Source: an optimization exercise on an open RTL-to-GDS flow (aim: small area and a short achievable clock period). Production flows keep margins and buffers that such runs may drop. The RTL was checked by simulation tests, not by an equivalence proof against the original design. Some runs may be left out. An edit can pass the tests and still lose a function that they never use. Power figures rest on the tool's default switching activity, not on a simulated workload.

==> run_1/pdn.png <==
Pins as bars on the die edge.
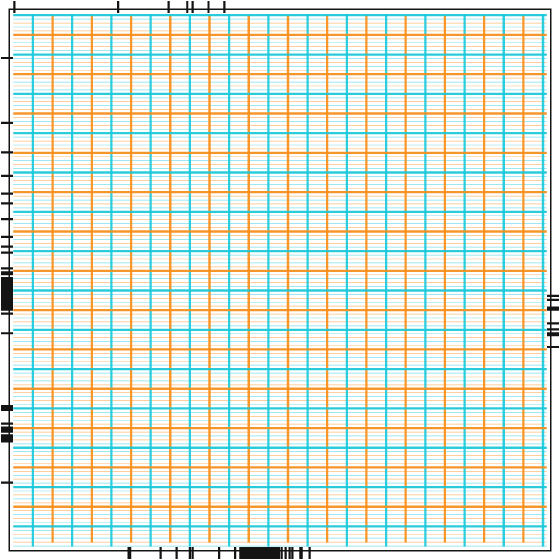
==> run_1/cell_classes.png <==
Bar = 100 µm. Fill, decap, tap and diode cells in gray.
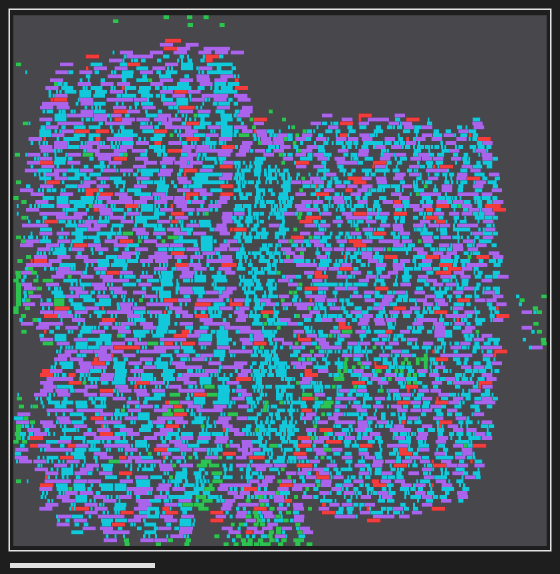
==> run_1/clock_map.png <==
Bar = 100 µm.
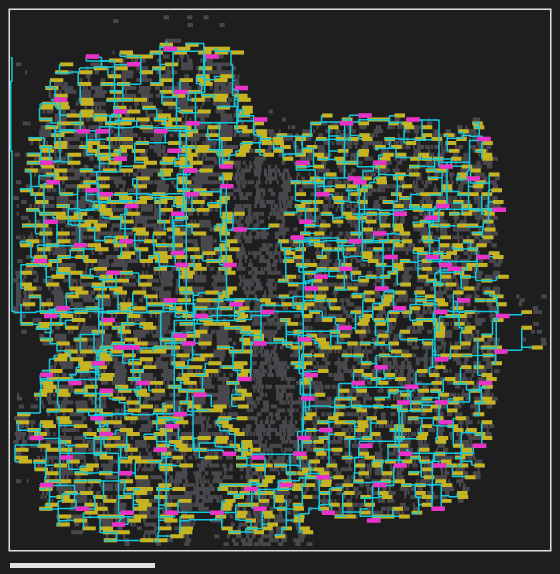
$ cat design/flow/design.v
module ffD(clk, rst, Din, Dout);
input clk, rst;
input [31:0]Din;
output [31:0]Dout;
reg [31:0]Dout;
always@(posedge clk) 
begin
	if(rst==1)
	Dout <= 0;
	else
	Dout <= Din;
end
endmodule 
module mux1 (
		input [31:0] A, B,
		input Sel,
		output reg [31:0] Out
	);
	always @(Sel, A, B) begin
		case (Sel)
			0: Out = A;
			1:	Out = B;
		endcase
	end
endmodule
module extend (
	input [15:0]offset,
	output reg [31:0]offset32
);
always @(offset)
begin
 offset32[31:0] = {16'b0000000000000000,offset[15:0]};
end
endmodule
module alu(ctl, a, b, resultado);
  input [1:0] ctl;
  input [31:0] a, b;
  output reg [31:0] resultado;
  always @(*)
  begin
    case (ctl)
      2'b00 : resultado = a & b;  
      2'b01 : resultado = a | b;  
      2'b10 : resultado = a + b;  
      2'b11 : resultado = a - b;  
      default : resultado = 32'hxxxxxxxx;
   endcase
 end
endmodule
module control(instruction, ctrl);
    input [31:0] instruction;
	 output [20:0] ctrl;
    reg    [20:0] ctrl;
	 wire [11:0] opcode;
	 wire [4:0] rs, rt, rd;
    parameter LW = 12'b000111_xxxxxx;
    parameter SW = 12'b001000_xxxxxx;
    parameter ADD = 12'b000110_100000;
	 parameter SUB = 12'b000110_100010;
	 parameter AND = 12'b000110_100100;
	 parameter OR = 12'b000110_100101;
	 assign opcode[11:0] = {instruction[31:26], instruction[5:0]};
	 assign rs[4:0] = {instruction[25:21]};
	 assign rt[4:0] = {instruction[20:16]};
	 assign rd[4:0] = {instruction[15:11]};
    always @(instruction)
    begin
        casex (opcode)
          LW :
          begin
              ctrl[20:0]={6'b10_1_1_0_1,rs[4:0],5'b00000,rt[4:0]};
          end
          SW :
          begin
              ctrl[20:0]={6'b10_1_1_1_1,rs[4:0],5'b00000,rt[4:0]};
          end
          ADD :
          begin
              ctrl[20:0]={6'b10_0_0_0_1,rs[4:0],rt[4:0],rd[4:0]};
          end
          SUB :
          begin
              ctrl[20:0]={6'b11_0_0_0_1,rs[4:0],rt[4:0],rd[4:0]};
          end
          AND :
          begin
              ctrl[20:0]={6'b00_0_0_0_1,rs[4:0],rt[4:0],rd[4:0]};
          end
			 OR :
          begin
              ctrl[20:0]={6'b01_0_0_0_1,rs[4:0],rt[4:0],rd[4:0]};
          end
          default
          begin
              ctrl[20:0]={21'b0}; 
          end
        endcase
    end
endmodule
module PC(
  input rst,
  input clk,
  output reg [31:0]pc
  );
	always @(posedge clk or posedge rst)
		if (rst == 1)
		pc <= 0;
		else
		pc <= pc + 1;
  endmodule
module registerFile(addr1,addr2,out1,out2,addr_in,in,clk,rst);
input [4:0] addr1;	
input [4:0] addr2;	
output [31:0] out1;	
output [31:0] out2;	
input [4:0] addr_in;	
input [31:0] in;	
reg [31:0] out1;
reg [31:0] out2;
input clk, rst;
wire [511:0] regmem;
always @(posedge clk)
begin
		out1 <= addr1[4] ? 32'b0 : regmem[addr1[3:0]*32 +: 32];
		out2 <= addr2[4] ? 32'b0 : regmem[addr2[3:0]*32 +: 32];
end
genvar i;
generate
	for (i = 0; i < 16; i = i + 1) begin : REG
		reg [31:0] q;
		always @(negedge clk or posedge rst)
			if (rst)
				q <= 32'b0;
			else if (addr_in == i)
				q <= in;
		assign regmem[32*i +: 32] = q;
	end
endgenerate
endmodule
module data_memory(
clk , 
rst ,
address_0 , 
data_in , 
data_out,
cs_0 , 
we_0 
);
parameter data_0_WIDTH = 32 ;
parameter ADDR_WIDTH = 13 ;
input [ADDR_WIDTH-1:0] address_0 ;
input cs_0 ;
input we_0 ;
input clk;
input rst;
input [data_0_WIDTH-1:0] data_in ;
output reg [data_0_WIDTH-1:0] data_out;
wire [ADDR_WIDTH*data_0_WIDTH-1:0] mem;
genvar i;
generate
	for (i = 0; i < ADDR_WIDTH; i = i + 1) begin : WORD
		reg [data_0_WIDTH-1:0] q;
		always @ (posedge clk)
			if (rst)
				q <= (i == 0) ? 32'd1000 :
				     (i == 1) ? 32'd5000 :
				     (i == 2) ? 32'd2000 :
				     (i == 3) ? 32'd3000 : 32'd0;
			else if ( cs_0 && we_0 && address_0 == i )
				q <= data_in;
		assign mem[data_0_WIDTH*i +: data_0_WIDTH] = q;
	end
endgenerate
	always @ (posedge clk)
		begin : MEM_READ_0
			if (cs_0 && !we_0 && address_0 < ADDR_WIDTH) begin
				data_out <= mem[address_0*data_0_WIDTH +: data_0_WIDTH];
			end else begin
				data_out <= 0;
		end
	end
endmodule
module cpu (clk, rst, imem_addr, imem_data, test, test1);
	input clk, rst;
	output [6:0]imem_addr;
	input  [31:0]imem_data;
	output  [31:0]test;
	output [31:0]test1;
wire	 [31:0] inst;
wire   [31:0]ctrl, ctrl0, ctrl1, ctrl2;
wire   [20:0]controle;
wire	 [31:0]resultado;
wire   [31:0]data_out2;
wire   [31:0]pc;
wire	 [4:0]addr1, addr2, addr_in;
wire	 [31:0]out1, out2, out3;
wire	 [31:0]in;
wire	 rw;
wire	 [15:0]offset;
wire	 [31:0]offset32;
wire   sel1;
wire	 [31:0] imm;
wire   [31:0] data_out1;
wire	 [31:0]address_0;
wire	 [31:0] data_in;
wire	 [31:0]outrg1, outrg2;
wire	 [31:0] M, B, D, D1;
	assign imem_addr = pc[6:0];
	assign data_out2 = imem_data;
	PC PC(
		.rst(rst),
		.clk(clk),
		.pc(pc)
	);
ffD FF1(
		.rst(rst),
		.clk(clk),
		.Din(data_out2),
		.Dout(inst)
);
	registerFile RegisterFile(
		.addr1(inst[25:21]),
		.addr2(inst[20:16]),
		.out1(outrg1),
		.out2(outrg2),
		.addr_in(ctrl2[4:0]), 
		.in(out2),
		.rst(rst),
		.clk(clk)
	);
	control Controlador(
		.instruction(inst),
		.ctrl(controle)
	);
	extend Extend(
		.offset(inst[15:0]),
		.offset32(offset32)
	);
	ffD FF2(
		.rst(rst),
		.clk(clk),
		.Din(offset32),
		.Dout(imm)
		);
	ffD CONTROLE_0(
		.rst(rst),
		.clk(clk),
		.Din({11'b00000000000, controle[20:0]}),
		.Dout(ctrl0)
		);
	mux1 Mux1(
		.Sel(ctrl0[18]),
		.A(outrg2),
		.B(imm),
		.Out(out1)
	);
	alu Unidade_logica(
		.ctl(ctrl0[20:19]),
		.a(outrg1),
		.b(out1), 
		.resultado(resultado)
	);
	mux1 Mux3(
		.Sel(ctrl0[16]),
		.A(D),
		.B(resultado),
		.Out(out3)
	);
	ffD FF3(
		.rst(rst),
		.clk(clk),
		.Din(resultado),
		.Dout(D)
		);
	ffD CONTROLE_1(
		.rst(rst),
		.clk(clk),
		.Din(ctrl0),
		.Dout(ctrl1)
		);
	data_memory DataMemory(
		.address_0(out3[12:0]),
		.cs_0(ctrl1[15]),
		.we_0(ctrl0[16]),
		.data_in(outrg2),
		.data_out(M),
		.clk(clk),
		.rst(rst)
	);
	ffD FF5(
		.rst(rst),
		.clk(clk),
		.Din(D),
		.Dout(D1)
		);
	ffD CONTROLE_2(
		.rst(rst),
		.clk(clk),
		.Din(ctrl1),
		.Dout(ctrl2)
		);
	mux1 Mux2(
		.Sel(ctrl2[17]),
		.A(D1),
		.B(M),
		.Out(out2)
	);
	assign test[31:0] = inst[31:0];     
	assign test1[31:0] = out2[31:0];    
endmodule
$ cat design/flow/config.mk
export PLATFORM = sky130hd
export DESIGN_NAME = cpu
export DESIGN_NICKNAME = cpu
export VERILOG_FILES = /design/flow/design.v
export SDC_FILE = /design/flow/constraint.sdc
export NUM_CORES = 4
export LEC_CHECK = 0
export CAP_MARGIN = 20
export CORE_MARGIN = 2
export CORE_UTILIZATION = 40
export SLEW_MARGIN = 20
$ cat design/flow/run.sh
#!/bin/bash
# synth_recipe.tcl (not shown) runs the flow's synth.tcl, then flattens the netlist and writes it again
# the make line also repeats each setting of config.mk as NAME=value (left out here)
make -C /OpenROAD-flow-scripts/flow DESIGN_CONFIG=/design/flow/config.mk WORK_HOME=/design/flow/orfs CLKGATE_MAP_FILE= SYNTH_SCRIPT=/design/flow/synth_recipe.tcl finish
$ cat design/flow/constraint.sdc
create_clock -name core_clock -period 5.5 [get_ports {clk}]
set_input_delay 1.1000 -clock core_clock [delete_from_list [all_inputs] [get_ports {clk}]]
set_output_delay 1.1000 -clock core_clock [all_outputs]
set_load 0.01 [all_outputs]
==> metrics.yaml, run 1 <==
status: "finished clean"
firstDrtPassIters: 5
top_layer: "met5"
finalSetupViolCount: 0
worstSetupStartpoint: "CONTROLE_0.Dout[18]$_SDFF_PP0_"
clock-sinks: 1166
ctsResizeCount: 0
via_per_inst: 5.465
yosysMostFrequentCell: "nand2_1"
post_cts_buffers: 0
synthMuxAreaShare: 0.2537
start_util: 0.4032
synthCells: 5260
antenna_found_initial: 7
synth_seq_cells: 1166
crit_type: "reg2reg"
p_clk_frac: 0.480
synth_common_cells: "nand2_1 (1044), mux2i_1 (653), dfxtp_1 (647)"
synth_top_area_cell: "dfxtp_1"
top_register: "RegisterFile.REG.q"
crit_path_end: "DataMemory.WORD[6].q[16]$_SDFFE_PP0P_"
synth_top_area_frac: 0.2371
top_regs: "RegisterFile.REG.q x512, DataMemory.WORD.q x416"
use_met3: 0.03641
core_area_um2: 135500
multi_input_area_share: 0.4300
clock_cell_area_share: 0.06982
grt-ovfl-total: 0
drt_iter0_drc: 2971
period_share: 0.9417
clk_path_buf_depth: 3
hold_violations: 0
layout_common_cells: "nand2_1 (1035), mux2i_1 (650), dfxtp_1 (634)"
rows: 135
drt-met1-wl_um: 68710
root_buffer: "clkbuf_16"
drt_wl_total_um: 152800
start_kind: "flip-flop"
layout_commonest_cell: "nand2_1"
path_max_fanout: 23
comb_power_share: 0.048
seq_share: 0.4179
first_global_vias: 39189
syn_area_per_cell_um2: 10.38
drive_above_1_share: 0.1422
critPathArrivalTime_ps: 5780
r2r-end: "DataMemory.WORD[6].q[16]$_SDFFE_PP0P_"
p_int_w: 0.01415
endpoint_kind: "flip-flop"
postRouteAntennaNets: 0
drcViolationCount: 0
dr_wl_met2_um: 71930
-- pdn.png (at the start) --
[VSS] cyan
[VDD] orange
signal pins: 105
met1 rails: 136
met5 straps: 27

-- cell_classes.png (at the start) --
[clock drivers and dummy loads] red | cells: 230
[flip-flops] purple | cells: 1166
[other buffers and delay cells] green | cells: 264
[all other logic] cyan | cells: 3649

-- clock_map.png (at the start) --
[flip-flops] yellow | count: 1166
[clock wires] cyan | length: 14900 µm
[cells driving clock nets] magenta | count: 130
routed clock nets: 131
flops lie: spread over the die

run 1: critical path, cell delays in order, from the launching register on:
cell and delay (ps):
dfxtp_4 460, buf_4 250, nor3b_1 290, o211ai_1 200, or2_2 340, o21ai_0 220, xnor2_1 90, ha_1 400
and3_1 270, a31oi_1 100, o21ai_0 180, o21a_1 280, o31ai_1 120, nor4b_1 260, a22oi_1 140, buf_4 210
or4_2 690, buf_4 340, mux2i_1 190
run 1: power by group through the flow:
stage | Sequential, W | Clock [W] | Combinational (W)
global placement | 0.00883 | 0 | 0.000887
detailed placement | 0.00883 | 0 | 0.000890
finish | 0.00866 | 0.00882 | 0.000890
global route | 0.00867 | 0.00935 | 0.000971
CTS | 0.00866 | 0.00899 | 0.000894
floorplan | 0.00875 | 0 | 0.000664
run 1: stage by stage:
stage	hold slack (ps)	power, W	utilization	cell area, µm²
2_1_floorplan	413.8	0.009418	-	54690
3_3_place_gp	416.2	0.009719	0.4266	57790
3_5_place_dp	422.6	0.009722	0.4266	57790
4_1_cts	432.5	0.01855	0.4586	62130
5_1_grt	447.6	0.01899	0.4587	62140
6_report	434.8	0.01838	0.4588	62150
--- run 2 (diff from run 1) ---
==> design/flow/design.v (replaced) <==
module cpu (clk, rst, imem_addr, imem_data, test, test1);
	input clk, rst;
	output [6:0] imem_addr;
	input  [31:0] imem_data;
	output [31:0] test;
	output [31:0] test1;
	reg [6:0] pc;
	always @(posedge clk or posedge rst)
		if (rst) pc <= 7'd0;
		else     pc <= pc + 7'd1;
	assign imem_addr = pc;
	reg [31:0] ir;
	always @(posedge clk)
		ir <= rst ? 32'd0 : imem_data;
	assign test = ir;
	wire [5:0] op = ir[31:26];
	wire [5:0] fn = ir[5:0];
	wire d_lw  = (op == 6'b000111);
	wire d_sw  = (op == 6'b001000);
	wire d_r   = (op == 6'b000110);
	wire d_add = d_r & (fn == 6'b100000);
	wire d_sub = d_r & (fn == 6'b100010);
	wire d_and = d_r & (fn == 6'b100100);
	wire d_or  = d_r & (fn == 6'b100101);
	wire d_mem = d_lw | d_sw;
	wire d_valid = d_mem | d_add | d_sub | d_and | d_or;
	wire d_arith = d_mem | d_add | d_sub;
	wire [4:0] d_dest = d_mem ? ir[20:16] : (d_valid ? ir[15:11] : 5'd0);
	wire [511:0] rf;      
	wire [15:0] rs_oh, rt_oh;
	genvar g;
	generate
		for (g = 0; g < 16; g = g + 1) begin : DEC
			assign rs_oh[g] = ~rst & (ir[25:21] == g);
			assign rt_oh[g] = ~rst & (ir[20:16] == g);
		end
	endgenerate
	reg [31:0] rd_a, rd_b;
	integer k;
	always @(*) begin
		rd_a = 32'd0;
		rd_b = 32'd0;
		for (k = 0; k < 16; k = k + 1) begin
			rd_a = rd_a | ({32{rs_oh[k]}} & rf[32*k +: 32]);
			rd_b = rd_b | ({32{rt_oh[k]}} & rf[32*k +: 32]);
		end
	end
	reg [31:0] ea, eb;        
	reg [15:0] eimm;
	reg e_arith, e_sub, e_or, e_imm, e_sw, e_mem, e_valid, e_nw;
	reg [3:0] e_dest;
	always @(posedge clk) begin
		ea   <= rd_a;
		eb   <= rd_b ^ {32{d_sub}};
		eimm <= ir[15:0];
		if (rst) begin
			e_arith <= 1'b0; e_sub <= 1'b0; e_or <= 1'b0; e_imm <= 1'b0;
			e_sw <= 1'b0; e_mem <= 1'b0; e_valid <= 1'b0; e_nw <= 1'b0;
			e_dest <= 4'd0;
		end else begin
			e_arith <= d_arith; e_sub <= d_sub; e_or <= d_or; e_imm <= d_mem;
			e_sw <= d_sw; e_mem <= d_mem; e_valid <= d_valid; e_nw <= d_dest[4];
			e_dest <= d_dest[3:0];
		end
	end
	wire [31:0] bop = e_imm ? {16'd0, eimm} : eb;
	wire [31:0] sum = ea + bop + {31'd0, e_sub};
	wire [31:0] res = e_arith ? sum : (e_or ? (ea | eb) : (ea & eb));
	reg m_mem, m_valid, m_nw;
	reg [3:0] m_dest;
	reg [31:0] md;
	reg [12:0] m_rsel;
	wire [415:0] dm;      
	wire [12:0] hit;
	generate
		for (g = 0; g < 13; g = g + 1) begin : ADEC
			assign hit[g] = (sum[12:0] == g);
		end
	endgenerate
	wire [12:0] wsel = hit & {13{e_sw & m_valid}};
	wire [12:0] rsel = hit & {13{e_mem & ~d_sw}};
	always @(posedge clk) begin
		m_rsel <= rsel;
		if (rst) begin
			m_mem <= 1'b0; m_valid <= 1'b0; m_nw <= 1'b0; m_dest <= 4'd0;
			md <= 32'd0;
		end else begin
			m_mem <= e_mem; m_valid <= e_valid; m_nw <= e_nw; m_dest <= e_dest;
			md <= res;
		end
	end
	wire [31:0] sd0 = eb & {32{~rst}};
	wire [31:0] sd1 = eb | {32{rst}};
	function [31:0] init_word(input integer i);
		init_word = (i == 0) ? 32'd1000 : (i == 1) ? 32'd5000 :
		            (i == 2) ? 32'd2000 : (i == 3) ? 32'd3000 : 32'd0;
	endfunction
	generate
		for (g = 0; g < 13; g = g + 1) begin : DM
			wire [31:0] iw = init_word(g);
			wire [31:0] nd = (sd1 & iw) | (sd0 & ~iw);
			reg [31:0] q;
			always @(posedge clk)
				if (wsel[g] | rst) q <= nd;
			assign dm[32*g +: 32] = q;
		end
	endgenerate
	reg [31:0] mrd;
	always @(*) begin
		mrd = 32'd0;
		for (k = 0; k < 13; k = k + 1)
			mrd = mrd | ({32{m_rsel[k]}} & dm[32*k +: 32]);
	end
	wire [31:0] wbn = (m_mem ? mrd : md) & {32{~rst}};
	reg [31:0] wb;
	always @(posedge clk) wb <= wbn;
	assign test1 = wb;
	generate
		for (g = 0; g < 16; g = g + 1) begin : RF
			reg [31:0] q;
			always @(posedge clk)
				if (rst | (~m_nw & (m_dest == g))) q <= wbn;
			assign rf[32*g +: 32] = q;
		end
	endgenerate
endmodule
==> metrics.yaml, run 2 <==
status: "finished clean"
r2r-end: "DM[0].q[23]$_DFFE_PP_"
cts.clk_slew.worst_paths_ps: 60
synth_top_area_frac: 0.6288  # +0.3916
postRouteAntennaNets: 0  # unchanged
powerClk_w: 0.00810  # -8.2%
synthCells: 2896  # -45%
postSynth.asyncResetShare: 0.006130
slowest_delay_ps: 590  # -100 ps
top_register: "RF.q"
antenna_found_initial: 10  # +3
wl_met3_um: 17720
period_share: 0.9081  # -0.03359
synth_seq_cells: 1142  # -2.1%
grt_max_degree: 73
finalSetupViolCount: 0  # unchanged
syn_area_per_cell_um2: 15.30  # +47%
critPathArrivalTime_ps: 5350  # -430 ps
use_met3: 0.06470  # +0.02830
holdWs_ps: 361.7  # -73.08 ps
top_layer: "met5"
cts_buffers: 114
switching_power_w: 0.004295
multi_input_area_share: 0.2323  # -0.1977
start_kind: "flip-flop"
drcViolationCount: 0  # unchanged
die-area_um2: 113500
cp_slowest_cell: "o31ai_4"
yosysMostFrequentCell: "edfxtp_1"
grt-busiest-layer: "met2"
synth_top_area_cell: "edfxtp_1"
tap_cells: 1488
layout_common_cells: "edfxtp_1 (928), a221oi_1 (271), a22o_1 (261)"
crit_buf_inv: 3  # unchanged
crit_type: "reg2reg"
top_regs: "RF.q x512, DM.q x416"
synth_common_cells: "edfxtp_1 (928), a221oi_1 (271), a22o_1 (261)"
clk_path_buf_depth: 3  # unchanged
layout_commonest_cell: "edfxtp_1"
p_comb_w: 0.000879  # -1%
first_global_vias: 29354  # -25%
crit_chain: "buf_4, mux2_2, fa_1, a21oi_1, o22ai_1, o31ai_2, o21ai_2, xnor2_2, nand4_1, nor3_2, nand2_1, buf_4, o31ai_4, buf_12"
grt_setup_unrepaired: "no"
firstDrtPassIters: 9  # +4
p_clk_frac: 0.427  # -0.053
multi_input_gates: 1550
clock-sinks: 1142  # -2.1%
drt_iter0_drc: 4913  # +65%
synthMuxAreaShare: 0.004319  # -0.2494
post_cts_buffers: 0  # unchanged
hold_violations: 0  # unchanged
critPathTopFamily: "compound AO/OA/AOI/OAI gates"
cpMostUsedCell: "buf_4"
p_seq_w: 0.00999  # +15%
buf_share: 0.03869
comb_power_share: 0.046  # -0.002
drive_above_1_share: 0.1419  # -0.0002635
endpoint_kind: "flip-flop"
seq_cells: 1142
ir_worst_vdd_mv: 0.3225
path_max_fanout: 33  # +43%
clock_cell_area_share: 0.07537  # +0.005547
root_buffer: "clkbuf_16"
fillers: 9456
dr_wl_met2_um: 64320  # -11%
dpl_cell_area_um2: 48130  # -17%
p_int_w: 0.01468  # +3.7%
drt-met1-wl_um: 56940  # -17%
start_util: 0.4021  # -0.001057
top_power_group: "registers"
grt-ovfl-total: 0  # unchanged
via_per_inst: 6.447  # +18%
synth_top_family_by_area: "compound AO/OA/AOI/OAI gates"
## run 2: changes by cell type after synthesis, sizes merged, moves of 263 or more
cell and change:
nand2 -985, a221oi +263, dfrtn -512, edfxtp +928, o21ai -323, dfxtp -440, mux2i -655, mux4 -320
## run 2: worst max path at each step
stage / slack, ps / cells past startpoint / start / end
after floorplan: -940 / 15 / e_imm$_SDFF_PP0_ / DM[10].q[0]$_DFFE_PP_
after global placement: 620 / 14 / e_imm$_SDFF_PP0_ / DM[0].q[19]$_DFFE_PP_
after detailed placement: 560 / 14 / e_imm$_SDFF_PP0_ / DM[0].q[23]$_DFFE_PP_
after CTS: 460 / 14 / e_imm$_SDFF_PP0_ / DM[0].q[24]$_DFFE_PP_
after global routing: 120 / 14 / e_imm$_SDFF_PP0_ / DM[0].q[22]$_DFFE_PP_
final: 510 / 14 / e_imm$_SDFF_PP0_ / DM[0].q[23]$_DFFE_PP_
## run 2: through the flow
step                  util  total power (W)  TNS, ps
floorplan                -          0.01054  -145150
global placement    0.4360          0.01100        0
detailed placement  0.4367          0.01103        0
CTS                 0.4724          0.01903        0
global route        0.4733          0.01946        0
finish              0.4733          0.01897        0
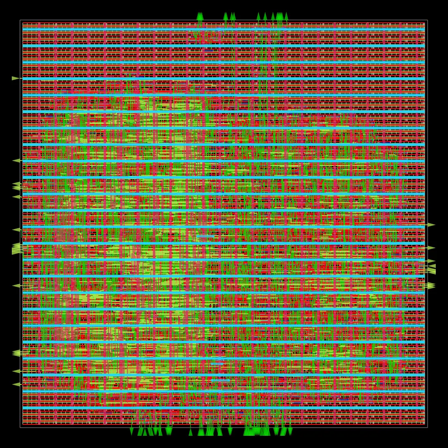
(run_2/final_all.png)
DRT Wirelength: 146100 µm
Final Cell Area: 52160 µm²
Die Width: 336.9 µm

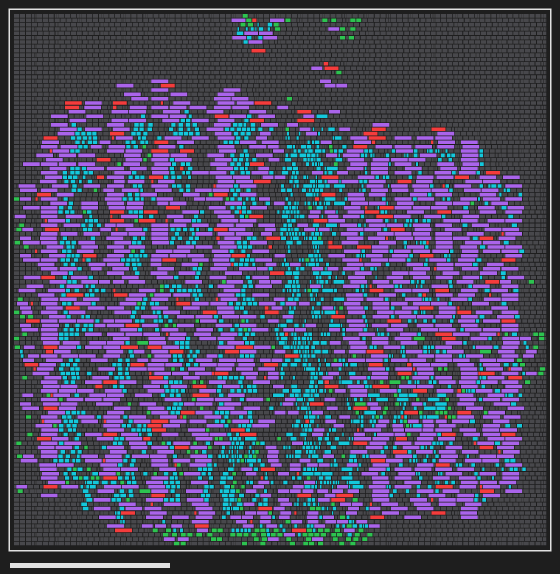
(run_2/cell_classes.png)
Bar = 100 µm. Fill, decap, tap and diode cells in gray.
sequential cell area share: 0.6171
core area: 110200 µm²
final core occ: 0.4733
Rows: 122

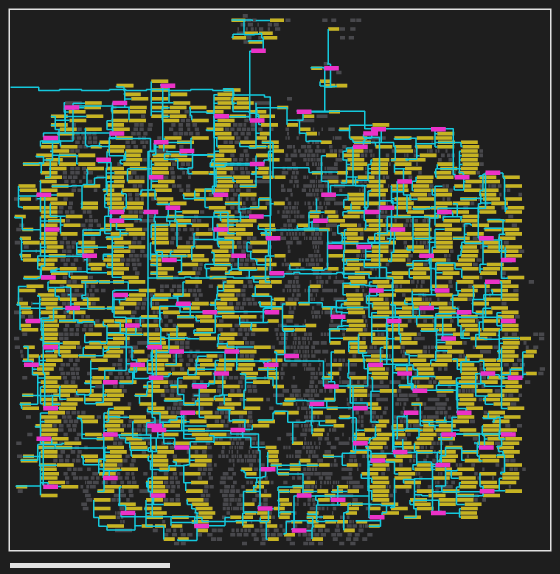
(run_2/clock_map.png)
Bar = 100 µm.
[flip-flops] yellow | count: 1142
[clock wires] cyan | length: 13000 µm
[cells driving clock nets] magenta | count: 114
routed clock nets: 115
flops lie: spread over the die

--- run 3 (diff from run 2) ---
--- a/design/flow/config.mk
+++ b/design/flow/config.mk
@@ -10,2 +10,3 @@
 export CORE_UTILIZATION = 40
+export SETUP_SLACK_MARGIN = 3.0
 export SLEW_MARGIN = 20
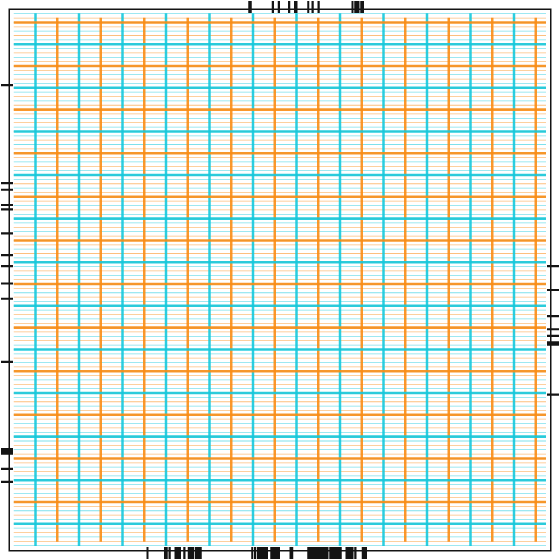
(run_3/pdn.png)
Pins as bars on the die edge.
[VDD] orange
[VSS] cyan
rows: 122
met5 straps: 24
signal pins: 105
met4 straps: 24

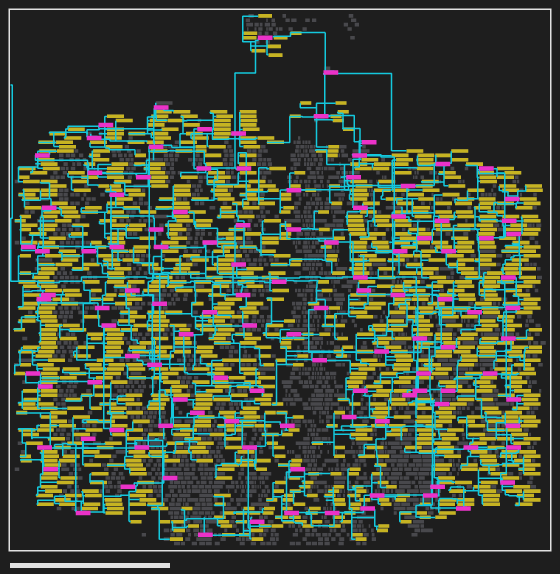
(run_3/clock_map.png)
Bar = 100 µm.
[flip-flops] yellow | count: 1142
[clock wires] cyan | length: 13300 µm
[cells driving clock nets] magenta | count: 115
routed clock nets: 116

==> metrics.yaml, run 3 <==
status: "finished clean"
top_register: "RF.q"
yosysMostFrequentCell: "edfxtp_1"
multi_input_gates: 1558  # +0.52%
p_seq_w: 0.0100  # about the same
antenna_found_initial: 5  # -5
comb_power_share: 0.061  # +0.015
drt-met1-wl_um: 58550  # +2.8%
crit_cells: 11  # -3
drt_iter0_drc: 5427  # +10%
ir_worst_vdd_mv: 0.3023  # -6.3%
wl_met3_um: 18970  # +7.1%
period_share: 0.7485  # -0.1597
layout_commonest_cell: "edfxtp_1"
p_clk_frac: 0.427  # about the same
ios: 105
first_global_vias: 30610  # +4.3%
maxSlewViolCount: 0
fin_crit_ps: 4117
die-area_um2: 113500  # unchanged
postSynth.asyncResetShare: 0.006130  # unchanged
critPathArrivalTime_ps: 4550  # -800 ps
grt_max_degree: 65  # -11%
layout_common_cells: "edfxtp_1 (928), a22o_1 (261), a221oi_1 (259)"
finalSetupViolCount: 0  # unchanged
via_per_inst: 6.520  # +1.1%
seq_share: 0.5780  # -0.03911
largest_class: "sequential cells"
core_area_um2: 110200  # unchanged
critPathTopFamily: "XOR/XNOR gates"
synthCells: 2896  # unchanged
post_cts_buffers: 125  # +125
synth_top_area_frac: 0.6288  # unchanged
drcViolationCount: 0  # unchanged
final_cell_area_um2: 55800  # +7.0%
postRouteAntennaNets: 0  # unchanged
worstSetupStartpoint: "e_imm$_SDFF_PP0_"
top_power_group: "registers"
rows: 122  # unchanged
dr_wl_met2_um: 72330  # +12%
endpoint_kind: "flip-flop"
cpMostUsedCell: "fa_2"
use_met3: 0.06430  # -0.0004026
syn_area_per_cell_um2: 15.30  # unchanged
powerClk_w: 0.00834  # +3.0%
top_regs: "RF.q x512, DM.q x416"
top_layer: "met5"
crit_buf_inv: 4  # +1
clock-sinks: 1142  # unchanged
buf_share: 0.08720  # +0.04851
fillers: 9044  # -4.4%
drive_above_1_share: 0.2222  # +0.08027
cts_buffers: 115  # +0.88%
switching_power_w: 0.004462  # +3.9%
grt-busiest-layer: "met2"
die_w_um: 336.9  # unchanged
p_comb_w: 0.00119  # +35%
tap_cells: 1488  # unchanged
seq_cells: 1142  # unchanged
crit_type: "reg2reg"
multi_input_area_share: 0.2281  # -0.004174
clock_cell_area_share: 0.07247  # -0.002902
cp_slowest_cell: "xor2_1"
ys_types: 68
fin_util: 0.5063  # +0.03305
root_buffer: "clkbuf_16"
grt-ovfl-total: 0  # unchanged
p_int_w: 0.01506  # +2.6%
setup_tns_ps: 0  # unchanged
crit_path_end: "DM[5].q[3]$_DFFE_PP_"
clk_path_buf_depth: 3  # unchanged
firstDrtPassIters: 9  # unchanged
slowest_delay_ps: 1010  # +420 ps
hold_violations: 0  # unchanged
start_util: 0.4021  # unchanged
start_kind: "flip-flop"
synth_seq_cells: 1142  # unchanged
path_max_fanout: 9  # -73%
synth_common_cells: "edfxtp_1 (928), a221oi_1 (271), a22o_1 (261)"
critPathRequiredTime_ps: 5930
crit_chain: "mux2_4, fa_2, fa_2, buf_4, xor2_1, and3_1, nand3_4, o21ai_4, buf_12, buf_6, clkbuf_16"
synth_top_area_cell: "edfxtp_1"
drt_wl_total_um: 160100  # +9.6%
cts.clk_slew.worst_paths_ps: 60  # about the same
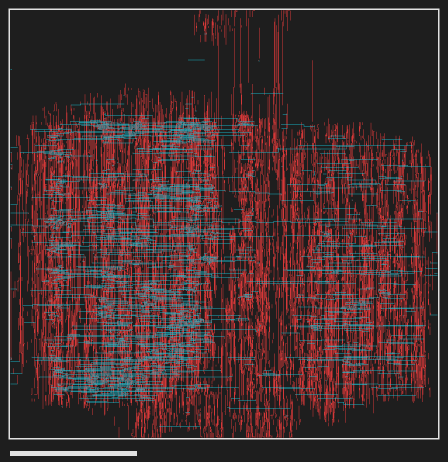
(run_3/metal_stack.png)
Bar = 100 µm. Only two layers are drawn.
[met3] cyan | wire length: 19000 µm
[met2] red | wire length: 72.3 mm

[run 3: changes by cell type in the layout (fill, tap and decap cells not counted), moves of 12 or more]
| cell | before | now |
|---|---|---|
| clkdlybuf4s50_1 | 103 | 32 |
| buf_12 | 6 | 60 |
| a221oi_1 | 271 | 259 |
| dlygate4sd2_1 | 0 | 44 |
| buf_16 | 0 | 19 |
| a221oi_2 | 0 | 12 |
| clkbuf_16 | 114 | 131 |
| clkdlybuf4s15_1 | 0 | 18 |
| buf_4 | 114 | 168 |
| dfxtp_1 | 204 | 174 |
| buf_6 | 1 | 39 |
| dfxtp_2 | 3 | 22 |
[run 3: metrics by stage]
step           total power [W]  hold slack (ps)  setup WS [ps]  std cells
2_1_floorplan          0.01055            381.7           1068       2896
3_5_place_dp           0.01102            383.9          807.6       4396
5_1_grt                0.01997            382.5           1312       4827
4_1_cts                0.01939            388.4           1491       4768
6_report               0.01952            385.7           1383       4829
3_3_place_gp           0.01099            384.9          843.4       4394
[run 3: cell families after synthesis]
group,share of synthesized area
compound gates,0.1676
flops,0.7262
simple gates,0.05934
buf+inv,0.01790
xor+xnor,0.01341
mux,0.004319
fa+ha+maj,0.01124
--- run 4 (diff from run 3) ---
--- a/design/flow/config.mk
+++ b/design/flow/config.mk
@@ -9,3 +9,3 @@
 export CORE_MARGIN = 2
-export CORE_UTILIZATION = 40
+export CORE_UTILIZATION = 65
 export SETUP_SLACK_MARGIN = 3.0
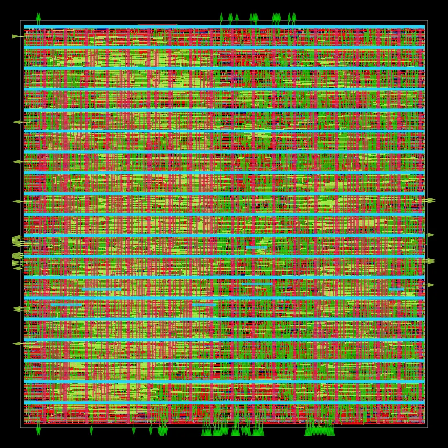
(run_4/final_all.png)
num ports: 105
Post-Layout Cell Count: 4186
Rows: 95
die area: 70290 µm²
Die H: 265.1 µm

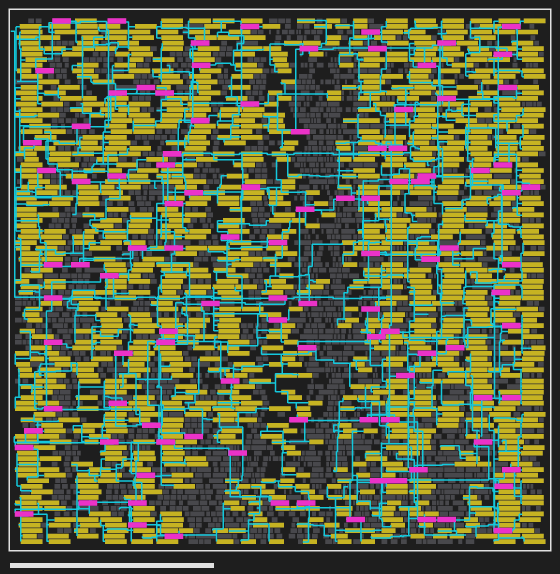
(run_4/clock_map.png)
Bar = 100 µm.
[cells driving clock nets] magenta | count: 106
[flip-flops] yellow | count: 1142
[clock wires] cyan | length: 12200 µm
flops lie: spread over the die
routed clock nets: 107

==> metrics.yaml, run 4 <==
status: "finished clean"
p_leak_nw: 20.08
yosysMostFrequentCell: "edfxtp_1"
ys_types: 68  # unchanged
endpoint_kind: "flip-flop"
synth_xor_area_frac: 0.01341  # unchanged
p_sw_frac: 0.2256
synthAdderAreaFrac: 0.01124  # unchanged
synth_top_family_by_area: "compound AO/OA/AOI/OAI gates"
crit_type: "reg2reg"
setup_tns_ps: 0  # unchanged
skew_ps: 33.72
layout.non_clock_buffers: 401
crit_path_end: "DM[3].q[15]$_DFFE_PP_"
synth_top_area_cell: "edfxtp_1"
finalSetupViolCount: 0  # unchanged
start_util: 0.6576  # +0.2555
cp_slowest_cell: "fa_2"
crit_buf_inv: 5  # +1
switching_power_w: 0.004300  # -3.6%
seqCellArea_um2: 32240
tap_cells: 873  # -41%
clock-sinks: 1142  # unchanged
fillers: 3270  # -64%
finalPower_w: 0.01906  # -2.4%
cts_buffers: 106  # -7.8%
core_area_um2: 67400  # -39%
clk_path_buf_depth: 3  # unchanged
maxSlewViolCount: 0  # unchanged
grt_setup_unrepaired: "yes"
p_clk_frac: 0.410  # -0.017
drcViolationCount: 0  # unchanged
drt_wl_total_um: 160500  # +0.26%
antenna_found_initial: 8  # +3
synthMuxAreaShare: 0.004319  # unchanged
postSynth.asyncResetShare: 0.006130  # unchanged
numPortBuffers: 104
hold_depth: 0
largest_register_ffs: 512
vias: 32627
period_share: 0.7390  # -0.009505
cts.clk_slew.worst_paths_ps: 60  # about the same
slew_headroom: 0.1853
synth_seq_cells: 1142  # unchanged
ys.flop_type: "edfxtp_1"
multi_input_gates: 1558  # unchanged
htreeDepth: 3
syn_area_per_cell_um2: 15.30  # unchanged
nNonClkInverters: 11
top_register: "RF.q"
synth_compound_area_frac: 0.1676  # unchanged
ys_seq_area_frac: 0.7262
critPathRequiredTime_ps: 5880  # -50 ps
crit_chain: "buf_6, mux2_4, fa_2, fa_2, a21oi_4, o22ai_4, o31ai_4, buf_4, xor2_2, nand4_1, nor3_4, buf_12, nand2_8, o31ai_4, buf_6, clkbuf_16"
synth_edf_count: 928
r2r-start: "e_imm$_SDFF_PP0_"
top_regs: "RF.q x512, DM.q x416"
drive_above_1_share: 0.2299  # +0.007687
fin_crit_ps: 4064  # -52.28 ps
p_int_w: 0.01476  # -2.0%
start_kind: "flip-flop"
firstDrtPassIters: 7  # -2
first_global_vias: 30826  # +0.71%
place_inst: 3770  # -14%
comb_power_share: 0.065  # +0.004
layout_commonest_cell: "edfxtp_1"
seq_cells: 1142  # unchanged
critPathTopFamily: "compound AO/OA/AOI/OAI gates"
n_antenna_cell: 3
tightestPinTransition_ps: 1220
synth_top_area_frac: 0.6288  # unchanged
postCtsHoldBufs: 0
synthCells: 2896  # unchanged
grt-ovfl-total: 0  # unchanged
crit_cells: 16  # +5
layout_common_cells: "edfxtp_1 (928), a22o_1 (260), a221oi_1 (256)"
drt_iter0_drc: 6232  # +15%
root_buffer: "clkbuf_16"
seqPwrFrac: 0.525
worstSetupStartpoint: "e_imm$_SDFF_PP0_"
clock_latency_ps: 690
postRouteAntennaNets: 0  # unchanged
netlist_area_um2: 44320
multi_input_area_um2: 13250
buf_share: 0.08907  # +0.001874
via_per_inst: 7.794  # +20%
cap_violations: 0
grt_max_degree: 81  # +25%
slowest_delay_ps: 390  # -620 ps
path_max_fanout: 8  # -1
holdWs_ps: 384.2  # -1.517 ps
clock_cell_area_share: 0.06707  # -0.005403
hold_violations: 0  # unchanged
p_per_area_nw_per_um2: 344.8
r2r-end: "DM[3].q[15]$_DFFE_PP_"
largest_class: "sequential cells"
multi_input_area_share: 0.2398  # +0.01172
synth_nets: 2963
ir_worst_vdd_mv: 0.3095  # +2.4%
hp-start: "ir[15]$_SDFF_PP0_"
critPathArrivalTime_ps: 4440  # -110 ps
rrSetupSlack_ps: 1440
synth_simple_gate_area_share: 0.05934  # unchanged
fin_util: 0.8199  # +0.3136
seq_share: 0.5834  # +0.005372
hold_end: "eimm[15]$_DFF_P_"
routedWlPerCell_um: 38.34
die_w_um: 265.1  # -21%
synth_common_cells: "edfxtp_1 (928), a221oi_1 (271), a22o_1 (261)"
yosysWarnings: 1
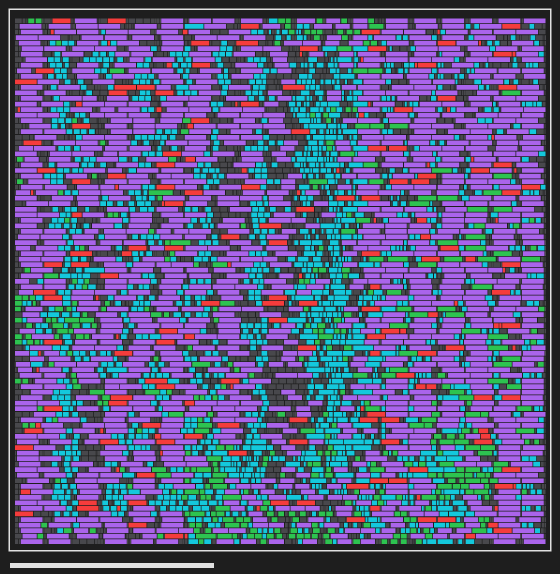
(run_4/cell_classes.png)
Bar = 100 µm. Fill, decap, tap and diode cells in gray.
[other buffers and delay cells] green | cells: 401
[flip-flops] purple | cells: 1142
[all other logic] cyan | cells: 1569
[clock drivers and dummy loads] red | cells: 198

[run 4: power by group through the flow]
| stage | clock, W | combinational, W | sequential, W |
|---|---|---|---|
| finish | 0.00782 | 0.00123 | 0.0100 |
| CTS | 0.00773 | 0.00103 | 0.00998 |
| global route | 0.00810 | 0.00125 | 0.0100 |
| detailed placement | 0 | 0.000835 | 0.0102 |
| floorplan | 0 | 0.000475 | 0.0101 |
| global placement | 0 | 0.000823 | 0.0101 |
[run 4: routing by layer]
| metal | up-vias | part of all wire | global-route usage |
|---|---|---|---|
| met3 | 892 | 0.15 | 0.1326 |
| met4 | 12 | 0.085 | 0.2556 |
| li1 | 12644 | - | - |
| met1 | 15870 | 0.32 | 0.5503 |
| met5 | - | 0.00059 | 0.009009 |
| met2 | 3209 | 0.45 | 0.6557 |
[run 4: metrics by stage]
stage          setup slack, ps  instance area (µm²)
2_1_floorplan             1068                44660
3_3_place_gp             759.9                47150
3_5_place_dp             694.2                47190
4_1_cts                   1509                53530
5_1_grt                   1326                55260
6_report                  1436                55260
[run 4: timing repair]
action,CTS,global route
buffers inserted,119,46
pin swaps,71,60
gates cloned,22,28
resized for setup,328,108
endpoints found under the setup margin,1069,733
==> run_4/pdn.png <==
Pins as bars on the die edge.
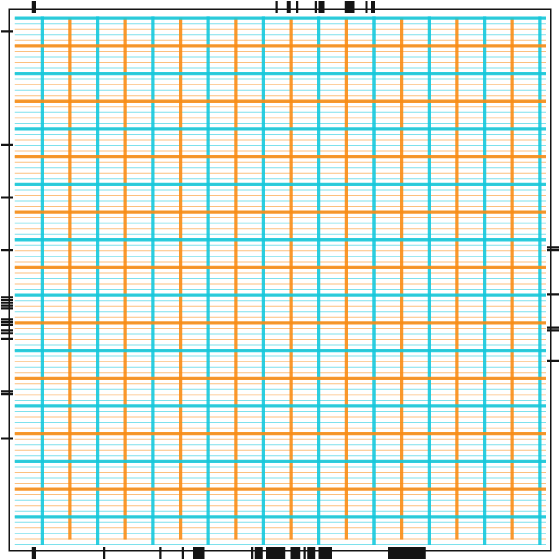

--- run 5 (diff from run 4) ---
--- a/design/flow/design.v
+++ b/design/flow/design.v
@@ -47,5 +47,6 @@
 	end
-	reg [31:0] ea, eb;        
-	reg [15:0] eimm;
-	reg e_arith, e_sub, e_or, e_imm, e_sw, e_mem, e_valid, e_nw;
+	reg [31:0] ea;            
+	reg [31:0] eb;            
+	reg [31:0] es;            
+	reg e_arith, e_sub, e_or, e_sw, e_mem, e_valid, e_nw;
 	reg [3:0] e_dest;
@@ -53,6 +54,6 @@
 		ea   <= rd_a;
-		eb   <= rd_b ^ {32{d_sub}};
-		eimm <= ir[15:0];
+		eb   <= d_mem ? {16'd0, ir[15:0]} : (rd_b ^ {32{d_sub}});
+		es   <= rd_b;
 		if (rst) begin
-			e_arith <= 1'b0; e_sub <= 1'b0; e_or <= 1'b0; e_imm <= 1'b0;
+			e_arith <= 1'b0; e_sub <= 1'b0; e_or <= 1'b0;
 			e_sw <= 1'b0; e_mem <= 1'b0; e_valid <= 1'b0; e_nw <= 1'b0;
@@ -60,3 +61,3 @@
 		end else begin
-			e_arith <= d_arith; e_sub <= d_sub; e_or <= d_or; e_imm <= d_mem;
+			e_arith <= d_arith; e_sub <= d_sub; e_or <= d_or;
 			e_sw <= d_sw; e_mem <= d_mem; e_valid <= d_valid; e_nw <= d_dest[4];
@@ -65,4 +66,4 @@
 	end
-	wire [31:0] bop = e_imm ? {16'd0, eimm} : eb;
-	wire [31:0] sum = ea + bop + {31'd0, e_sub};
+	wire [32:0] sum1 = {ea, 1'b1} + {eb, e_sub};
+	wire [31:0] sum = sum1[32:1];
 	wire [31:0] res = e_arith ? sum : (e_or ? (ea | eb) : (ea & eb));
@@ -73,2 +74,6 @@
 	wire [415:0] dm;      
+	wire [12:0] ap = ea[12:0] ^ eb[12:0];
+	wire [12:0] aa = ea[12:0] & eb[12:0];
+	wire [12:0] ao = ea[12:0] | eb[12:0];
+	wire hi_ok = &(~(ap[12:5] ^ ao[11:4]));
 	wire [12:0] hit;
@@ -76,3 +81,10 @@
 		for (g = 0; g < 13; g = g + 1) begin : ADEC
-			assign hit[g] = (sum[12:0] == g);
+			wire [4:0] K = g;
+			wire [4:0] cin  = ap[4:0] ^ K;
+			wire [3:0] cout;
+			genvar b;
+			for (b = 0; b < 4; b = b + 1) begin : B
+				assign cout[b] = K[b] ? aa[b] : ao[b];
+			end
+			assign hit[g] = hi_ok & ~cin[0] & (cin[4:1] == cout[3:0]);
 		end
@@ -91,4 +103,4 @@
 	end
-	wire [31:0] sd0 = eb & {32{~rst}};
-	wire [31:0] sd1 = eb | {32{rst}};
+	wire [31:0] sd0 = es & {32{~rst}};
+	wire [31:0] sd1 = es | {32{rst}};
 	function [31:0] init_word(input integer i);
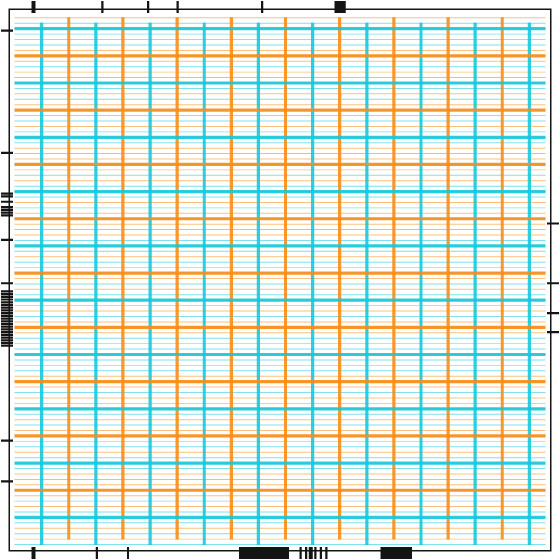
(run_5/pdn.png)
Pins as bars on the die edge.
[VSS] cyan
[VDD] orange
rows: 97
met5 straps: 19
met1 rails: 98
signal pins: 105

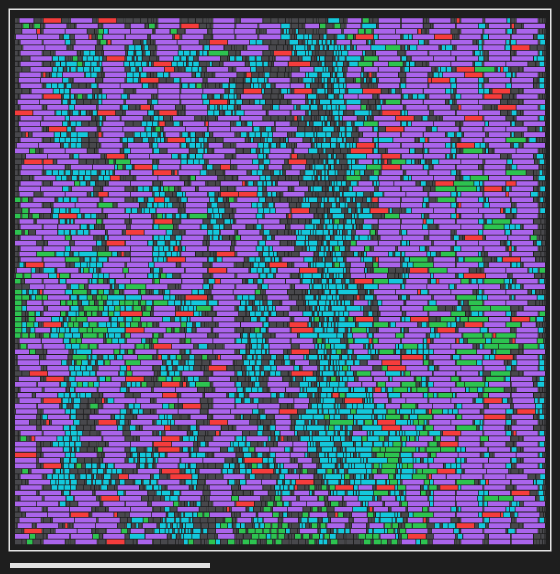
(run_5/cell_classes.png)
Bar = 100 µm. Fill, decap, tap and diode cells in gray.
[other buffers and delay cells] green | cells: 396
[all other logic] cyan | cells: 1889
[clock drivers and dummy loads] red | cells: 202
[flip-flops] purple | cells: 1158

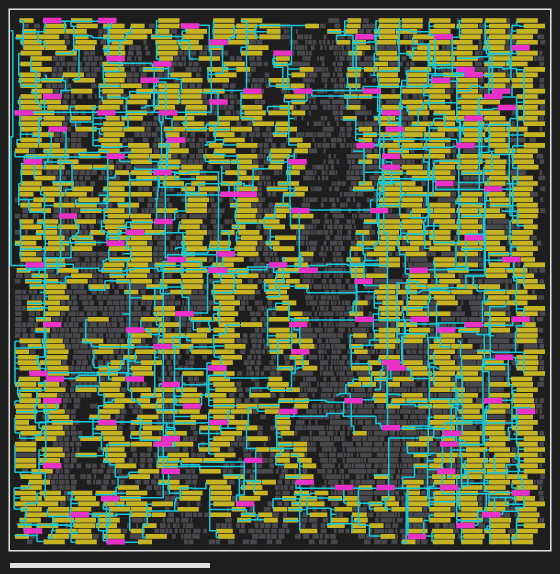
(run_5/clock_map.png)
Bar = 100 µm.
[clock wires] cyan | length: 12900 µm
[flip-flops] yellow | count: 1158
[cells driving clock nets] magenta | count: 107
routed clock nets: 108
flops lie: spread over the die

==> metrics.yaml, run 5 <==
die_w_um: 270.5  # +2.0%
postSynth.asyncResetShare: 0.006045  # -0.00008469
htreeDepth: 3  # unchanged
slew_headroom: 0.2227  # +0.03747
tightestPinTransition_ps: 1164  # -56.10 ps
numPortBuffers: 104  # unchanged
crit_cells: 10  # -6
synth_edf_count: 928  # unchanged
nNonClkInverters: 113  # +102
grt_max_degree: 65  # -20%
root_buffer: "clkbuf_16"
ys.flop_type: "edfxtp_1"
buf_share: 0.08560  # -0.003478
p_seq_w: 0.0101  # about the same
firstDrtPassIters: 13  # +6
p_sw_frac: 0.2315  # +0.005855
crit_type: "reg2reg"
postRouteAntennaNets: 0  # unchanged
top_regs: "RF.q x512, DM.q x416"
layout.cells.non_filler: 4589  # +9.6%
maxSlewViolCount: 0  # unchanged
hold_violations: 0  # unchanged
drcViolationCount: 0  # unchanged
period_share: 0.5579  # -0.1810
layout.non_clock_buffers: 396  # -1.2%
crit_chain: "inv_2, ha_4, xnor2_2, nor4_2, nand4_1, or3_4, or4_4, o21ai_4, buf_12, clkbuf_16"
multi_input_area_um2: 13790  # +4.1%
crit_buf_inv: 3  # -2
grt-ovfl-total: 0  # unchanged
skew_ps: 27.24  # -6.486 ps
drive_above_1_share: 0.1951  # -0.03485
setup_slack_ps: 2431  # +995.7 ps
seqCellArea_um2: 32580  # +1.0%
start_kind: "flip-flop"
place_inst: 4173  # +11%
ir_worst_vdd_mv: 0.3278  # +5.9%
drt_iter0_drc: 6591  # +5.8%
p_int_w: 0.01474  # -0.11%
clock_cell_area_share: 0.06400  # -0.003068
worstSetupStartpoint: "eb[11]$_DFF_P_"
ctsResizeCount: 308  # -6.1%
cp_slowest_cell: "or4_4"
cts_buffers: 107  # +0.94%
powerClk_w: 0.00779  # about the same
rows: 97  # +2.1%
core_area_um2: 70150  # +4.1%
holdWs_ps: 481.5  # +97.34 ps
status: "finished clean"
comb_power_share: 0.066  # about the same
die-area_um2: 73160  # +4.1%
layout_commonest_cell: "edfxtp_1"
critPathTopFamily: "simple AND/OR/NAND/NOR gates"
fin_util: 0.8043  # -0.01560
antenna_found_initial: 10  # +2
multi_input_gates: 1776  # +14%
p_clk_frac: 0.406  # -0.004
die_y_um: 270.5  # +2.0%
largest_class: "sequential cells"
hold_end: "m_dest[0]$_SDFF_PP0_"
seq_cells: 1158  # +1.4%
via_per_inst: 7.655  # -1.8%
seq_share: 0.5773  # -0.006044
largest_register_ffs: 512  # unchanged
grt_setup_unrepaired: "yes"
p_leak_nw: 20.67  # +2.9%
r2r-start: "eb[11]$_DFF_P_"
fin_crit_ps: 3069  # -995.7 ps
finalPower_w: 0.01918  # +0.65%
yosysWarnings: 1  # unchanged
multi_input_area_share: 0.2444  # +0.004589
dpl_cell_area_um2: 48750  # +3.3%
syn_area_per_cell_um2: 14.18  # -7.3%
hold_depth: 1  # +1
top_power_group: "registers"
postCtsHoldBufs: 0  # unchanged
synth_top_area_frac: 0.6037  # -0.02502
slowest_delay_ps: 450  # +60 ps
critPathArrivalTime_ps: 3470  # -970 ps
clock_latency_ps: 700  # about the same
critPathRequiredTime_ps: 5900  # +20 ps
fillers: 3654  # +12%
finalSetupViolCount: 0  # unchanged
n_antenna_cell: 4  # +1
synthCells: 3254  # +12%
p_per_area_nw_per_um2: 339.9  # -1.4%
start_util: 0.6580  # about the same
ys_seq_area_frac: 0.7043  # -0.02196
cap_violations: 0  # unchanged
final_cell_area_um2: 56420  # +2.1%
post_cts_buffers: 100  # -16%
hp-start: "e_dest[0]$_SDFF_PP0_"
yosysMostFrequentCell: "edfxtp_1"
synth_common_cells: "edfxtp_1 (928), a22oi_1 (436), dfxtp_1 (223)"
setup_tns_ps: 0  # unchanged
post-place-ws_ps: 1519  # +824.3 ps
path_max_fanout: 6  # -2
clk_path_buf_depth: 3  # unchanged
ios: 105  # unchanged
vias: 35131  # +7.7%
cts.clk_slew.worst_paths_ps: 70  # about the same
routedWlPerCell_um: 37.60  # -1.9%
synth_seq_cells: 1158  # +1.4%
first_global_vias: 33305  # +8.0%
## run 5: cell count changes after synthesis, sizes merged, moves of 33 or more
cell / change
clkbuf: -38
a22o: -123
nand2: +100
xor2: -33
buf: +60
inv: +102
a221oi: -151
a22oi: +276
ha: +34
## run 5: cells by family after synthesis
| family | count (synthesis) | synth area share |
|---|---|---|
| muxes | 18 | 0.003931 |
| AOI/OAI and AO/OA | 948 | 0.1590 |
| buffers and inverters | 328 | 0.02920 |
| and+or+nand+nor | 688 | 0.07547 |
| adders and majority gates | 70 | 0.01979 |
| DFF | 1158 | 0.7043 |
| xor gates and xnor gates | 44 | 0.008349 |
## run 5: worst reg2reg max path, cell delays in order, from the launching register on
cell       delay (ps)
dfxtp_2           330
inv_2              50
ha_4              250
xnor2_2           130
nor4_2            350
nand4_1           190
or3_4             430
or4_4             450
o21ai_4           200
buf_12            220
clkbuf_16         190
## run 5: per-layer routing
layer	up-vias	track usage	wire (µm)
li1	13539	-	-
met3	1145	0.1335	27880
met4	9	0.2664	15690
met2	3875	0.6733	75220
met5	-	0	89
met1	16563	0.5510	53660
==> run_5/metal_stack.png <==
Bar = 100 µm. Only two layers are drawn.
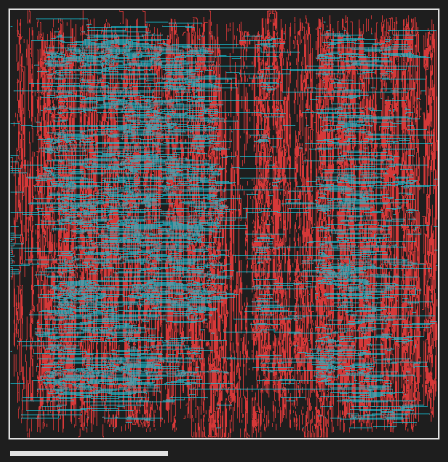

--- run 6 (diff from run 5) ---
--- a/design/flow/design.v
+++ b/design/flow/design.v
@@ -50,3 +50,3 @@
 	reg [31:0] es;            
-	reg e_arith, e_sub, e_or, e_sw, e_mem, e_valid, e_nw;
+	reg e_arith, e_sub, e_or, e_swv, e_mem, e_valid, e_nw;
 	reg [3:0] e_dest;
@@ -58,3 +58,3 @@
 			e_arith <= 1'b0; e_sub <= 1'b0; e_or <= 1'b0;
-			e_sw <= 1'b0; e_mem <= 1'b0; e_valid <= 1'b0; e_nw <= 1'b0;
+			e_swv <= 1'b0; e_mem <= 1'b0; e_valid <= 1'b0; e_nw <= 1'b0;
 			e_dest <= 4'd0;
@@ -62,3 +62,3 @@
 			e_arith <= d_arith; e_sub <= d_sub; e_or <= d_or;
-			e_sw <= d_sw; e_mem <= d_mem; e_valid <= d_valid; e_nw <= d_dest[4];
+			e_swv <= d_sw & e_valid; e_mem <= d_mem; e_valid <= d_valid; e_nw <= d_dest[4];
 			e_dest <= d_dest[3:0];
@@ -69,6 +69,8 @@
 	wire [31:0] res = e_arith ? sum : (e_or ? (ea | eb) : (ea & eb));
-	reg m_mem, m_valid, m_nw;
+	reg m_nw;
 	reg [3:0] m_dest;
 	reg [31:0] md;
-	reg [12:0] m_rsel;
+	reg [12:0] m_rsel, m_wsel;
+	reg m_fwd;
+	reg [31:0] ss;
 	wire [415:0] dm;      
@@ -91,16 +93,19 @@
 	endgenerate
-	wire [12:0] wsel = hit & {13{e_sw & m_valid}};
+	wire [12:0] wsel = hit & {13{e_swv}};
 	wire [12:0] rsel = hit & {13{e_mem & ~d_sw}};
 	always @(posedge clk) begin
-		m_rsel <= rsel;
+		m_rsel <= rsel & ~wsel & {13{~rst}};
+		m_wsel <= wsel & {13{~rst}};
+		m_fwd  <= (|(rsel & wsel)) & ~rst;
+		ss     <= es;
 		if (rst) begin
-			m_mem <= 1'b0; m_valid <= 1'b0; m_nw <= 1'b0; m_dest <= 4'd0;
+			m_nw <= 1'b0; m_dest <= 4'd0;
 			md <= 32'd0;
 		end else begin
-			m_mem <= e_mem; m_valid <= e_valid; m_nw <= e_nw; m_dest <= e_dest;
-			md <= res;
+			m_nw <= e_nw; m_dest <= e_dest;
+			md <= e_mem ? 32'd0 : res;    
 		end
 	end
-	wire [31:0] sd0 = es & {32{~rst}};
-	wire [31:0] sd1 = es | {32{rst}};
+	wire [31:0] sd0 = ss & {32{~rst}};
+	wire [31:0] sd1 = ss | {32{rst}};
 	function [31:0] init_word(input integer i);
@@ -115,3 +120,3 @@
 			always @(posedge clk)
-				if (wsel[g] | rst) q <= nd;
+				if (m_wsel[g] | rst) q <= nd;
 			assign dm[32*g +: 32] = q;
@@ -121,3 +126,3 @@
 	always @(*) begin
-		mrd = 32'd0;
+		mrd = {32{m_fwd}} & ss;
 		for (k = 0; k < 13; k = k + 1)
@@ -125,3 +130,3 @@
 	end
-	wire [31:0] wbn = (m_mem ? mrd : md) & {32{~rst}};
+	wire [31:0] wbn = (mrd | md) & {32{~rst}};
 	reg [31:0] wb;
--- a/design/flow/config.mk
+++ b/design/flow/config.mk
@@ -9,4 +9,4 @@
 export CORE_MARGIN = 2
-export CORE_UTILIZATION = 65
-export SETUP_SLACK_MARGIN = 3.0
+export CORE_UTILIZATION = 55
+export SETUP_SLACK_MARGIN = 2.9
 export SLEW_MARGIN = 20
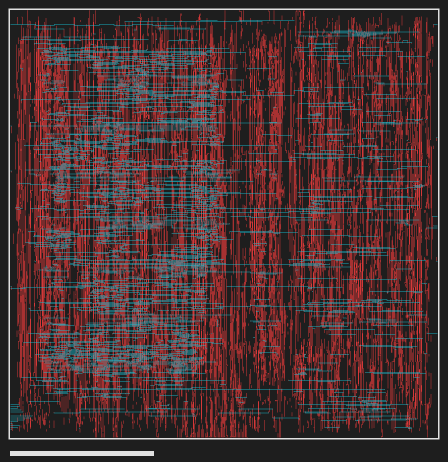
(run_6/metal_stack.png)
Bar = 100 µm. Only two layers are drawn.
[met2] red | wire length: 76.7 mm
[met3] cyan | wire length: 21.5 mm

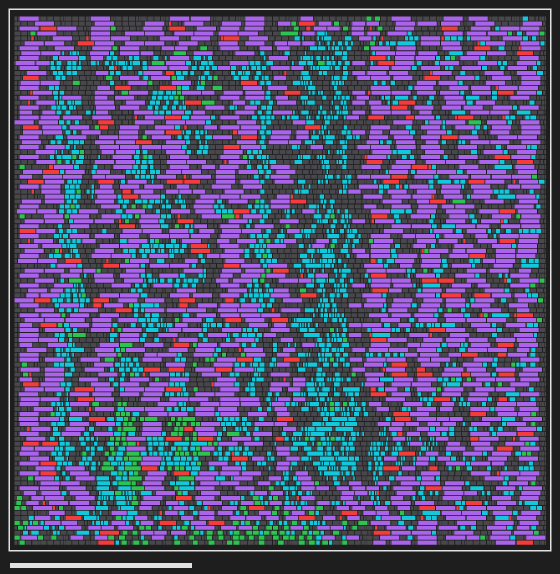
(run_6/cell_classes.png)
Bar = 100 µm. Fill, decap, tap and diode cells in gray.
[flip-flops] purple | cells: 1202
[clock drivers and dummy loads] red | cells: 219
[all other logic] cyan | cells: 1849
[other buffers and delay cells] green | cells: 284

==> metrics.yaml, run 6 <==
numPortBuffers: 104  # unchanged
drt-met1-wl_um: 60680  # +13%
die_y_um: 297.1  # +9.9%
top_layer: "met5"
cp_slowest_cell: "clkbuf_16"
postRouteAntennaNets: 0  # unchanged
start_kind: "input pin"
p_sw_frac: 0.2220  # -0.009547
first_global_vias: 31781  # -4.6%
ir_worst_vdd_mv: 0.3033  # -7.5%
synthMuxAreaShare: 0.004289  # +0.0003579
synth_seq_cells: 1202  # +3.8%
ys.flop_type: "edfxtp_1"
synth_top_area_frac: 0.5896  # -0.01414
layout_commonest_cell: "edfxtp_1"
skew_ps: 22.78  # -4.456 ps
grt-busiest-layer: "met2"
htreeDepth: 3  # unchanged
routedWlPerCell_um: 36.48  # -3.0%
postCtsHoldBufs: 0  # unchanged
hp-start: "es[4]$_DFF_P_"
use_met3: 0.07917  # -0.05432
start_util: 0.5551  # -0.1029
root_buffer: "clkbuf_16"
worstSetupStartpoint: "rst"
fillers: 6136  # +68%
drcViolationCount: 0  # unchanged
synth_common_cells: "edfxtp_1 (928), a22oi_1 (352), dfxtp_1 (267)"
die-area_um2: 88300  # +21%
use_met2: 0.5881  # -0.08522
synth_compound_area_frac: 0.1601  # +0.001040
yosysWarnings: 1  # unchanged
comb_power_share: 0.052  # -0.014
cts.clk_slew.worst_paths_ps: 60  # about the same
largest_register_ffs: 512  # unchanged
fin_crit_ps: 2795  # -273.8 ps
p_per_area_nw_per_um2: 344.8  # +1.4%
critPathArrivalTime_ps: 3340  # -130 ps
cap_violations: 0  # unchanged
clock_latency_ps: 700  # about the same
finalSetupViolCount: 0  # unchanged
path_max_fanout: 32  # +26
post-place-ws_ps: 1689  # +170.0 ps
grt_use_met1: 0.4843  # -0.06665
slowest_delay_ps: 370  # -80 ps
cts_buffers: 117  # +9.3%
setup_slack_ps: 2705  # +273.8 ps
via_per_inst: 7.042  # -8.0%
ys_seq_area_frac: 0.7064  # +0.002137
synth_simple_gate_area_share: 0.06872  # -0.006745
critPathRequiredTime_ps: 6050  # +150 ps
core_area_um2: 85150  # +21%
postSynth.asyncResetShare: 0.005824  # -0.0002213
synth_edf_count: 928  # unchanged
yosysMostFrequentCell: "edfxtp_1"
seqCellArea_um2: 33470  # +2.7%
syn_area_per_cell_um2: 14.59  # +2.9%
drt_iter0_drc: 4992  # -24%
status: "finished clean"
grt_max_degree: 50  # -23%
ctsResizeCount: 192  # -38%
p_leak_nw: 19.70  # -4.7%
period_share: 0.5081  # -0.04979
die_w_um: 297.1  # +9.9%
setup_tns_ps: 0  # unchanged
hold_depth: 0  # -1
clk_path_buf_depth: 3  # unchanged
grt_setup_unrepaired: "yes"
crit_cells: 10  # unchanged
multi_input_area_um2: 13940  # +1.1%
post_cts_buffers: 55  # -45%
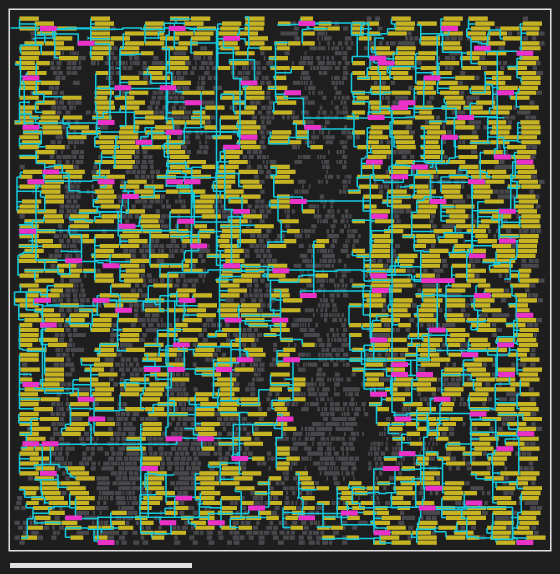
(run_6/clock_map.png)
Bar = 100 µm.
[flip-flops] yellow | count: 1202
[cells driving clock nets] magenta | count: 117
[clock wires] cyan | length: 12500 µm
flops lie: spread over the die
routed clock nets: 118

==> run 6: power by group through the flow <==
| stage | clock [W] | combinational [W] | sequential (W) |
|---|---|---|---|
| 5_1_grt | 0.00820 | 0.00103 | 0.0105 |
| 6_report | 0.00779 | 0.000992 | 0.0104 |
| 2_1_floorplan | 0 | 0.000517 | 0.0105 |
| 3_3_place_gp | 0 | 0.000873 | 0.0106 |
| 4_1_cts | 0.00783 | 0.000908 | 0.0104 |
| 3_5_place_dp | 0 | 0.000882 | 0.0106 |
==> run 6: layout make-up <==
class                           instances  share of cell area
Multi-Input combinational cell       1730              0.2502
Antenna cell                            4           0.0001796
Tap cell                             1144             0.02569
Inverter                              119            0.008061
Clock buffer                          182             0.06190
Clock inverter                         37            0.005299
Sequential cell                      1202              0.6006
Timing Repair Buffer                  284             0.04809
==> run 6: per-stage QoR <==
step	utilization	instances	hold slack (ps)	area [µm²]	total power, W
floorplan	-	3239	309.6	47940	0.01102
global placement	0.5859	4349	315.7	49890	0.01147
detailed placement	0.5861	4349	312.1	49910	0.01149
CTS	0.6421	4630	326.2	54670	0.01915
global route	0.6543	4698	327.7	55710	0.01969
finish	0.6545	4702	325.1	55720	0.01921
--- run 7 (diff from run 6) ---
--- a/design/flow/config.mk
+++ b/design/flow/config.mk
@@ -10,2 +10,4 @@
 export CORE_UTILIZATION = 55
+export CTS_CLUSTER_DIAMETER = 60
+export CTS_CLUSTER_SIZE = 30
 export SETUP_SLACK_MARGIN = 2.9
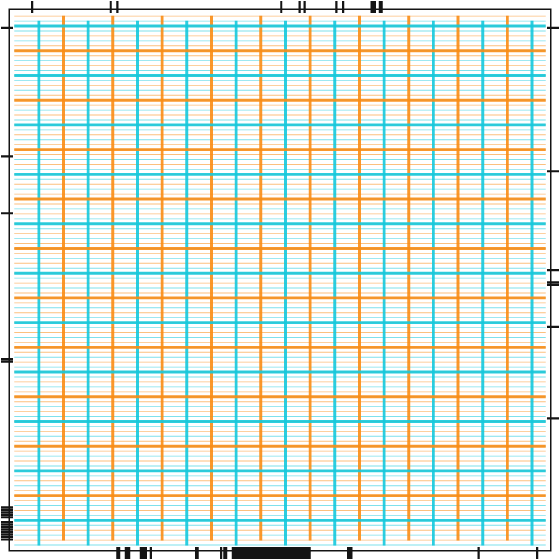
(run_7/pdn.png)
Pins as bars on the die edge.
VDD IR max: 0.3329 mV
Die H: 297.1 µm
core area: 85150 µm²
Die Width: 297.1 µm

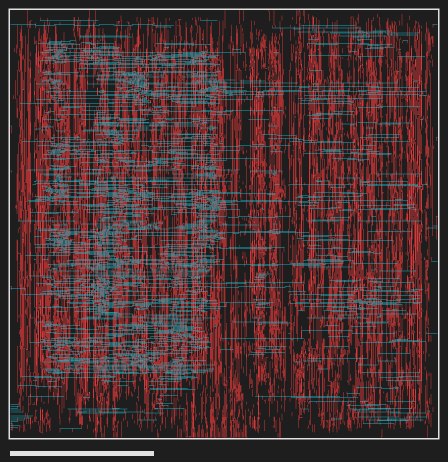
(run_7/metal_stack.png)
Bar = 100 µm. Only two layers are drawn.
[met2] red | wire length: 79.2 mm
[met3] cyan | wire length: 22.3 mm

==> metrics.yaml, run 7 <==
seq_cells: 1202  # unchanged
postRouteAntennaNets: 0  # unchanged
layout_commonest_cell: "edfxtp_1"
ys.flop_type: "edfxtp_1"
layout_common_cells: "edfxtp_1 (928), a22oi_1 (332), dfxtp_1 (225)"
setup_slack_ps: 2747  # +41.44 ps
root_buffer: "clkbuf_16"
p_int_w: 0.01342
path_max_fanout: 27  # -16%
drt_iter0_drc: 5144  # +3.0%
via_per_inst: 7.175  # +1.9%
synth_seq_cells: 1202  # unchanged
synthCells: 3239
clk_path_buf_depth: 3  # unchanged
seqCellArea_um2: 33480  # about the same
numPortBuffers: 104  # unchanged
postCtsHoldBufs: 0  # unchanged
synth_edf_count: 928  # unchanged
synth.area.top_cells: "edfxtp_1 (59%), dfxtp_1 (11%), a22oi_1 (5.6%), a22o_1 (3.2%), a221oi_1 (3.0%)"
cts.clk_slew.worst_paths_ps: 90  # +30 ps
finalSetupViolCount: 0  # unchanged
drt-met1-wl_um: 60990  # +0.52%
skew_ps: 31.81  # +9.028 ps
drcViolationCount: 0  # unchanged
powerClk_w: 0.00635  # -18%
syn_area_per_cell_um2: 14.59  # unchanged
grt-busiest-layer: "met2"
tap_cells: 1144  # unchanged
synth_compound_area_frac: 0.1601  # unchanged
fin_crit_ps: 2753  # -41.44 ps
use_met2: 0.6000  # +0.01190
period_share: 0.5006  # -0.007535
largest_class: "sequential cells"
multi_input_area_share: 0.2573  # +0.007037
place_inst: 4349  # unchanged
post-place-ws_ps: 1689  # unchanged
p_seq_w: 0.0104  # about the same
multi_input_gates: 1747  # +0.98%
seq_share: 0.6087  # +0.008179
clock_cell_area_share: 0.04868  # -0.01852
buf_share: 0.05086  # +0.002769
vias: 33358
cap_violations: 0  # unchanged
postSynth.asyncResetShare: 0.005824  # unchanged
htreeDepth: 3  # unchanged
n_antenna_cell: 5  # +1
grt_max_degree: 60  # +20%
nNonClkInverters: 119  # unchanged
setup_tns_ps: 0  # unchanged
dr_wl_met2_um: 79180
area_delta_synth_final_pct: 16.37
top_power_group: "registers"
ys_seq_area_frac: 0.7064  # unchanged
start_kind: "input pin"
clock-sinks: 1202
switching_power_w: 0.004374
p_per_area_nw_per_um2: 323.4  # -6.2%
status: "finished clean"
p_leak_nw: 19.31  # -2.0%
clock_latency_ps: 680  # -20 ps
synth_top_area_frac: 0.5896  # unchanged
synthMuxAreaShare: 0.004289  # unchanged
fin_nets: 3543
routedWlPerCell_um: 37.75  # +3.5%
multi_input_area_um2: 14150  # +1.5%
netlist_area_um2: 47260
grt_setup_unrepaired: "yes"
top_layer: "met5"
yosysWarnings: 1  # unchanged
maxSlewViolCount: 0
p_sw_frac: 0.2459  # +0.02391
synth_simple_gate_area_share: 0.06872  # unchanged
critPathRequiredTime_ps: 5860  # -190 ps
cp_slowest_cell: "nand4_1"
synth_common_cells: "edfxtp_1 (928), a22oi_1 (352), dfxtp_1 (267)"
critPathArrivalTime_ps: 3120  # -220 ps
cts_buffers: 74  # -37%
nClkBuffers: 84  # -54%
layout.non_clock_buffers: 295  # +3.9%
largest_register_ffs: 512  # unchanged
use_met3: 0.09290  # +0.01373
start_util: 0.5551  # unchanged
final_cell_area_um2: 55000  # -1.3%
fillers: 6157  # +0.34%
cpMostUsedCell: "buf_12"
p_comb_w: 0.00103  # +4%
grt_use_met1: 0.4914  # +0.007074
first_global_vias: 31789  # +0.025%
yosysMostFrequentCell: "edfxtp_1"
comb_power_share: 0.058  # +0.006
dpl_cell_area_um2: 49910  # unchanged
slowest_delay_ps: 440  # +70 ps
finalPower_w: 0.01779  # -7.4%
holdWs_ps: 325.8  # +0.7060 ps
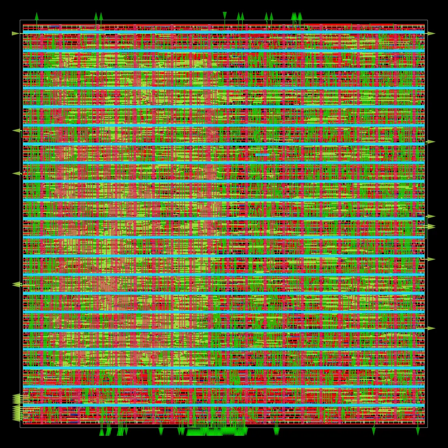
(run_7/final_all.png)
final core occ: 0.6460
DRT Wirelength: 175500 µm
Post-Layout Cell Count: 4649
die area: 88300 µm²

## run 7: cell count changes in the layout (fill, tap and decap cells not counted), moves of 7 or more
cell | before | now
clkinv_1 | 9 | 2
inv_6 | 0 | 8
clkbuf_1 | 44 | 4
dfxtp_2 | 18 | 25
buf_4 | 142 | 151
clkinv_2 | 17 | 5
inv_8 | 0 | 11
clkbuf_8 | 16 | 1
nand2_8 | 11 | 18
clkbuf_16 | 125 | 79
or2_4 | 13 | 27
buf_12 | 20 | 28
dfxtp_1 | 234 | 225
## run 7: path summary, 6_finish.rpt
kind | startpoint | to | cells past startpoint
max in group asynchronous | rst | pc[1]$_DFF_PP0_ | 4
min in group asynchronous | rst | pc[3]$_DFF_PP0_ | 4
worst min register to register | es[17]$_DFF_P_ | ss[17]$_DFF_P_ | 0
worst min-delay path | es[17]$_DFF_P_ | ss[17]$_DFF_P_ | 0
worst max register to register | ea[2]$_DFF_P_ | md[31]$_SDFF_PP0_ | 10
worst max-delay path | rst | ea[10]$_DFF_P_ | 9
## run 7: what timing repair did
action | in CTS | in global routing
pin swaps | 47 | 36
cloned | 27 | 9
endpoints found under the setup margin | 1421 | 180
gates resized for setup | 238 | 80
buffers inserted | 59 | 63
--- run 8 (diff from run 7) ---
--- a/design/flow/design.v
+++ b/design/flow/design.v
@@ -33,4 +33,4 @@
 		for (g = 0; g < 16; g = g + 1) begin : DEC
-			assign rs_oh[g] = ~rst & (ir[25:21] == g);
-			assign rt_oh[g] = ~rst & (ir[20:16] == g);
+			assign rs_oh[g] = (ir[25:21] == g);
+			assign rt_oh[g] = (ir[20:16] == g);
 		end
@@ -51,2 +51,3 @@
 	reg e_arith, e_sub, e_or, e_swv, e_mem, e_valid, e_nw;
+	reg e_bub;
 	reg [3:0] e_dest;
@@ -56,2 +57,3 @@
 		es   <= rd_b;
+		e_bub <= rst;
 		if (rst) begin
@@ -102,7 +104,6 @@
 			m_nw <= 1'b0; m_dest <= 4'd0;
-			md <= 32'd0;
 		end else begin
 			m_nw <= e_nw; m_dest <= e_dest;
-			md <= e_mem ? 32'd0 : res;    
 		end
+		md <= (rst | e_mem | e_bub) ? 32'd0 : res;
 	end
--- a/design/flow/config.mk
+++ b/design/flow/config.mk
@@ -12,3 +12,3 @@
 export CTS_CLUSTER_SIZE = 30
-export SETUP_SLACK_MARGIN = 2.9
+export SETUP_SLACK_MARGIN = 2.8
 export SLEW_MARGIN = 20
==> metrics.yaml, run 8 <==
status: "finished clean"
synth.area.top_cells: "edfxtp_1 (60%), dfxtp_1 (12%), a22o_1 (4.7%), a221oi_1 (4.6%), a22oi_1 (2.9%)"
critPathRequiredTime_ps: 5830  # -30 ps
cts_buffers: 77  # +4.1%
postCtsHoldBufs: 0  # unchanged
postRouteAntennaNets: 0  # unchanged
start_util: 0.5556  # about the same
fillers: 6086  # -1.2%
setup_slack_ps: 2821  # +73.83 ps
grt_max_degree: 63  # +5.0%
synth_edf_count: 928  # unchanged
largest_class: "sequential cells"
holdWs_ps: 333.3  # +7.482 ps
grt_use_met1: 0.4603  # -0.03105
grt-busiest-layer: "met2"
clock-sinks: 1203  # +0.083%
cap_violations: 0  # unchanged
yosysMostFrequentCell: "edfxtp_1"
setup_tns_ps: 0  # unchanged
post_cts_buffers: 47  # -20%
synthCells: 3115  # -3.8%
synthMuxAreaShare: 0.004763  # +0.0004743
place_inst: 4247  # -2.3%
fin_nets: 3375  # -4.7%
use_met2: 0.5554  # -0.04462
die-area_um2: 86880  # -1.6%
fin_util: 0.6393  # -0.006725
vias: 31429  # -5.8%
cts.clk_slew.worst_paths_ps: 90  # about the same
clk_path_buf_depth: 3  # unchanged
path_max_fanout: 62  # +130%
grt_setup_unrepaired: "yes"
period_share: 0.4872  # -0.01342
die_y_um: 294.8  # -0.80%
drcViolationCount: 0  # unchanged
via_per_inst: 7.034  # -2.0%
nNonClkInverters: 112  # -5.9%
multi_input_area_share: 0.2413  # -0.01596
clock_cell_area_share: 0.05459  # +0.005907
ys_seq_area_frac: 0.7185  # +0.01206
drt_iter0_drc: 4726  # -8.1%
slew_headroom: 0.2015
root_buffer: "clkbuf_16"
p_leak_nw: 18.65  # -3.5%
syn_area_per_cell_um2: 14.93  # +2.3%
layout_commonest_cell: "edfxtp_1"
layout_common_cells: "edfxtp_1 (928), a22o_1 (251), a221oi_1 (246)"
crit_buf_inv: 5
start_kind: "input pin"
seq_cells: 1203  # +0.083%
clock_latency_ps: 660  # -20 ps
die_w_um: 294.8  # -0.80%
ctsResizeCount: 109  # -54%
rows: 106
postSynth.asyncResetShare: 0.005819  # about the same
netlist_area_um2: 46500  # -1.6%
routedWlPerCell_um: 34.65  # -8.2%
htreeDepth: 3  # unchanged
nClkBuffers: 81  # -3.6%
ys.flop_type: "edfxtp_1"
finalSetupViolCount: 0  # unchanged
tap_cells: 1134  # -0.87%
first_global_vias: 30530  # -4.0%
grt-ovfl-total: 0
synth_seq_cells: 1203  # +0.083%
ir_worst_vdd_mv: 0.3001  # -9.9%
core_area_um2: 83690  # -1.7%
n_antenna_cell: 2  # -3
dr_wl_met2_um: 69930  # -12%
multi_input_gates: 1620  # -7.3%
seq_share: 0.6256  # +0.01682
multi_input_area_um2: 12910  # -8.8%
yosysWarnings: 1  # unchanged
use_met3: 0.09547  # +0.002567
seqCellArea_um2: 33470  # about the same
cp_slowest_cell: "buf_8"
drt_wl_total_um: 154800  # -12%
buf_share: 0.04402  # -0.006848
post-place-ws_ps: 1687  # -1.180 ps
synth_compound_area_frac: 0.1598  # -0.0002165
critPathArrivalTime_ps: 3010  # -110 ps
largest_register_ffs: 512  # unchanged
drt-met1-wl_um: 56440  # -7.5%
slowest_delay_ps: 460  # +20 ps
layout.non_clock_buffers: 257  # -13%
synth_simple_gate_area_share: 0.06108  # -0.007640
top_layer: "met4"
layout.cells.non_filler: 4468  # -3.9%
area_delta_synth_final_pct: 15.05
numPortBuffers: 104  # unchanged
skew_ps: 33.22  # +1.405 ps
cpMostUsedCell: "buf_4"
maxSlewViolCount: 0  # unchanged
-- run 8: cell types whose count changed after synthesis, sizes merged, moves of 13 or more --
| cell | change |
|---|---|
| a21oi | -19 |
| a221oi | +83 |
| a22o | +79 |
| a22oi | -177 |
| buf | -40 |
| clkbuf | +21 |
| nand2 | -64 |
| nand3 | +15 |
| nor2 | +23 |
| o31ai | -15 |
| xnor2 | +20 |
| xor2 | -13 |
-- run 8: final timing paths --
check                                  start                    end  cells after the start
max                                      rst  RF[0].q[22]$_DFFE_PP_                      6
min                            es[0]$_DFF_P_          ss[0]$_DFF_P_                      0
max reg2reg                ir[18]$_SDFF_PP0_      eb[17]$_SDFF_PP0_                      9
min reg2reg                    es[0]$_DFF_P_          ss[0]$_DFF_P_                      0
max in group asynchronous                rst        pc[4]$_DFF_PP0_                      4
min in group asynchronous                rst        pc[6]$_DFF_PP0_                      4
-- run 8: where the power goes --
group	switching, W	internal, W
Clock	0.00356	0.00311
Combinational	0.000859	0.000387
Sequential	0.000257	0.0103
-- run 8: through the flow --
step,cell area (µm²),power (W)
after floorplan,46550,0.01130
after global placement,49280,0.01182
after detailed placement,49370,0.01186
after CTS,53000,0.01842
after global routing,53490,0.01894
final,53500,0.01845
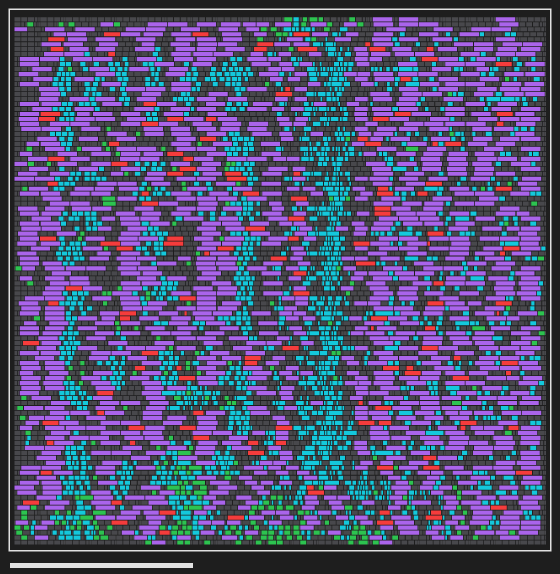
(run_8/cell_classes.png)
Bar = 100 µm. Fill, decap, tap and diode cells in gray.
[flip-flops] purple | cells: 1203
[all other logic] cyan | cells: 1732
[clock drivers and dummy loads] red | cells: 140
[other buffers and delay cells] green | cells: 257

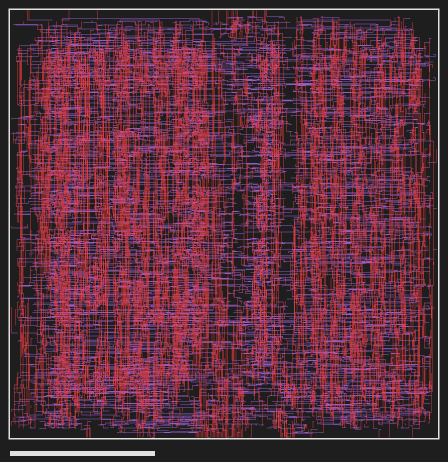
(run_8/metal_stack.png)
Bar = 100 µm. Only two layers are drawn.
[met1] purple | wire length: 56.4 mm
[met2] red | wire length: 69.9 mm

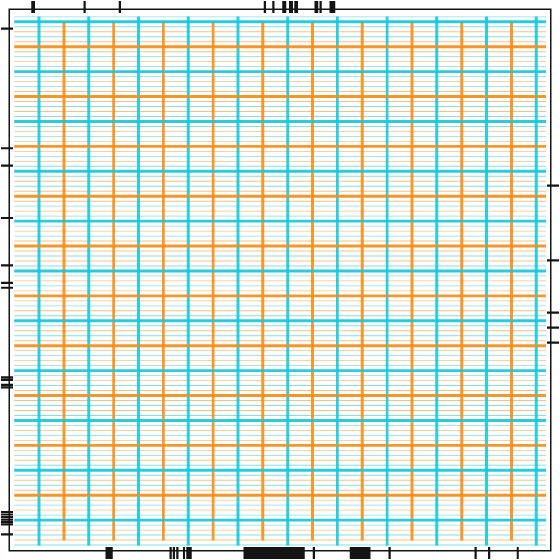
(run_8/pdn.png)
Pins as bars on the die edge.
[VSS] cyan
[VDD] orange
signal pins: 105
met4 straps: 21
rows: 106
met1 rails: 107
met5 straps: 21

--- run 9 (diff from run 8) ---
--- a/design/flow/config.mk
+++ b/design/flow/config.mk
@@ -12,3 +12,3 @@
 export CTS_CLUSTER_SIZE = 30
-export SETUP_SLACK_MARGIN = 2.8
+export SETUP_SLACK_MARGIN = 3.0
 export SLEW_MARGIN = 20
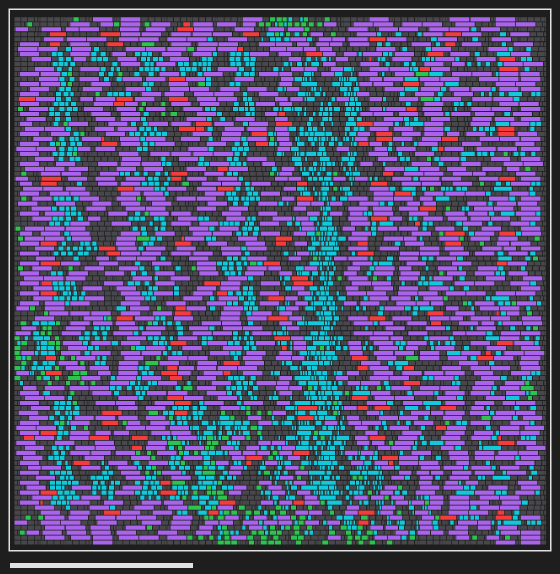
(run_9/cell_classes.png)
Bar = 100 µm. Fill, decap, tap and diode cells in gray.
[other buffers and delay cells] green | cells: 264
[flip-flops] purple | cells: 1203
[clock drivers and dummy loads] red | cells: 143
[all other logic] cyan | cells: 1730

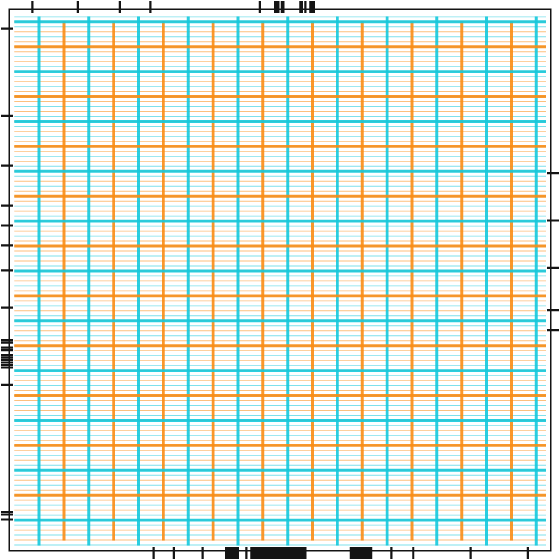
(run_9/pdn.png)
Pins as bars on the die edge.
Die H: 294.8 µm
VDD IR max: 0.3407 mV
core area: 83690 µm²
Die Width: 294.8 µm

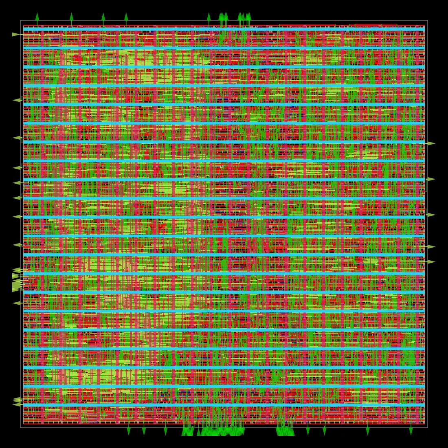
(run_9/final_all.png)
DRT Wirelength: 156000 µm
Post-Layout Cell Count: 4478
final core occ: 0.6479

==> metrics.yaml, run 9 <==
place_inst: 4247  # unchanged
layout_commonest_cell: "edfxtp_1"
grt-ovfl-total: 0  # unchanged
largest_register_ffs: 512  # unchanged
numPortBuffers: 104  # unchanged
cp_slowest_cell: "or3_4"
p_leak_nw: 18.88  # +1.2%
clock_latency_ps: 660  # about the same
postRouteAntennaNets: 0  # unchanged
dpl_cell_area_um2: 49380  # about the same
switching_power_w: 0.004715  # +0.79%
start_util: 0.5556  # unchanged
drt_iter0_drc: 4292  # -9.2%
tap_cells: 1134  # unchanged
skew_ps: 39.09  # +5.877 ps
layout.non_clock_buffers: 264  # +2.7%
syn_area_per_cell_um2: 14.93  # unchanged
grt_setup_unrepaired: "yes"
synth.area.top_cells: "edfxtp_1 (60%), dfxtp_1 (12%), a22o_1 (4.7%), a221oi_1 (4.6%), a22oi_1 (2.9%)"
yosysMostFrequentCell: "edfxtp_1"
holdWs_ps: 332.8  # -0.5650 ps
path_max_fanout: 10  # -84%
period_share: 0.4563  # -0.03087
seqPwrFrac: 0.562  # -0.009
clk_path_buf_depth: 3  # unchanged
slowest_delay_ps: 450  # about the same
nNonClkInverters: 112  # unchanged
cts.clk_slew.worst_paths_ps: 90  # about the same
area_delta_synth_final_pct: 16.61
crit_buf_inv: 2  # -3
yosysWarnings: 1  # unchanged
setup_tns_ps: 0  # unchanged
htreeDepth: 3  # unchanged
r2r-end: "eb[27]$_SDFF_PP0_"
postSynth.asyncResetShare: 0.005819  # unchanged
p_int_w: 0.01399  # +1.6%
drcViolationCount: 0  # unchanged
p_clk_frac: 0.366  # +0.004
clock-sinks: 1203  # unchanged
synthCells: 3115  # unchanged
finalPower_w: 0.01870  # +1.4%
synth_simple_gate_area_share: 0.06108  # unchanged
final_cell_area_um2: 54220  # +1.4%
multi_input_area_share: 0.2479  # +0.006560
powerClk_w: 0.00684  # +3%
die-area_um2: 86880  # unchanged
ys.flop_type: "edfxtp_1"
start_kind: "flip-flop"
critPathArrivalTime_ps: 3040  # +30 ps
seq_share: 0.6176  # -0.007965
hold_depth: 0  # unchanged
slew_headroom: 0.4280  # +0.2265
root_buffer: "clkbuf_16"
routedWlPerCell_um: 34.85  # +0.57%
hp-start: "es[23]$_DFF_P_"
seqCellArea_um2: 33490  # about the same
status: "finished clean"
p_seq_w: 0.0105  # about the same
fin_nets: 3380  # +0.15%
ys_seq_area_frac: 0.7185  # unchanged
hold_end: "ss[23]$_DFF_P_"
buf_share: 0.04407  # +0.00005800
clock_cell_area_share: 0.05630  # +0.001717
maxSlewViolCount: 0  # unchanged
vias: 31548  # +0.38%
nClkBuffers: 84  # +3.7%
comb_power_share: 0.072  # +0.004
r2r-start: "ir[19]$_SDFF_PP0_"
layout_common_cells: "edfxtp_1 (928), a22o_1 (251), a221oi_1 (246)"
synth_edf_count: 928  # unchanged
via_per_inst: 7.045  # +0.15%
postCtsHoldBufs: 0  # unchanged
synth_seq_cells: 1203  # unchanged
cts_buffers: 77  # unchanged
==> run 9: metal layers <==
layer | GRT usage | up-vias | part of all wire
met5 | 0 | - | 0
met4 | 0.1752 | 0 | 0.056
met3 | 0.09290 | 591 | 0.12
met2 | 0.5475 | 2396 | 0.45
met1 | 0.4693 | 15650 | 0.37
li1 | - | 12911 | -
==> run 9: worst max-delay path by stage <==
stage,end,depth (start not counted),slack (ps),from
6_report,eb[27]$_SDFF_PP0_,10,2990,ir[19]$_SDFF_PP0_
3_5_place_dp,RF[9].q[5]$_DFFE_PP_,4,1980,rst
2_1_floorplan,RF[4].q[0]$_DFFE_PP_,4,2500,rst
4_1_cts,eb[0]$_DFF_P_,9,2890,ir[16]$_SDFF_PP0_
3_3_place_gp,RF[11].q[24]$_DFFE_PP_,4,2030,rst
5_1_grt,md[21]$_SDFF_PP0_,11,2920,eb[0]$_DFF_P_
==> run 9: timing repair <==
action,CTS,global route
setup buffers,49,29
gates resized for setup,207,117
cloned,5,1
pin swaps,28,43
setup endpoints to repair,1213,210
--- run 10 (diff from run 9) ---
--- a/design/flow/config.mk
+++ b/design/flow/config.mk
@@ -12,3 +12,3 @@
 export CTS_CLUSTER_SIZE = 30
-export SETUP_SLACK_MARGIN = 3.0
+export SETUP_SLACK_MARGIN = 3.3
 export SLEW_MARGIN = 20
==> metrics.yaml, run 10 <==
grt_setup_unrepaired: "yes"
buf_share: 0.08710  # +0.04302
cts_buffers: 79  # +2.6%
path_max_fanout: 3  # -7
powerClk_w: 0.00666  # -3%
synthCells: 3115  # unchanged
clk_path_buf_depth: 3  # unchanged
synth_simple_gate_area_share: 0.06108  # unchanged
die_y_um: 294.8  # unchanged
drt-met1-wl_um: 59200  # +1.9%
grt-busiest-layer: "met2"
layout_commonest_cell: "edfxtp_1"
setup_tns_ps: 0  # unchanged
postCtsHoldBufs: 0  # unchanged
use_met3: 0.08046  # -0.01244
nNonClkInverters: 112  # unchanged
postRouteAntennaNets: 0  # unchanged
fin_nets: 3542  # +4.8%
skew_ps: 51.33  # +12.24 ps
top_power_group: "registers"
clock_cell_area_share: 0.05004  # -0.006268
ctsResizeCount: 683  # +230%
holdWs_ps: 325.7  # -7.067 ps
nClkBuffers: 87  # +3.6%
slowest_delay_ps: 390  # -60 ps
root_buffer: "clkbuf_16"
routedWlPerCell_um: 34.76  # -0.24%
slew_headroom: 0.4665  # +0.03851
post_cts_buffers: 147  # +200%
core_area_um2: 83690  # unchanged
grt-ovfl-total: 0  # unchanged
drt_iter0_drc: 4581  # +6.7%
synth_seq_cells: 1203  # unchanged
start_util: 0.5556  # unchanged
via_per_inst: 6.975  # -1.0%
layout.non_clock_buffers: 421  # +59%
yosysMostFrequentCell: "edfxtp_1"
p_clk_frac: 0.355  # -0.011
period_share: 0.4538  # -0.002542
die_w_um: 294.8  # unchanged
tap_cells: 1134  # unchanged
top_layer: "met4"
comb_power_share: 0.085  # +0.013
synth.area.top_cells: "edfxtp_1 (60%), dfxtp_1 (12%), a22o_1 (4.7%), a221oi_1 (4.6%), a22oi_1 (2.9%)"
switching_power_w: 0.004757  # +0.88%
dr_wl_met2_um: 74470  # +5.9%
cts.clk_slew.worst_paths_ps: 90  # about the same
status: "finished clean"
p_int_w: 0.01402  # +0.25%
layout_common_cells: "edfxtp_1 (928), a22o_1 (251), dfxtp_1 (190)"
cp_slowest_cell: "fa_2"
drcViolationCount: 0  # unchanged
vias: 32370  # +2.6%
use_met2: 0.5691  # +0.02164
seqCellArea_um2: 33580  # +0.28%
critPathArrivalTime_ps: 3040  # about the same
p_leak_nw: 20.33  # +7.7%
grt_use_met1: 0.4761  # +0.006751
multi_input_area_share: 0.2505  # +0.002606
ys.flop_type: "edfxtp_1"
largest_register_ffs: 512  # unchanged
postSynth.asyncResetShare: 0.005819  # unchanged
maxSlewViolCount: 0  # unchanged
clock-sinks: 1203  # unchanged
wl_met3_um: 19080  # +0.55%
htreeDepth: 3  # unchanged
area_delta_synth_final_pct: 24.44
ys_seq_area_frac: 0.7185  # unchanged
start_kind: "flip-flop"
## run 10: worst paths after layout
check                                  from                 to  slack, ps  cells after the start
max                        e_sub$_SDFF_PP0_  md[23]$_SDFF_PP0_       3000                     11
max reg2reg                e_sub$_SDFF_PP0_  md[23]$_SDFF_PP0_       3000                     11
min                           es[2]$_DFF_P_      ss[2]$_DFF_P_        330                      0
min reg2reg                   es[2]$_DFF_P_      ss[2]$_DFF_P_        330                      0
min in group asynchronous               rst    pc[0]$_DFF_PP0_        600                      2
max in group asynchronous               rst    pc[6]$_DFF_PP0_       4640                      2
## run 10: through the flow
stage	cells	cell area, µm²	utilization	power [W]
after detailed placement	4223	49590	0.5925	0.01186
after global routing	4638	57860	0.6913	0.01926
after floorplan	3115	47310	-	0.01132
after CTS	4530	55480	0.6629	0.01861
after global placement	4223	49590	0.5925	0.01183
final	4641	57860	0.6914	0.01878
## run 10: critical path: cells and delay by family, from the launching register on
family,cells,cell delay [ps]
AOI/OAI and AO/OA,3,600
muxes,1,60
buffers and inverters,1,50
DFF,1,370
and+or+nand+nor,5,920
adders and majority gates,1,390
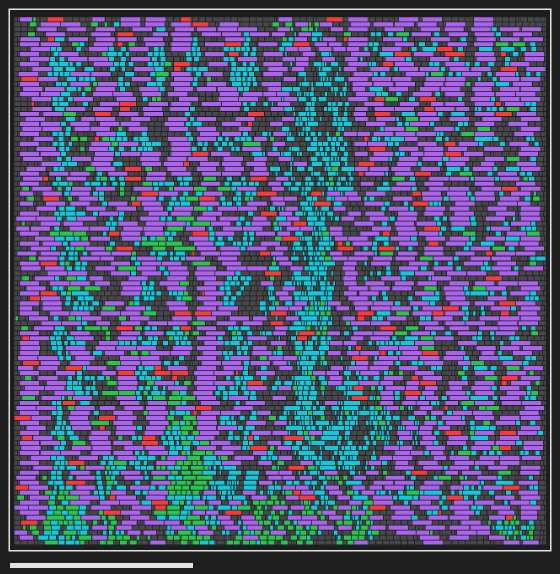
(run_10/cell_classes.png)
Bar = 100 µm. Fill, decap, tap and diode cells in gray.
final core occ: 0.6914
sequential cell area share: 0.5803
Rows: 106

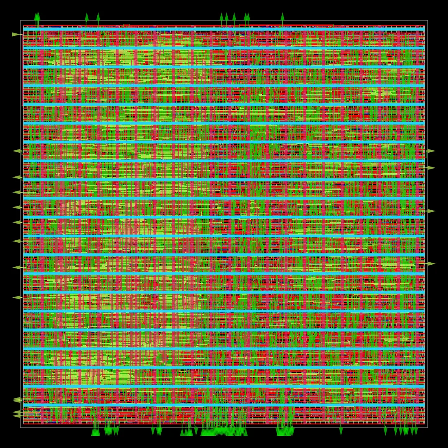
(run_10/final_all.png)
Final Cell Area: 57860 µm²
DRT Wirelength: 161300 µm
die area: 86880 µm²
Post-Layout Cell Count: 4641

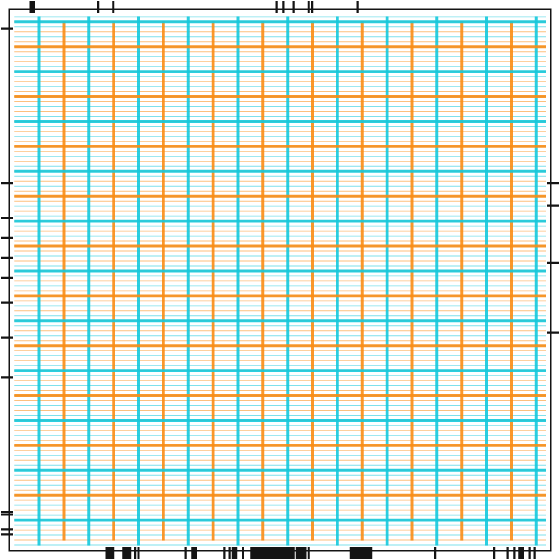
(run_10/pdn.png)
Pins as bars on the die edge.
VDD IR max: 0.3739 mV

--- run 11 (diff from run 10) ---
--- a/design/flow/config.mk
+++ b/design/flow/config.mk
@@ -12,3 +12,3 @@
 export CTS_CLUSTER_SIZE = 30
-export SETUP_SLACK_MARGIN = 3.3
+export SETUP_SLACK_MARGIN = 3.6
 export SLEW_MARGIN = 20
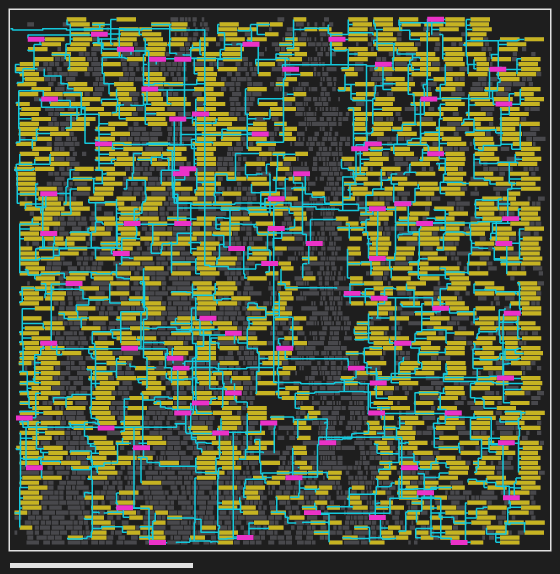
(run_11/clock_map.png)
Bar = 100 µm.
[cells driving clock nets] magenta | count: 80
[flip-flops] yellow | count: 1203
[clock wires] cyan | length: 12400 µm
flops lie: spread over the die
routed clock nets: 81

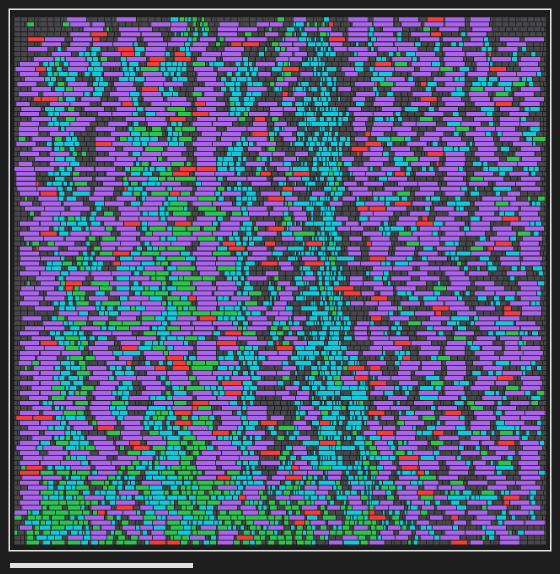
(run_11/cell_classes.png)
Bar = 100 µm. Fill, decap, tap and diode cells in gray.
[clock drivers and dummy loads] red | cells: 150
[all other logic] cyan | cells: 1744
[flip-flops] purple | cells: 1203
[other buffers and delay cells] green | cells: 561

==> metrics.yaml, run 11 <==
cts.clk_slew.worst_paths_ps: 110  # +20 ps
use_met3: 0.1172  # +0.03672
synth_simple_gate_area_share: 0.06108  # unchanged
critPathTopFamily: "compound AO/OA/AOI/OAI gates"
status: "finished clean"
synth_seq_cells: 1203  # unchanged
clock_cell_area_share: 0.04941  # -0.0006213
critPathArrivalTime_ps: 3040  # about the same
routedWlPerCell_um: 38.31  # +10%
dpl_cell_area_um2: 50180  # +1.2%
tap_cells: 1134  # unchanged
ys_seq_area_frac: 0.7185  # unchanged
area_delta_synth_final_pct: 33.03
via_per_inst: 7.180  # +2.9%
layout.non_clock_buffers: 561  # +33%
die-area_um2: 86880  # unchanged
grt_setup_unrepaired: "yes"
cts_buffers: 80  # +1.3%
multi_input_area_share: 0.2578  # +0.007333
grt-ovfl-total: 0  # unchanged
largest_register_ffs: 512  # unchanged
holdWs_ps: 325.5  # -0.1640 ps
period_share: 0.4526  # -0.001211
layout_commonest_cell: "edfxtp_1"
clock-sinks: 1203  # unchanged
maxSlewViolCount: 0  # unchanged
root_buffer: "clkbuf_16"
final_cell_area_um2: 61860  # +6.9%
seq_share: 0.5431  # -0.03727
ys.flop_type: "edfxtp_1"
seqCellArea_um2: 33590  # about the same
nNonClkInverters: 112  # unchanged
drcViolationCount: 0  # unchanged
vias: 34427  # +6.4%
start_kind: "flip-flop"
skew_ps: 53.83  # +2.507 ps
finalPower_w: 0.01941  # +3.4%
layout.cells.non_filler: 4795  # +3.3%
ir_worst_vdd_mv: 0.4398  # +18%
buf_share: 0.1195  # +0.03244
cp_slowest_cell: "dfxtp_4"
top_layer: "met5"
htreeDepth: 3  # unchanged
start_util: 0.5556  # unchanged
wl_met3_um: 25110  # +32%
grt_use_met1: 0.5070  # +0.03087
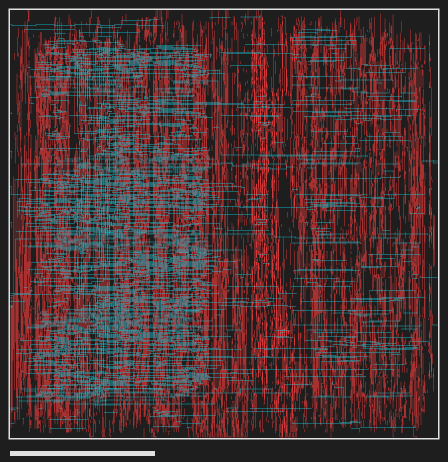
(run_11/metal_stack.png)
Bar = 100 µm. Only two layers are drawn.
[met3] cyan | wire length: 25.1 mm
[met2] red | wire length: 80.7 mm

## run 11: cell counts after synthesis
No cell type changed its count.
## run 11: path summary, 6_finish.rpt
kind,startpoint,endpoint,slack (ps),cells after the start
setup / recovery,ir[17]$_SDFF_PP0_,eb[11]$_DFF_P_,3010,12
hold / removal,es[8]$_DFF_P_,ss[8]$_DFF_P_,330,0
setup reg to reg,ir[17]$_SDFF_PP0_,eb[11]$_DFF_P_,3010,12
hold reg to reg,es[8]$_DFF_P_,ss[8]$_DFF_P_,330,0
max in group asynchronous,rst,pc[5]$_DFF_PP0_,4830,2
min in group asynchronous,rst,pc[1]$_DFF_PP0_,470,2
## run 11: repair_timing
item | CTS | global route
gates cloned | 44 | 8
gates resized for setup | 901 | 259
endpoints found under the setup margin | 2053 | 825
buffers inserted | 268 | 100
pin swaps | 256 | 198
## run 11: power breakdown
| group | internal [W] | switching [W] | total (W) |
|---|---|---|---|
| sequential | 0.0103 | 0.000277 | 0.0105 |
| combinational | 0.000767 | 0.00114 | 0.00191 |
| clock | 0.00321 | 0.00375 | 0.00695 |
| total | 0.0142 | 0.00517 | 0.0194 |
--- run 12 (diff from run 11) ---
--- a/design/flow/design.v
+++ b/design/flow/design.v
@@ -50,3 +50,3 @@
 	reg [31:0] es;            
-	reg e_arith, e_sub, e_or, e_swv, e_mem, e_valid, e_nw;
+	reg e_sub, e_swv, e_mem, e_valid, e_nw;
 	reg e_bub;
@@ -54,4 +54,4 @@
 	always @(posedge clk) begin
-		ea   <= rd_a;
-		eb   <= d_mem ? {16'd0, ir[15:0]} : (rd_b ^ {32{d_sub}});
+		ea   <= d_arith ? rd_a : (d_or ? (rd_a | rd_b) : (rd_a & rd_b));
+		eb   <= d_mem ? {16'd0, ir[15:0]} : (d_arith ? (rd_b ^ {32{d_sub}}) : 32'd0);
 		es   <= rd_b;
@@ -59,3 +59,3 @@
 		if (rst) begin
-			e_arith <= 1'b0; e_sub <= 1'b0; e_or <= 1'b0;
+			e_sub <= 1'b0;
 			e_swv <= 1'b0; e_mem <= 1'b0; e_valid <= 1'b0; e_nw <= 1'b0;
@@ -63,3 +63,3 @@
 		end else begin
-			e_arith <= d_arith; e_sub <= d_sub; e_or <= d_or;
+			e_sub <= d_sub;
 			e_swv <= d_sw & e_valid; e_mem <= d_mem; e_valid <= d_valid; e_nw <= d_dest[4];
@@ -70,3 +70,3 @@
 	wire [31:0] sum = sum1[32:1];
-	wire [31:0] res = e_arith ? sum : (e_or ? (ea | eb) : (ea & eb));
+	wire [31:0] res = sum;
 	reg m_nw;
@@ -74,2 +74,3 @@
 	reg [31:0] md;
+	reg m_alu;
 	reg [12:0] m_rsel, m_wsel;
@@ -107,3 +108,4 @@
 		end
-		md <= (rst | e_mem | e_bub) ? 32'd0 : res;
+		md <= res;
+		m_alu <= ~(rst | e_mem | e_bub);
 	end
@@ -131,3 +133,3 @@
 	end
-	wire [31:0] wbn = (mrd | md) & {32{~rst}};
+	wire [31:0] wbn = (mrd | (md & {32{m_alu}})) & {32{~rst}};
 	reg [31:0] wb;
--- a/design/flow/config.mk
+++ b/design/flow/config.mk
@@ -12,3 +12,3 @@
 export CTS_CLUSTER_SIZE = 30
-export SETUP_SLACK_MARGIN = 3.6
+export SETUP_SLACK_MARGIN = 3.0
 export SLEW_MARGIN = 20
==> metrics.yaml, run 12 <==
status: "finished clean"
via_per_inst: 6.993  # -2.6%
postRouteAntennaNets: 0
vias: 31914  # -7.3%
finalPower_w: 0.01804  # -7.1%
critPathArrivalTime_ps: 3060  # +20 ps
p_per_area_nw_per_um2: 334.2
area_delta_synth_final_pct: 15.65
synth_simple_gate_area_share: 0.07924  # +0.01815
crit_cells: 8  # -4
switching_power_w: 0.004407  # -15%
htreeDepth: 3  # unchanged
cp_slowest_cell: "or3b_4"
top_regs: "RF.q x512, DM.q x416"
layout.cells.non_filler: 4564  # -4.8%
yosysWarnings: 1
slowest_delay_ps: 430
firstDrtPassIters: 9
p_comb_w: 0.00105  # -45%
p_seq_w: 0.0105  # about the same
ys_seq_area_frac: 0.7153  # -0.003183
ys.flop_type: "edfxtp_1"
reg2reg_depth: 8  # -4
root_buffer: "clkbuf_16"
die-area_um2: 87210  # +0.38%
first_global_vias: 30833
clk_path_buf_depth: 3
synthMuxAreaShare: 0.007184
holdWs_ps: 330.8  # +5.309 ps
synth_seq_cells: 1202  # -0.083%
p_leak_nw: 19.33
critPathRequiredTime_ps: 6020
rows: 106
crit_chain: "or3b_4, buf_4, nor2_4, buf_8, a22oi_1, nand4_1, xnor2_1, o21ai_0"
ys_types: 78
synth.area.top_cells: "edfxtp_1 (60%), dfxtp_1 (11%), a22oi_1 (7.5%), a22o_1 (1.6%), nand2_1 (1.6%)"
post_cts_buffers: 41  # -85%
synth_top_family_by_area: "compound AO/OA/AOI/OAI gates"
crit_buf_inv: 2
grt_use_met1: 0.4792  # -0.02780
synthCells: 3202
use_met3: 0.07939  # -0.03780
dpl_cell_area_um2: 49410  # -1.5%
rrSetupSlack_ps: 2960  # -50 ps
numPortBuffers: 104
grt_setup_unrepaired: "yes"
grt-ovfl-total: 0  # unchanged
period_share: 0.4622  # +0.009620
clock-sinks: 1202  # -0.083%
p_int_w: 0.01364  # -4.3%
cap_violations: 0
hold_violations: 0
use_met2: 0.5764
drcViolationCount: 0  # unchanged
top_power_group: "registers"
r2r-end: "eb[6]$_DFF_P_"
synth_top_area_cell: "edfxtp_1"
skew_ps: 37.25  # -16.59 ps
comb_power_share: 0.058  # -0.040
p_clk_frac: 0.361  # +0.003
synth_common_cells: "edfxtp_1 (928), a22oi_1 (467), dfxtp_1 (267)"
largest_register_ffs: 512  # unchanged
cts.clk_slew.worst_paths_ps: 100  # about the same
clock_latency_ps: 670
ctsResizeCount: 213  # -76%
routedWlPerCell_um: 34.93  # -8.8%
worstSetupStartpoint: "ir[17]$_SDFF_PP0_"
layout_commonest_cell: "edfxtp_1"
fin_crit_ps: 2542
maxSlewViolCount: 0  # unchanged
r2r-start: "ir[17]$_SDFF_PP0_"
drive_above_1_share: 0.1624
postCtsHoldBufs: 0
place.detailed.hpwl_um: 89920
seqPwrFrac: 0.581  # +0.038
setup_tns_ps: 0
critPathTopFamily: "simple AND/OR/NAND/NOR gates"
start_util: 0.5569  # +0.001255
start_kind: "flip-flop"
p_sw_frac: 0.2443  # -0.02187
track_usage: 0.3613
synth_top_area_frac: 0.5970
finalSetupViolCount: 0
post-place-ws_ps: 2069
cts_buffers: 79  # -1.3%
powerClk_w: 0.00651  # -6.3%
path_max_fanout: 21
crit_path_end: "eb[6]$_DFF_P_"
==> run 12: worst min path at each step <==
stage,to,depth (start not counted),startpoint,slack [ps]
2_1_floorplan,ss[0]$_DFF_P_,0,es[0]$_DFF_P_,310
3_3_place_gp,ss[12]$_DFF_P_,0,es[12]$_DFF_P_,310
3_5_place_dp,ss[16]$_DFF_P_,0,es[16]$_DFF_P_,310
4_1_cts,ss[17]$_DFF_P_,0,es[17]$_DFF_P_,330
5_1_grt,ss[24]$_DFF_P_,0,es[24]$_DFF_P_,330
6_report,ss[17]$_DFF_P_,0,es[17]$_DFF_P_,330
==> run 12: layer usage <==
| metal | wire length [µm] | part of all wire |
|---|---|---|
| met2 | 73340 | 0.46 |
| met3 | 19020 | 0.12 |
| met5 | 13 | 0.000082 |
| met4 | 8609 | 0.054 |
| met1 | 58430 | 0.37 |
==> run 12: layout make-up <==
| type | count | area, µm² |
|---|---|---|
| inverter | 61 | 232.7 |
| clock buffer | 90 | 2138 |
| sequential | 1202 | 33480 |
| tap | 1134 | 1419 |
| multi-input combinational | 1744 | 13450 |
| antenna | 1 | 2.502 |
| fill | 6165 | 29840 |
| clock inverter | 56 | 705.7 |
| timing repair buffer | 276 | 2555 |
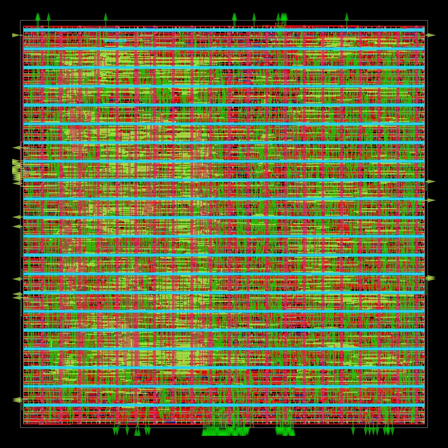
(run_12/final_all.png)
Final Cell Area: 53980 µm²
Die Width: 295.3 µm
Die H: 295.3 µm
DRT Wirelength: 159400 µm
final core occ: 0.6440

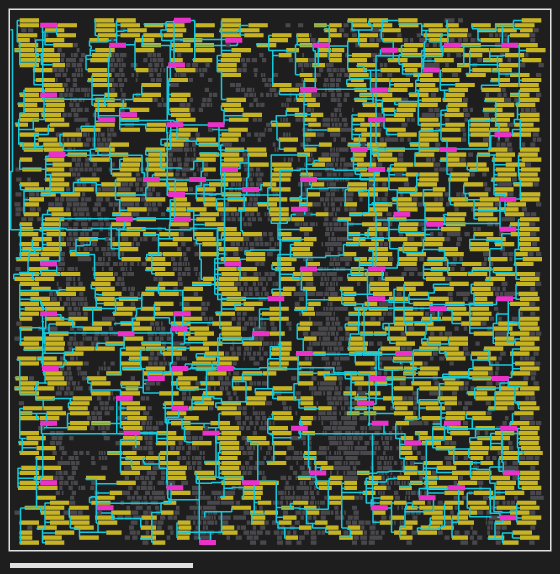
(run_12/clock_map.png)
Bar = 100 µm.
[clock wires] cyan | length: 11800 µm
[cells driving clock nets] magenta | count: 79
[flip-flops] yellow | count: 1202
routed clock nets: 80
flops lie: spread over the die

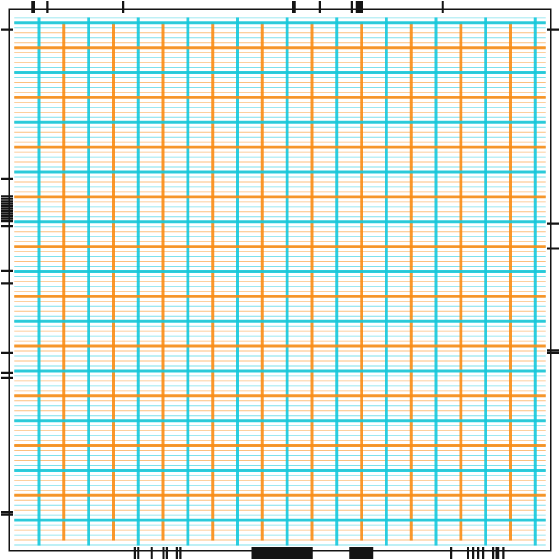
(run_12/pdn.png)
Pins as bars on the die edge.
VDD IR max: 0.2380 mV
core area: 83820 µm²

--- run 13 (diff from run 12) ---
--- a/design/flow/config.mk
+++ b/design/flow/config.mk
@@ -14 +14,2 @@
 export SLEW_MARGIN = 20
+export TNS_END_PERCENT = 5
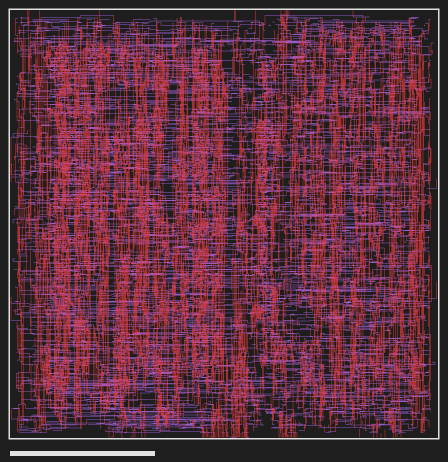
(run_13/metal_stack.png)
Bar = 100 µm. Only two layers are drawn.
[met1] purple | wire length: 58.2 mm
[met2] red | wire length: 72.3 mm

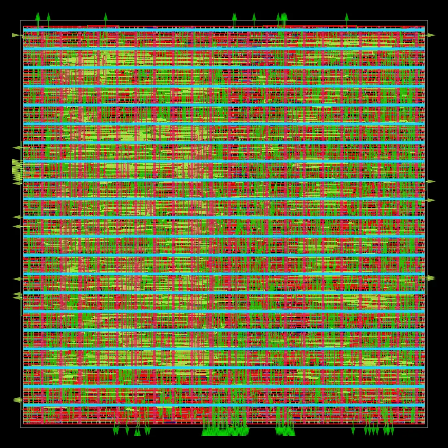
(run_13/final_all.png)
Final Cell Area: 53430 µm²
final core occ: 0.6374
DRT Wirelength: 157200 µm
Post-Layout Cell Count: 4525

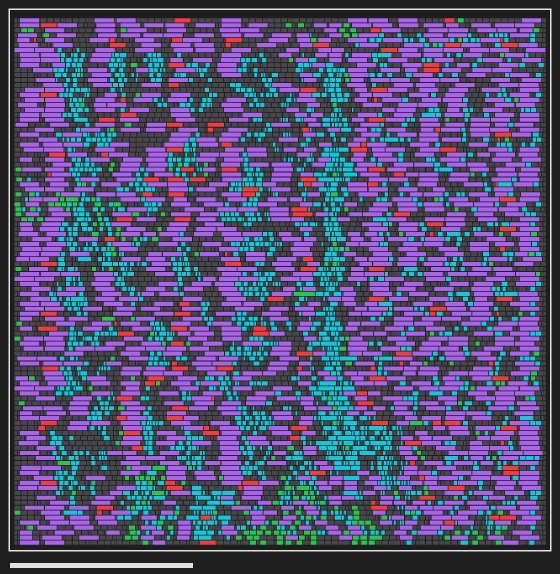
(run_13/cell_classes.png)
Bar = 100 µm. Fill, decap, tap and diode cells in gray.
[clock drivers and dummy loads] red | cells: 146
[other buffers and delay cells] green | cells: 237
[all other logic] cyan | cells: 1804
[flip-flops] purple | cells: 1202

==> metrics.yaml, run 13 <==
synth_top_area_frac: 0.5970  # unchanged
drive_above_1_share: 0.1472  # -0.01520
reg2reg_depth: 4  # -4
p_clk_frac: 0.362  # about the same
htreeDepth: 3  # unchanged
seqPwrFrac: 0.582  # about the same
dr_wl_met2_um: 72270  # -1.5%
grt-busiest-layer: "met2"
vias: 31503  # -1.3%
rows: 106  # unchanged
period_share: 0.5053  # +0.04314
cap_violations: 0  # unchanged
p_int_w: 0.01362  # about the same
hold_depth: 0  # unchanged
slowest_delay_ps: 870  # +440 ps
r2r-start: "m_rsel[10]$_DFF_P_"
hp-start: "es[17]$_DFF_P_"
finalSetupViolCount: 0  # unchanged
first_global_vias: 30642  # -0.62%
p_sw_frac: 0.2437  # -0.0005998
top_register: "RF.q"
use_met2: 0.5721  # -0.004294
routedWlPerCell_um: 34.74  # -0.55%
clock-sinks: 1202  # unchanged
cp_slowest_cell: "a31oi_2"
switching_power_w: 0.004389  # -0.42%
layout_commonest_cell: "edfxtp_1"
grt-ovfl-total: 0  # unchanged
setup_tns_ps: 0  # unchanged
ys.flop_type: "edfxtp_1"
largest_register_ffs: 512  # unchanged
synth_common_cells: "edfxtp_1 (928), a22oi_1 (467), dfxtp_1 (267)"
ys_types: 78  # unchanged
numPortBuffers: 104  # unchanged
die_y_um: 295.3  # unchanged
drcViolationCount: 0  # unchanged
synthCells: 3202  # unchanged
crit_cells: 4  # -4
start_kind: "flip-flop"
critPathArrivalTime_ps: 3060  # about the same
top_regs: "RF.q x512, DM.q x416"
status: "finished clean"
cts.clk_slew.worst_paths_ps: 90  # about the same
holdWs_ps: 330.6  # -0.2630 ps
ir_worst_vdd_mv: 0.2404  # +0.98%
die-area_um2: 87210  # unchanged
start_util: 0.5569  # unchanged
firstDrtPassIters: 10  # +1
skew_ps: 31.01  # -6.240 ps
crit_buf_inv: 1  # -1
via_per_inst: 6.962  # -0.44%
r2r-end: "RF[2].q[16]$_DFFE_PP_"
synth_top_family_by_area: "compound AO/OA/AOI/OAI gates"
post-place-ws_ps: 2069  # unchanged
critPathTopFamily: "compound AO/OA/AOI/OAI gates"
grt_use_met1: 0.4739  # -0.005268
wl_met3_um: 18720  # -1.5%
place.detailed.hpwl_um: 89920  # unchanged
syn_area_per_cell_um2: 14.58
grt_setup_unrepaired: "yes"
synthMuxAreaShare: 0.007184  # unchanged
synth_top_area_cell: "edfxtp_1"
synth_seq_cells: 1202  # unchanged
maxSlewViolCount: 0  # unchanged
hold_end: "ss[17]$_DFF_P_"
yosysWarnings: 1  # unchanged
die_w_um: 295.3  # unchanged
track_usage: 0.3576  # -0.003787
dpl_cell_area_um2: 49410  # unchanged
top_layer: "met4"
cts_buffers: 79  # unchanged
p_comb_w: 0.00101  # -4%
comb_power_share: 0.056  # -0.002
crit_chain: "buf_4, a22oi_1, and3_1, a31oi_2"
clock_latency_ps: 660  # about the same
worstSetupStartpoint: "m_rsel[10]$_DFF_P_"
rrSetupSlack_ps: 2720  # -240 ps
path_max_fanout: 17  # -19%
postRouteAntennaNets: 0  # unchanged
fin_crit_ps: 2779  # +237.3 ps
clk_path_buf_depth: 3  # unchanged
core_area_um2: 83820  # unchanged
synth_simple_gate_area_share: 0.07924  # unchanged
postCtsHoldBufs: 0  # unchanged
p_leak_nw: 18.76  # -2.9%
run 13: cell count changes in the layout (fill, tap and decap cells not counted), moves of 6 or more:
| cell | previous run | this run |
|---|---|---|
| buf_6 | 20 | 13 |
| dfxtp_4 | 18 | 11 |
| clkdlybuf4s50_1 | 32 | 100 |
| buf_4 | 135 | 112 |
| dlygate4sd2_1 | 67 | 1 |
| dfxtp_2 | 22 | 28 |
run 13: area by class of cell:
type                            instances  area, µm²
Sequential cell                      1202      33460
Multi-Input combinational cell       1743      13250
Tap cell                             1134       1419
Inverter                               61      232.7
Clock buffer                           90       2138
Timing Repair Buffer                  237       2211
Fill cell                            6169      30390
Clock inverter                         56      705.7
Antenna cell                            2      5.005
run 13: metrics by stage:
stage,utilization,instances
6_report,0.6374,4525
5_1_grt,0.6373,4523
4_1_cts,0.6299,4504
3_5_place_dp,0.5895,4332
3_3_place_gp,0.5894,4332
2_1_floorplan,-,3202
run 13: what timing repair did:
action / CTS / global route
cloned: 2 / 0
resized for setup: 90 / 110
setup endpoints to repair: 536 / 587
setup buffers: 24 / 19
pin swaps: 6 / 34

==> layout pictures side by side <==
Routed metal, one color a layer.
Bar = 100 µm. Only two layers are drawn.
panel A
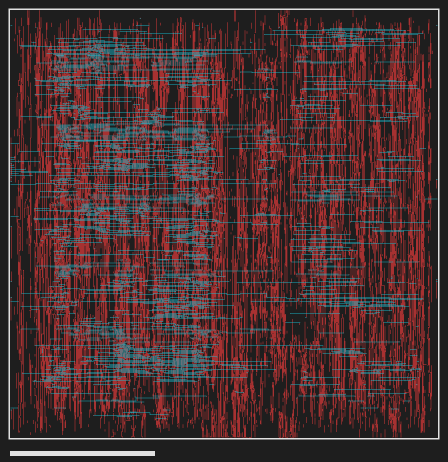
panel B
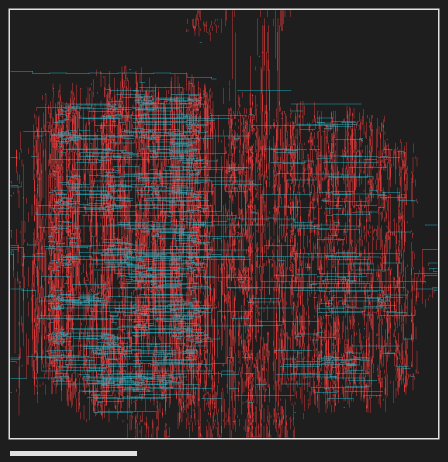
panel C
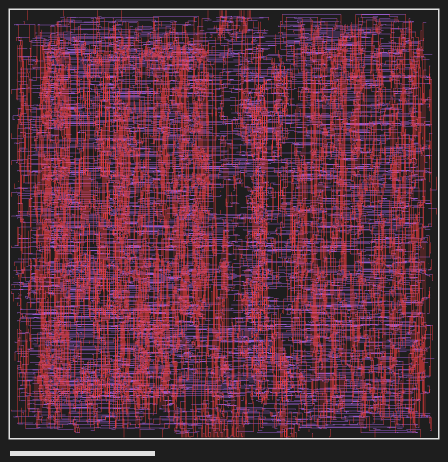
panel D
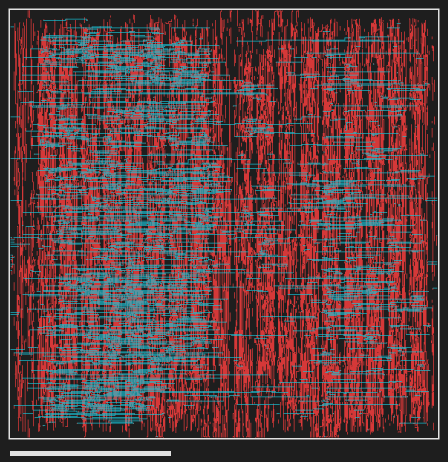
Run 4 is panel D.
Run 12 is panel A.
Run 9 is panel C.
Run 2 is panel B.

Key to panel D:
[met3] cyan | wire length: 23.4 mm
[met2] red | wire length: 71.8 mm


==> screenshots <==
Placed cells, one color a class.
Bar = 100 µm. Fill, decap, tap and diode cells in gray.
image #1
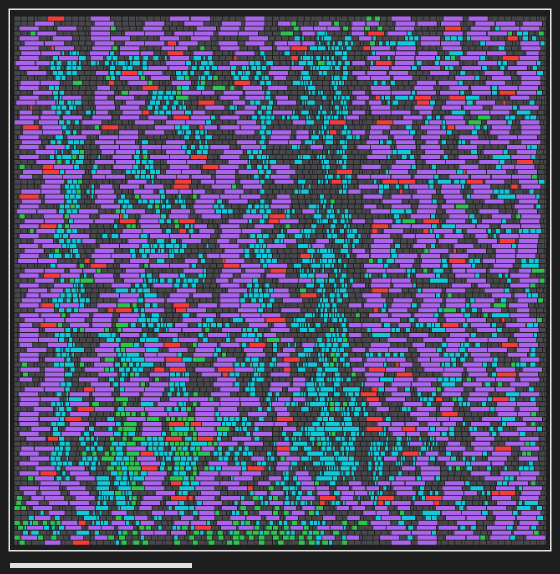
image #2
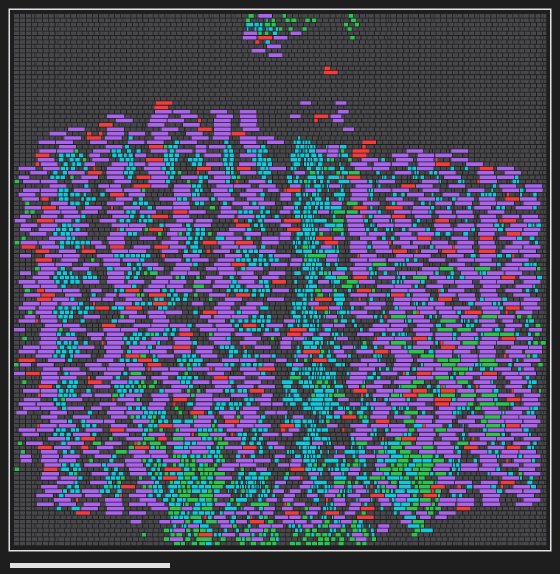
image #3
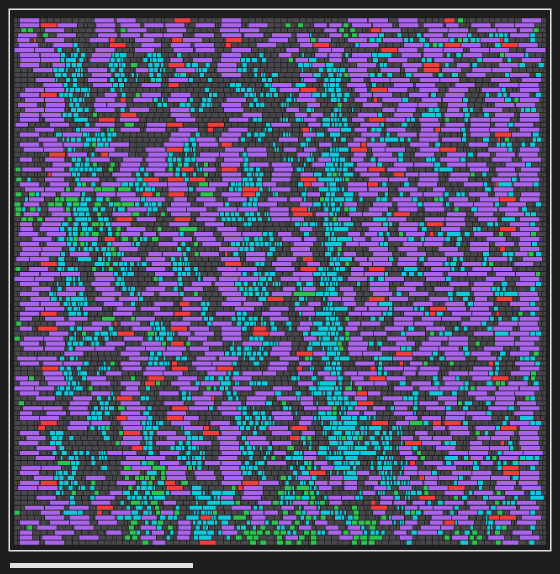
| from | picture |
|---|---|
| run 7 | image #1 |
| run 3 | image #2 |
| run 12 | image #3 |
- largest die: image #2
- lowest utilization: image #2

[separate check: timing with driven ports]
The results above use ideal ports. As a check the final layouts listed here were re-extracted and re-timed, cells and wires unchanged.
Step 1: set_driving_cell puts a clkbuf_16 on clk and a buf_2 on each other input, an assumption about the parent block.
Step 2 adds t to the input delays and takes it off the output delays; t is the mean of the earliest and latest rising clock arrival at the registers after step 1. Input paths then give back, and output paths get back, about the clock's delay inside the block.
a / b / c = no drivers / after step 1 / after step 2; a / b = the first two.
run | t, ns | slack for setup (ns) | worst setup path after step 2 | worst data-port slew with drivers (ns) | pins driven straight from the clock port
run 2 | 0.767 | 0.505 / 0.505 / 0.505 | register to register | 0.04 | 1
run 3 | 0.765 | 1.383 / 1.383 / 1.383 | register to register | 0.14 | 1
run 4 | 0.746 | 1.436 / 1.436 / 1.436 | register to register | 0.20 | 1
run 5 | 0.748 | 2.431 / 2.431 / 1.925 | input to register | 0.32 | 1
run 6 | 0.757 | 2.705 / 2.521 / 1.764 | input to register | 0.36 | 1
run 7 | 0.739 | 2.747 / 2.756 / 2.017 | input to register | 0.06 | 1
run 8 | 0.708 | 2.821 / 2.778 / 2.130 | input to register | 0.06 | 1
run 9 | 0.712 | 2.990 / 2.938 / 2.312 | input to register | 0.05 | 1
run 10 | 0.725 | 3.004 / 3.004 / 2.545 | input to register | 0.06 | 1
run 11 | 0.734 | 3.011 / 3.011 / 2.726 | input to register | 0.23 | 1
run 12 | 0.717 | 2.958 / 2.947 / 2.449 | input to register | 0.07 | 1
run 13 | 0.722 | 2.721 / 2.666 / 2.176 | input to register | 0.06 | 1
After both steps every run listed still meets setup and hold. For run 6, which loses most, drivers alone change the setup slack by -0.184 ns; drivers and shift together by -0.941 ns.
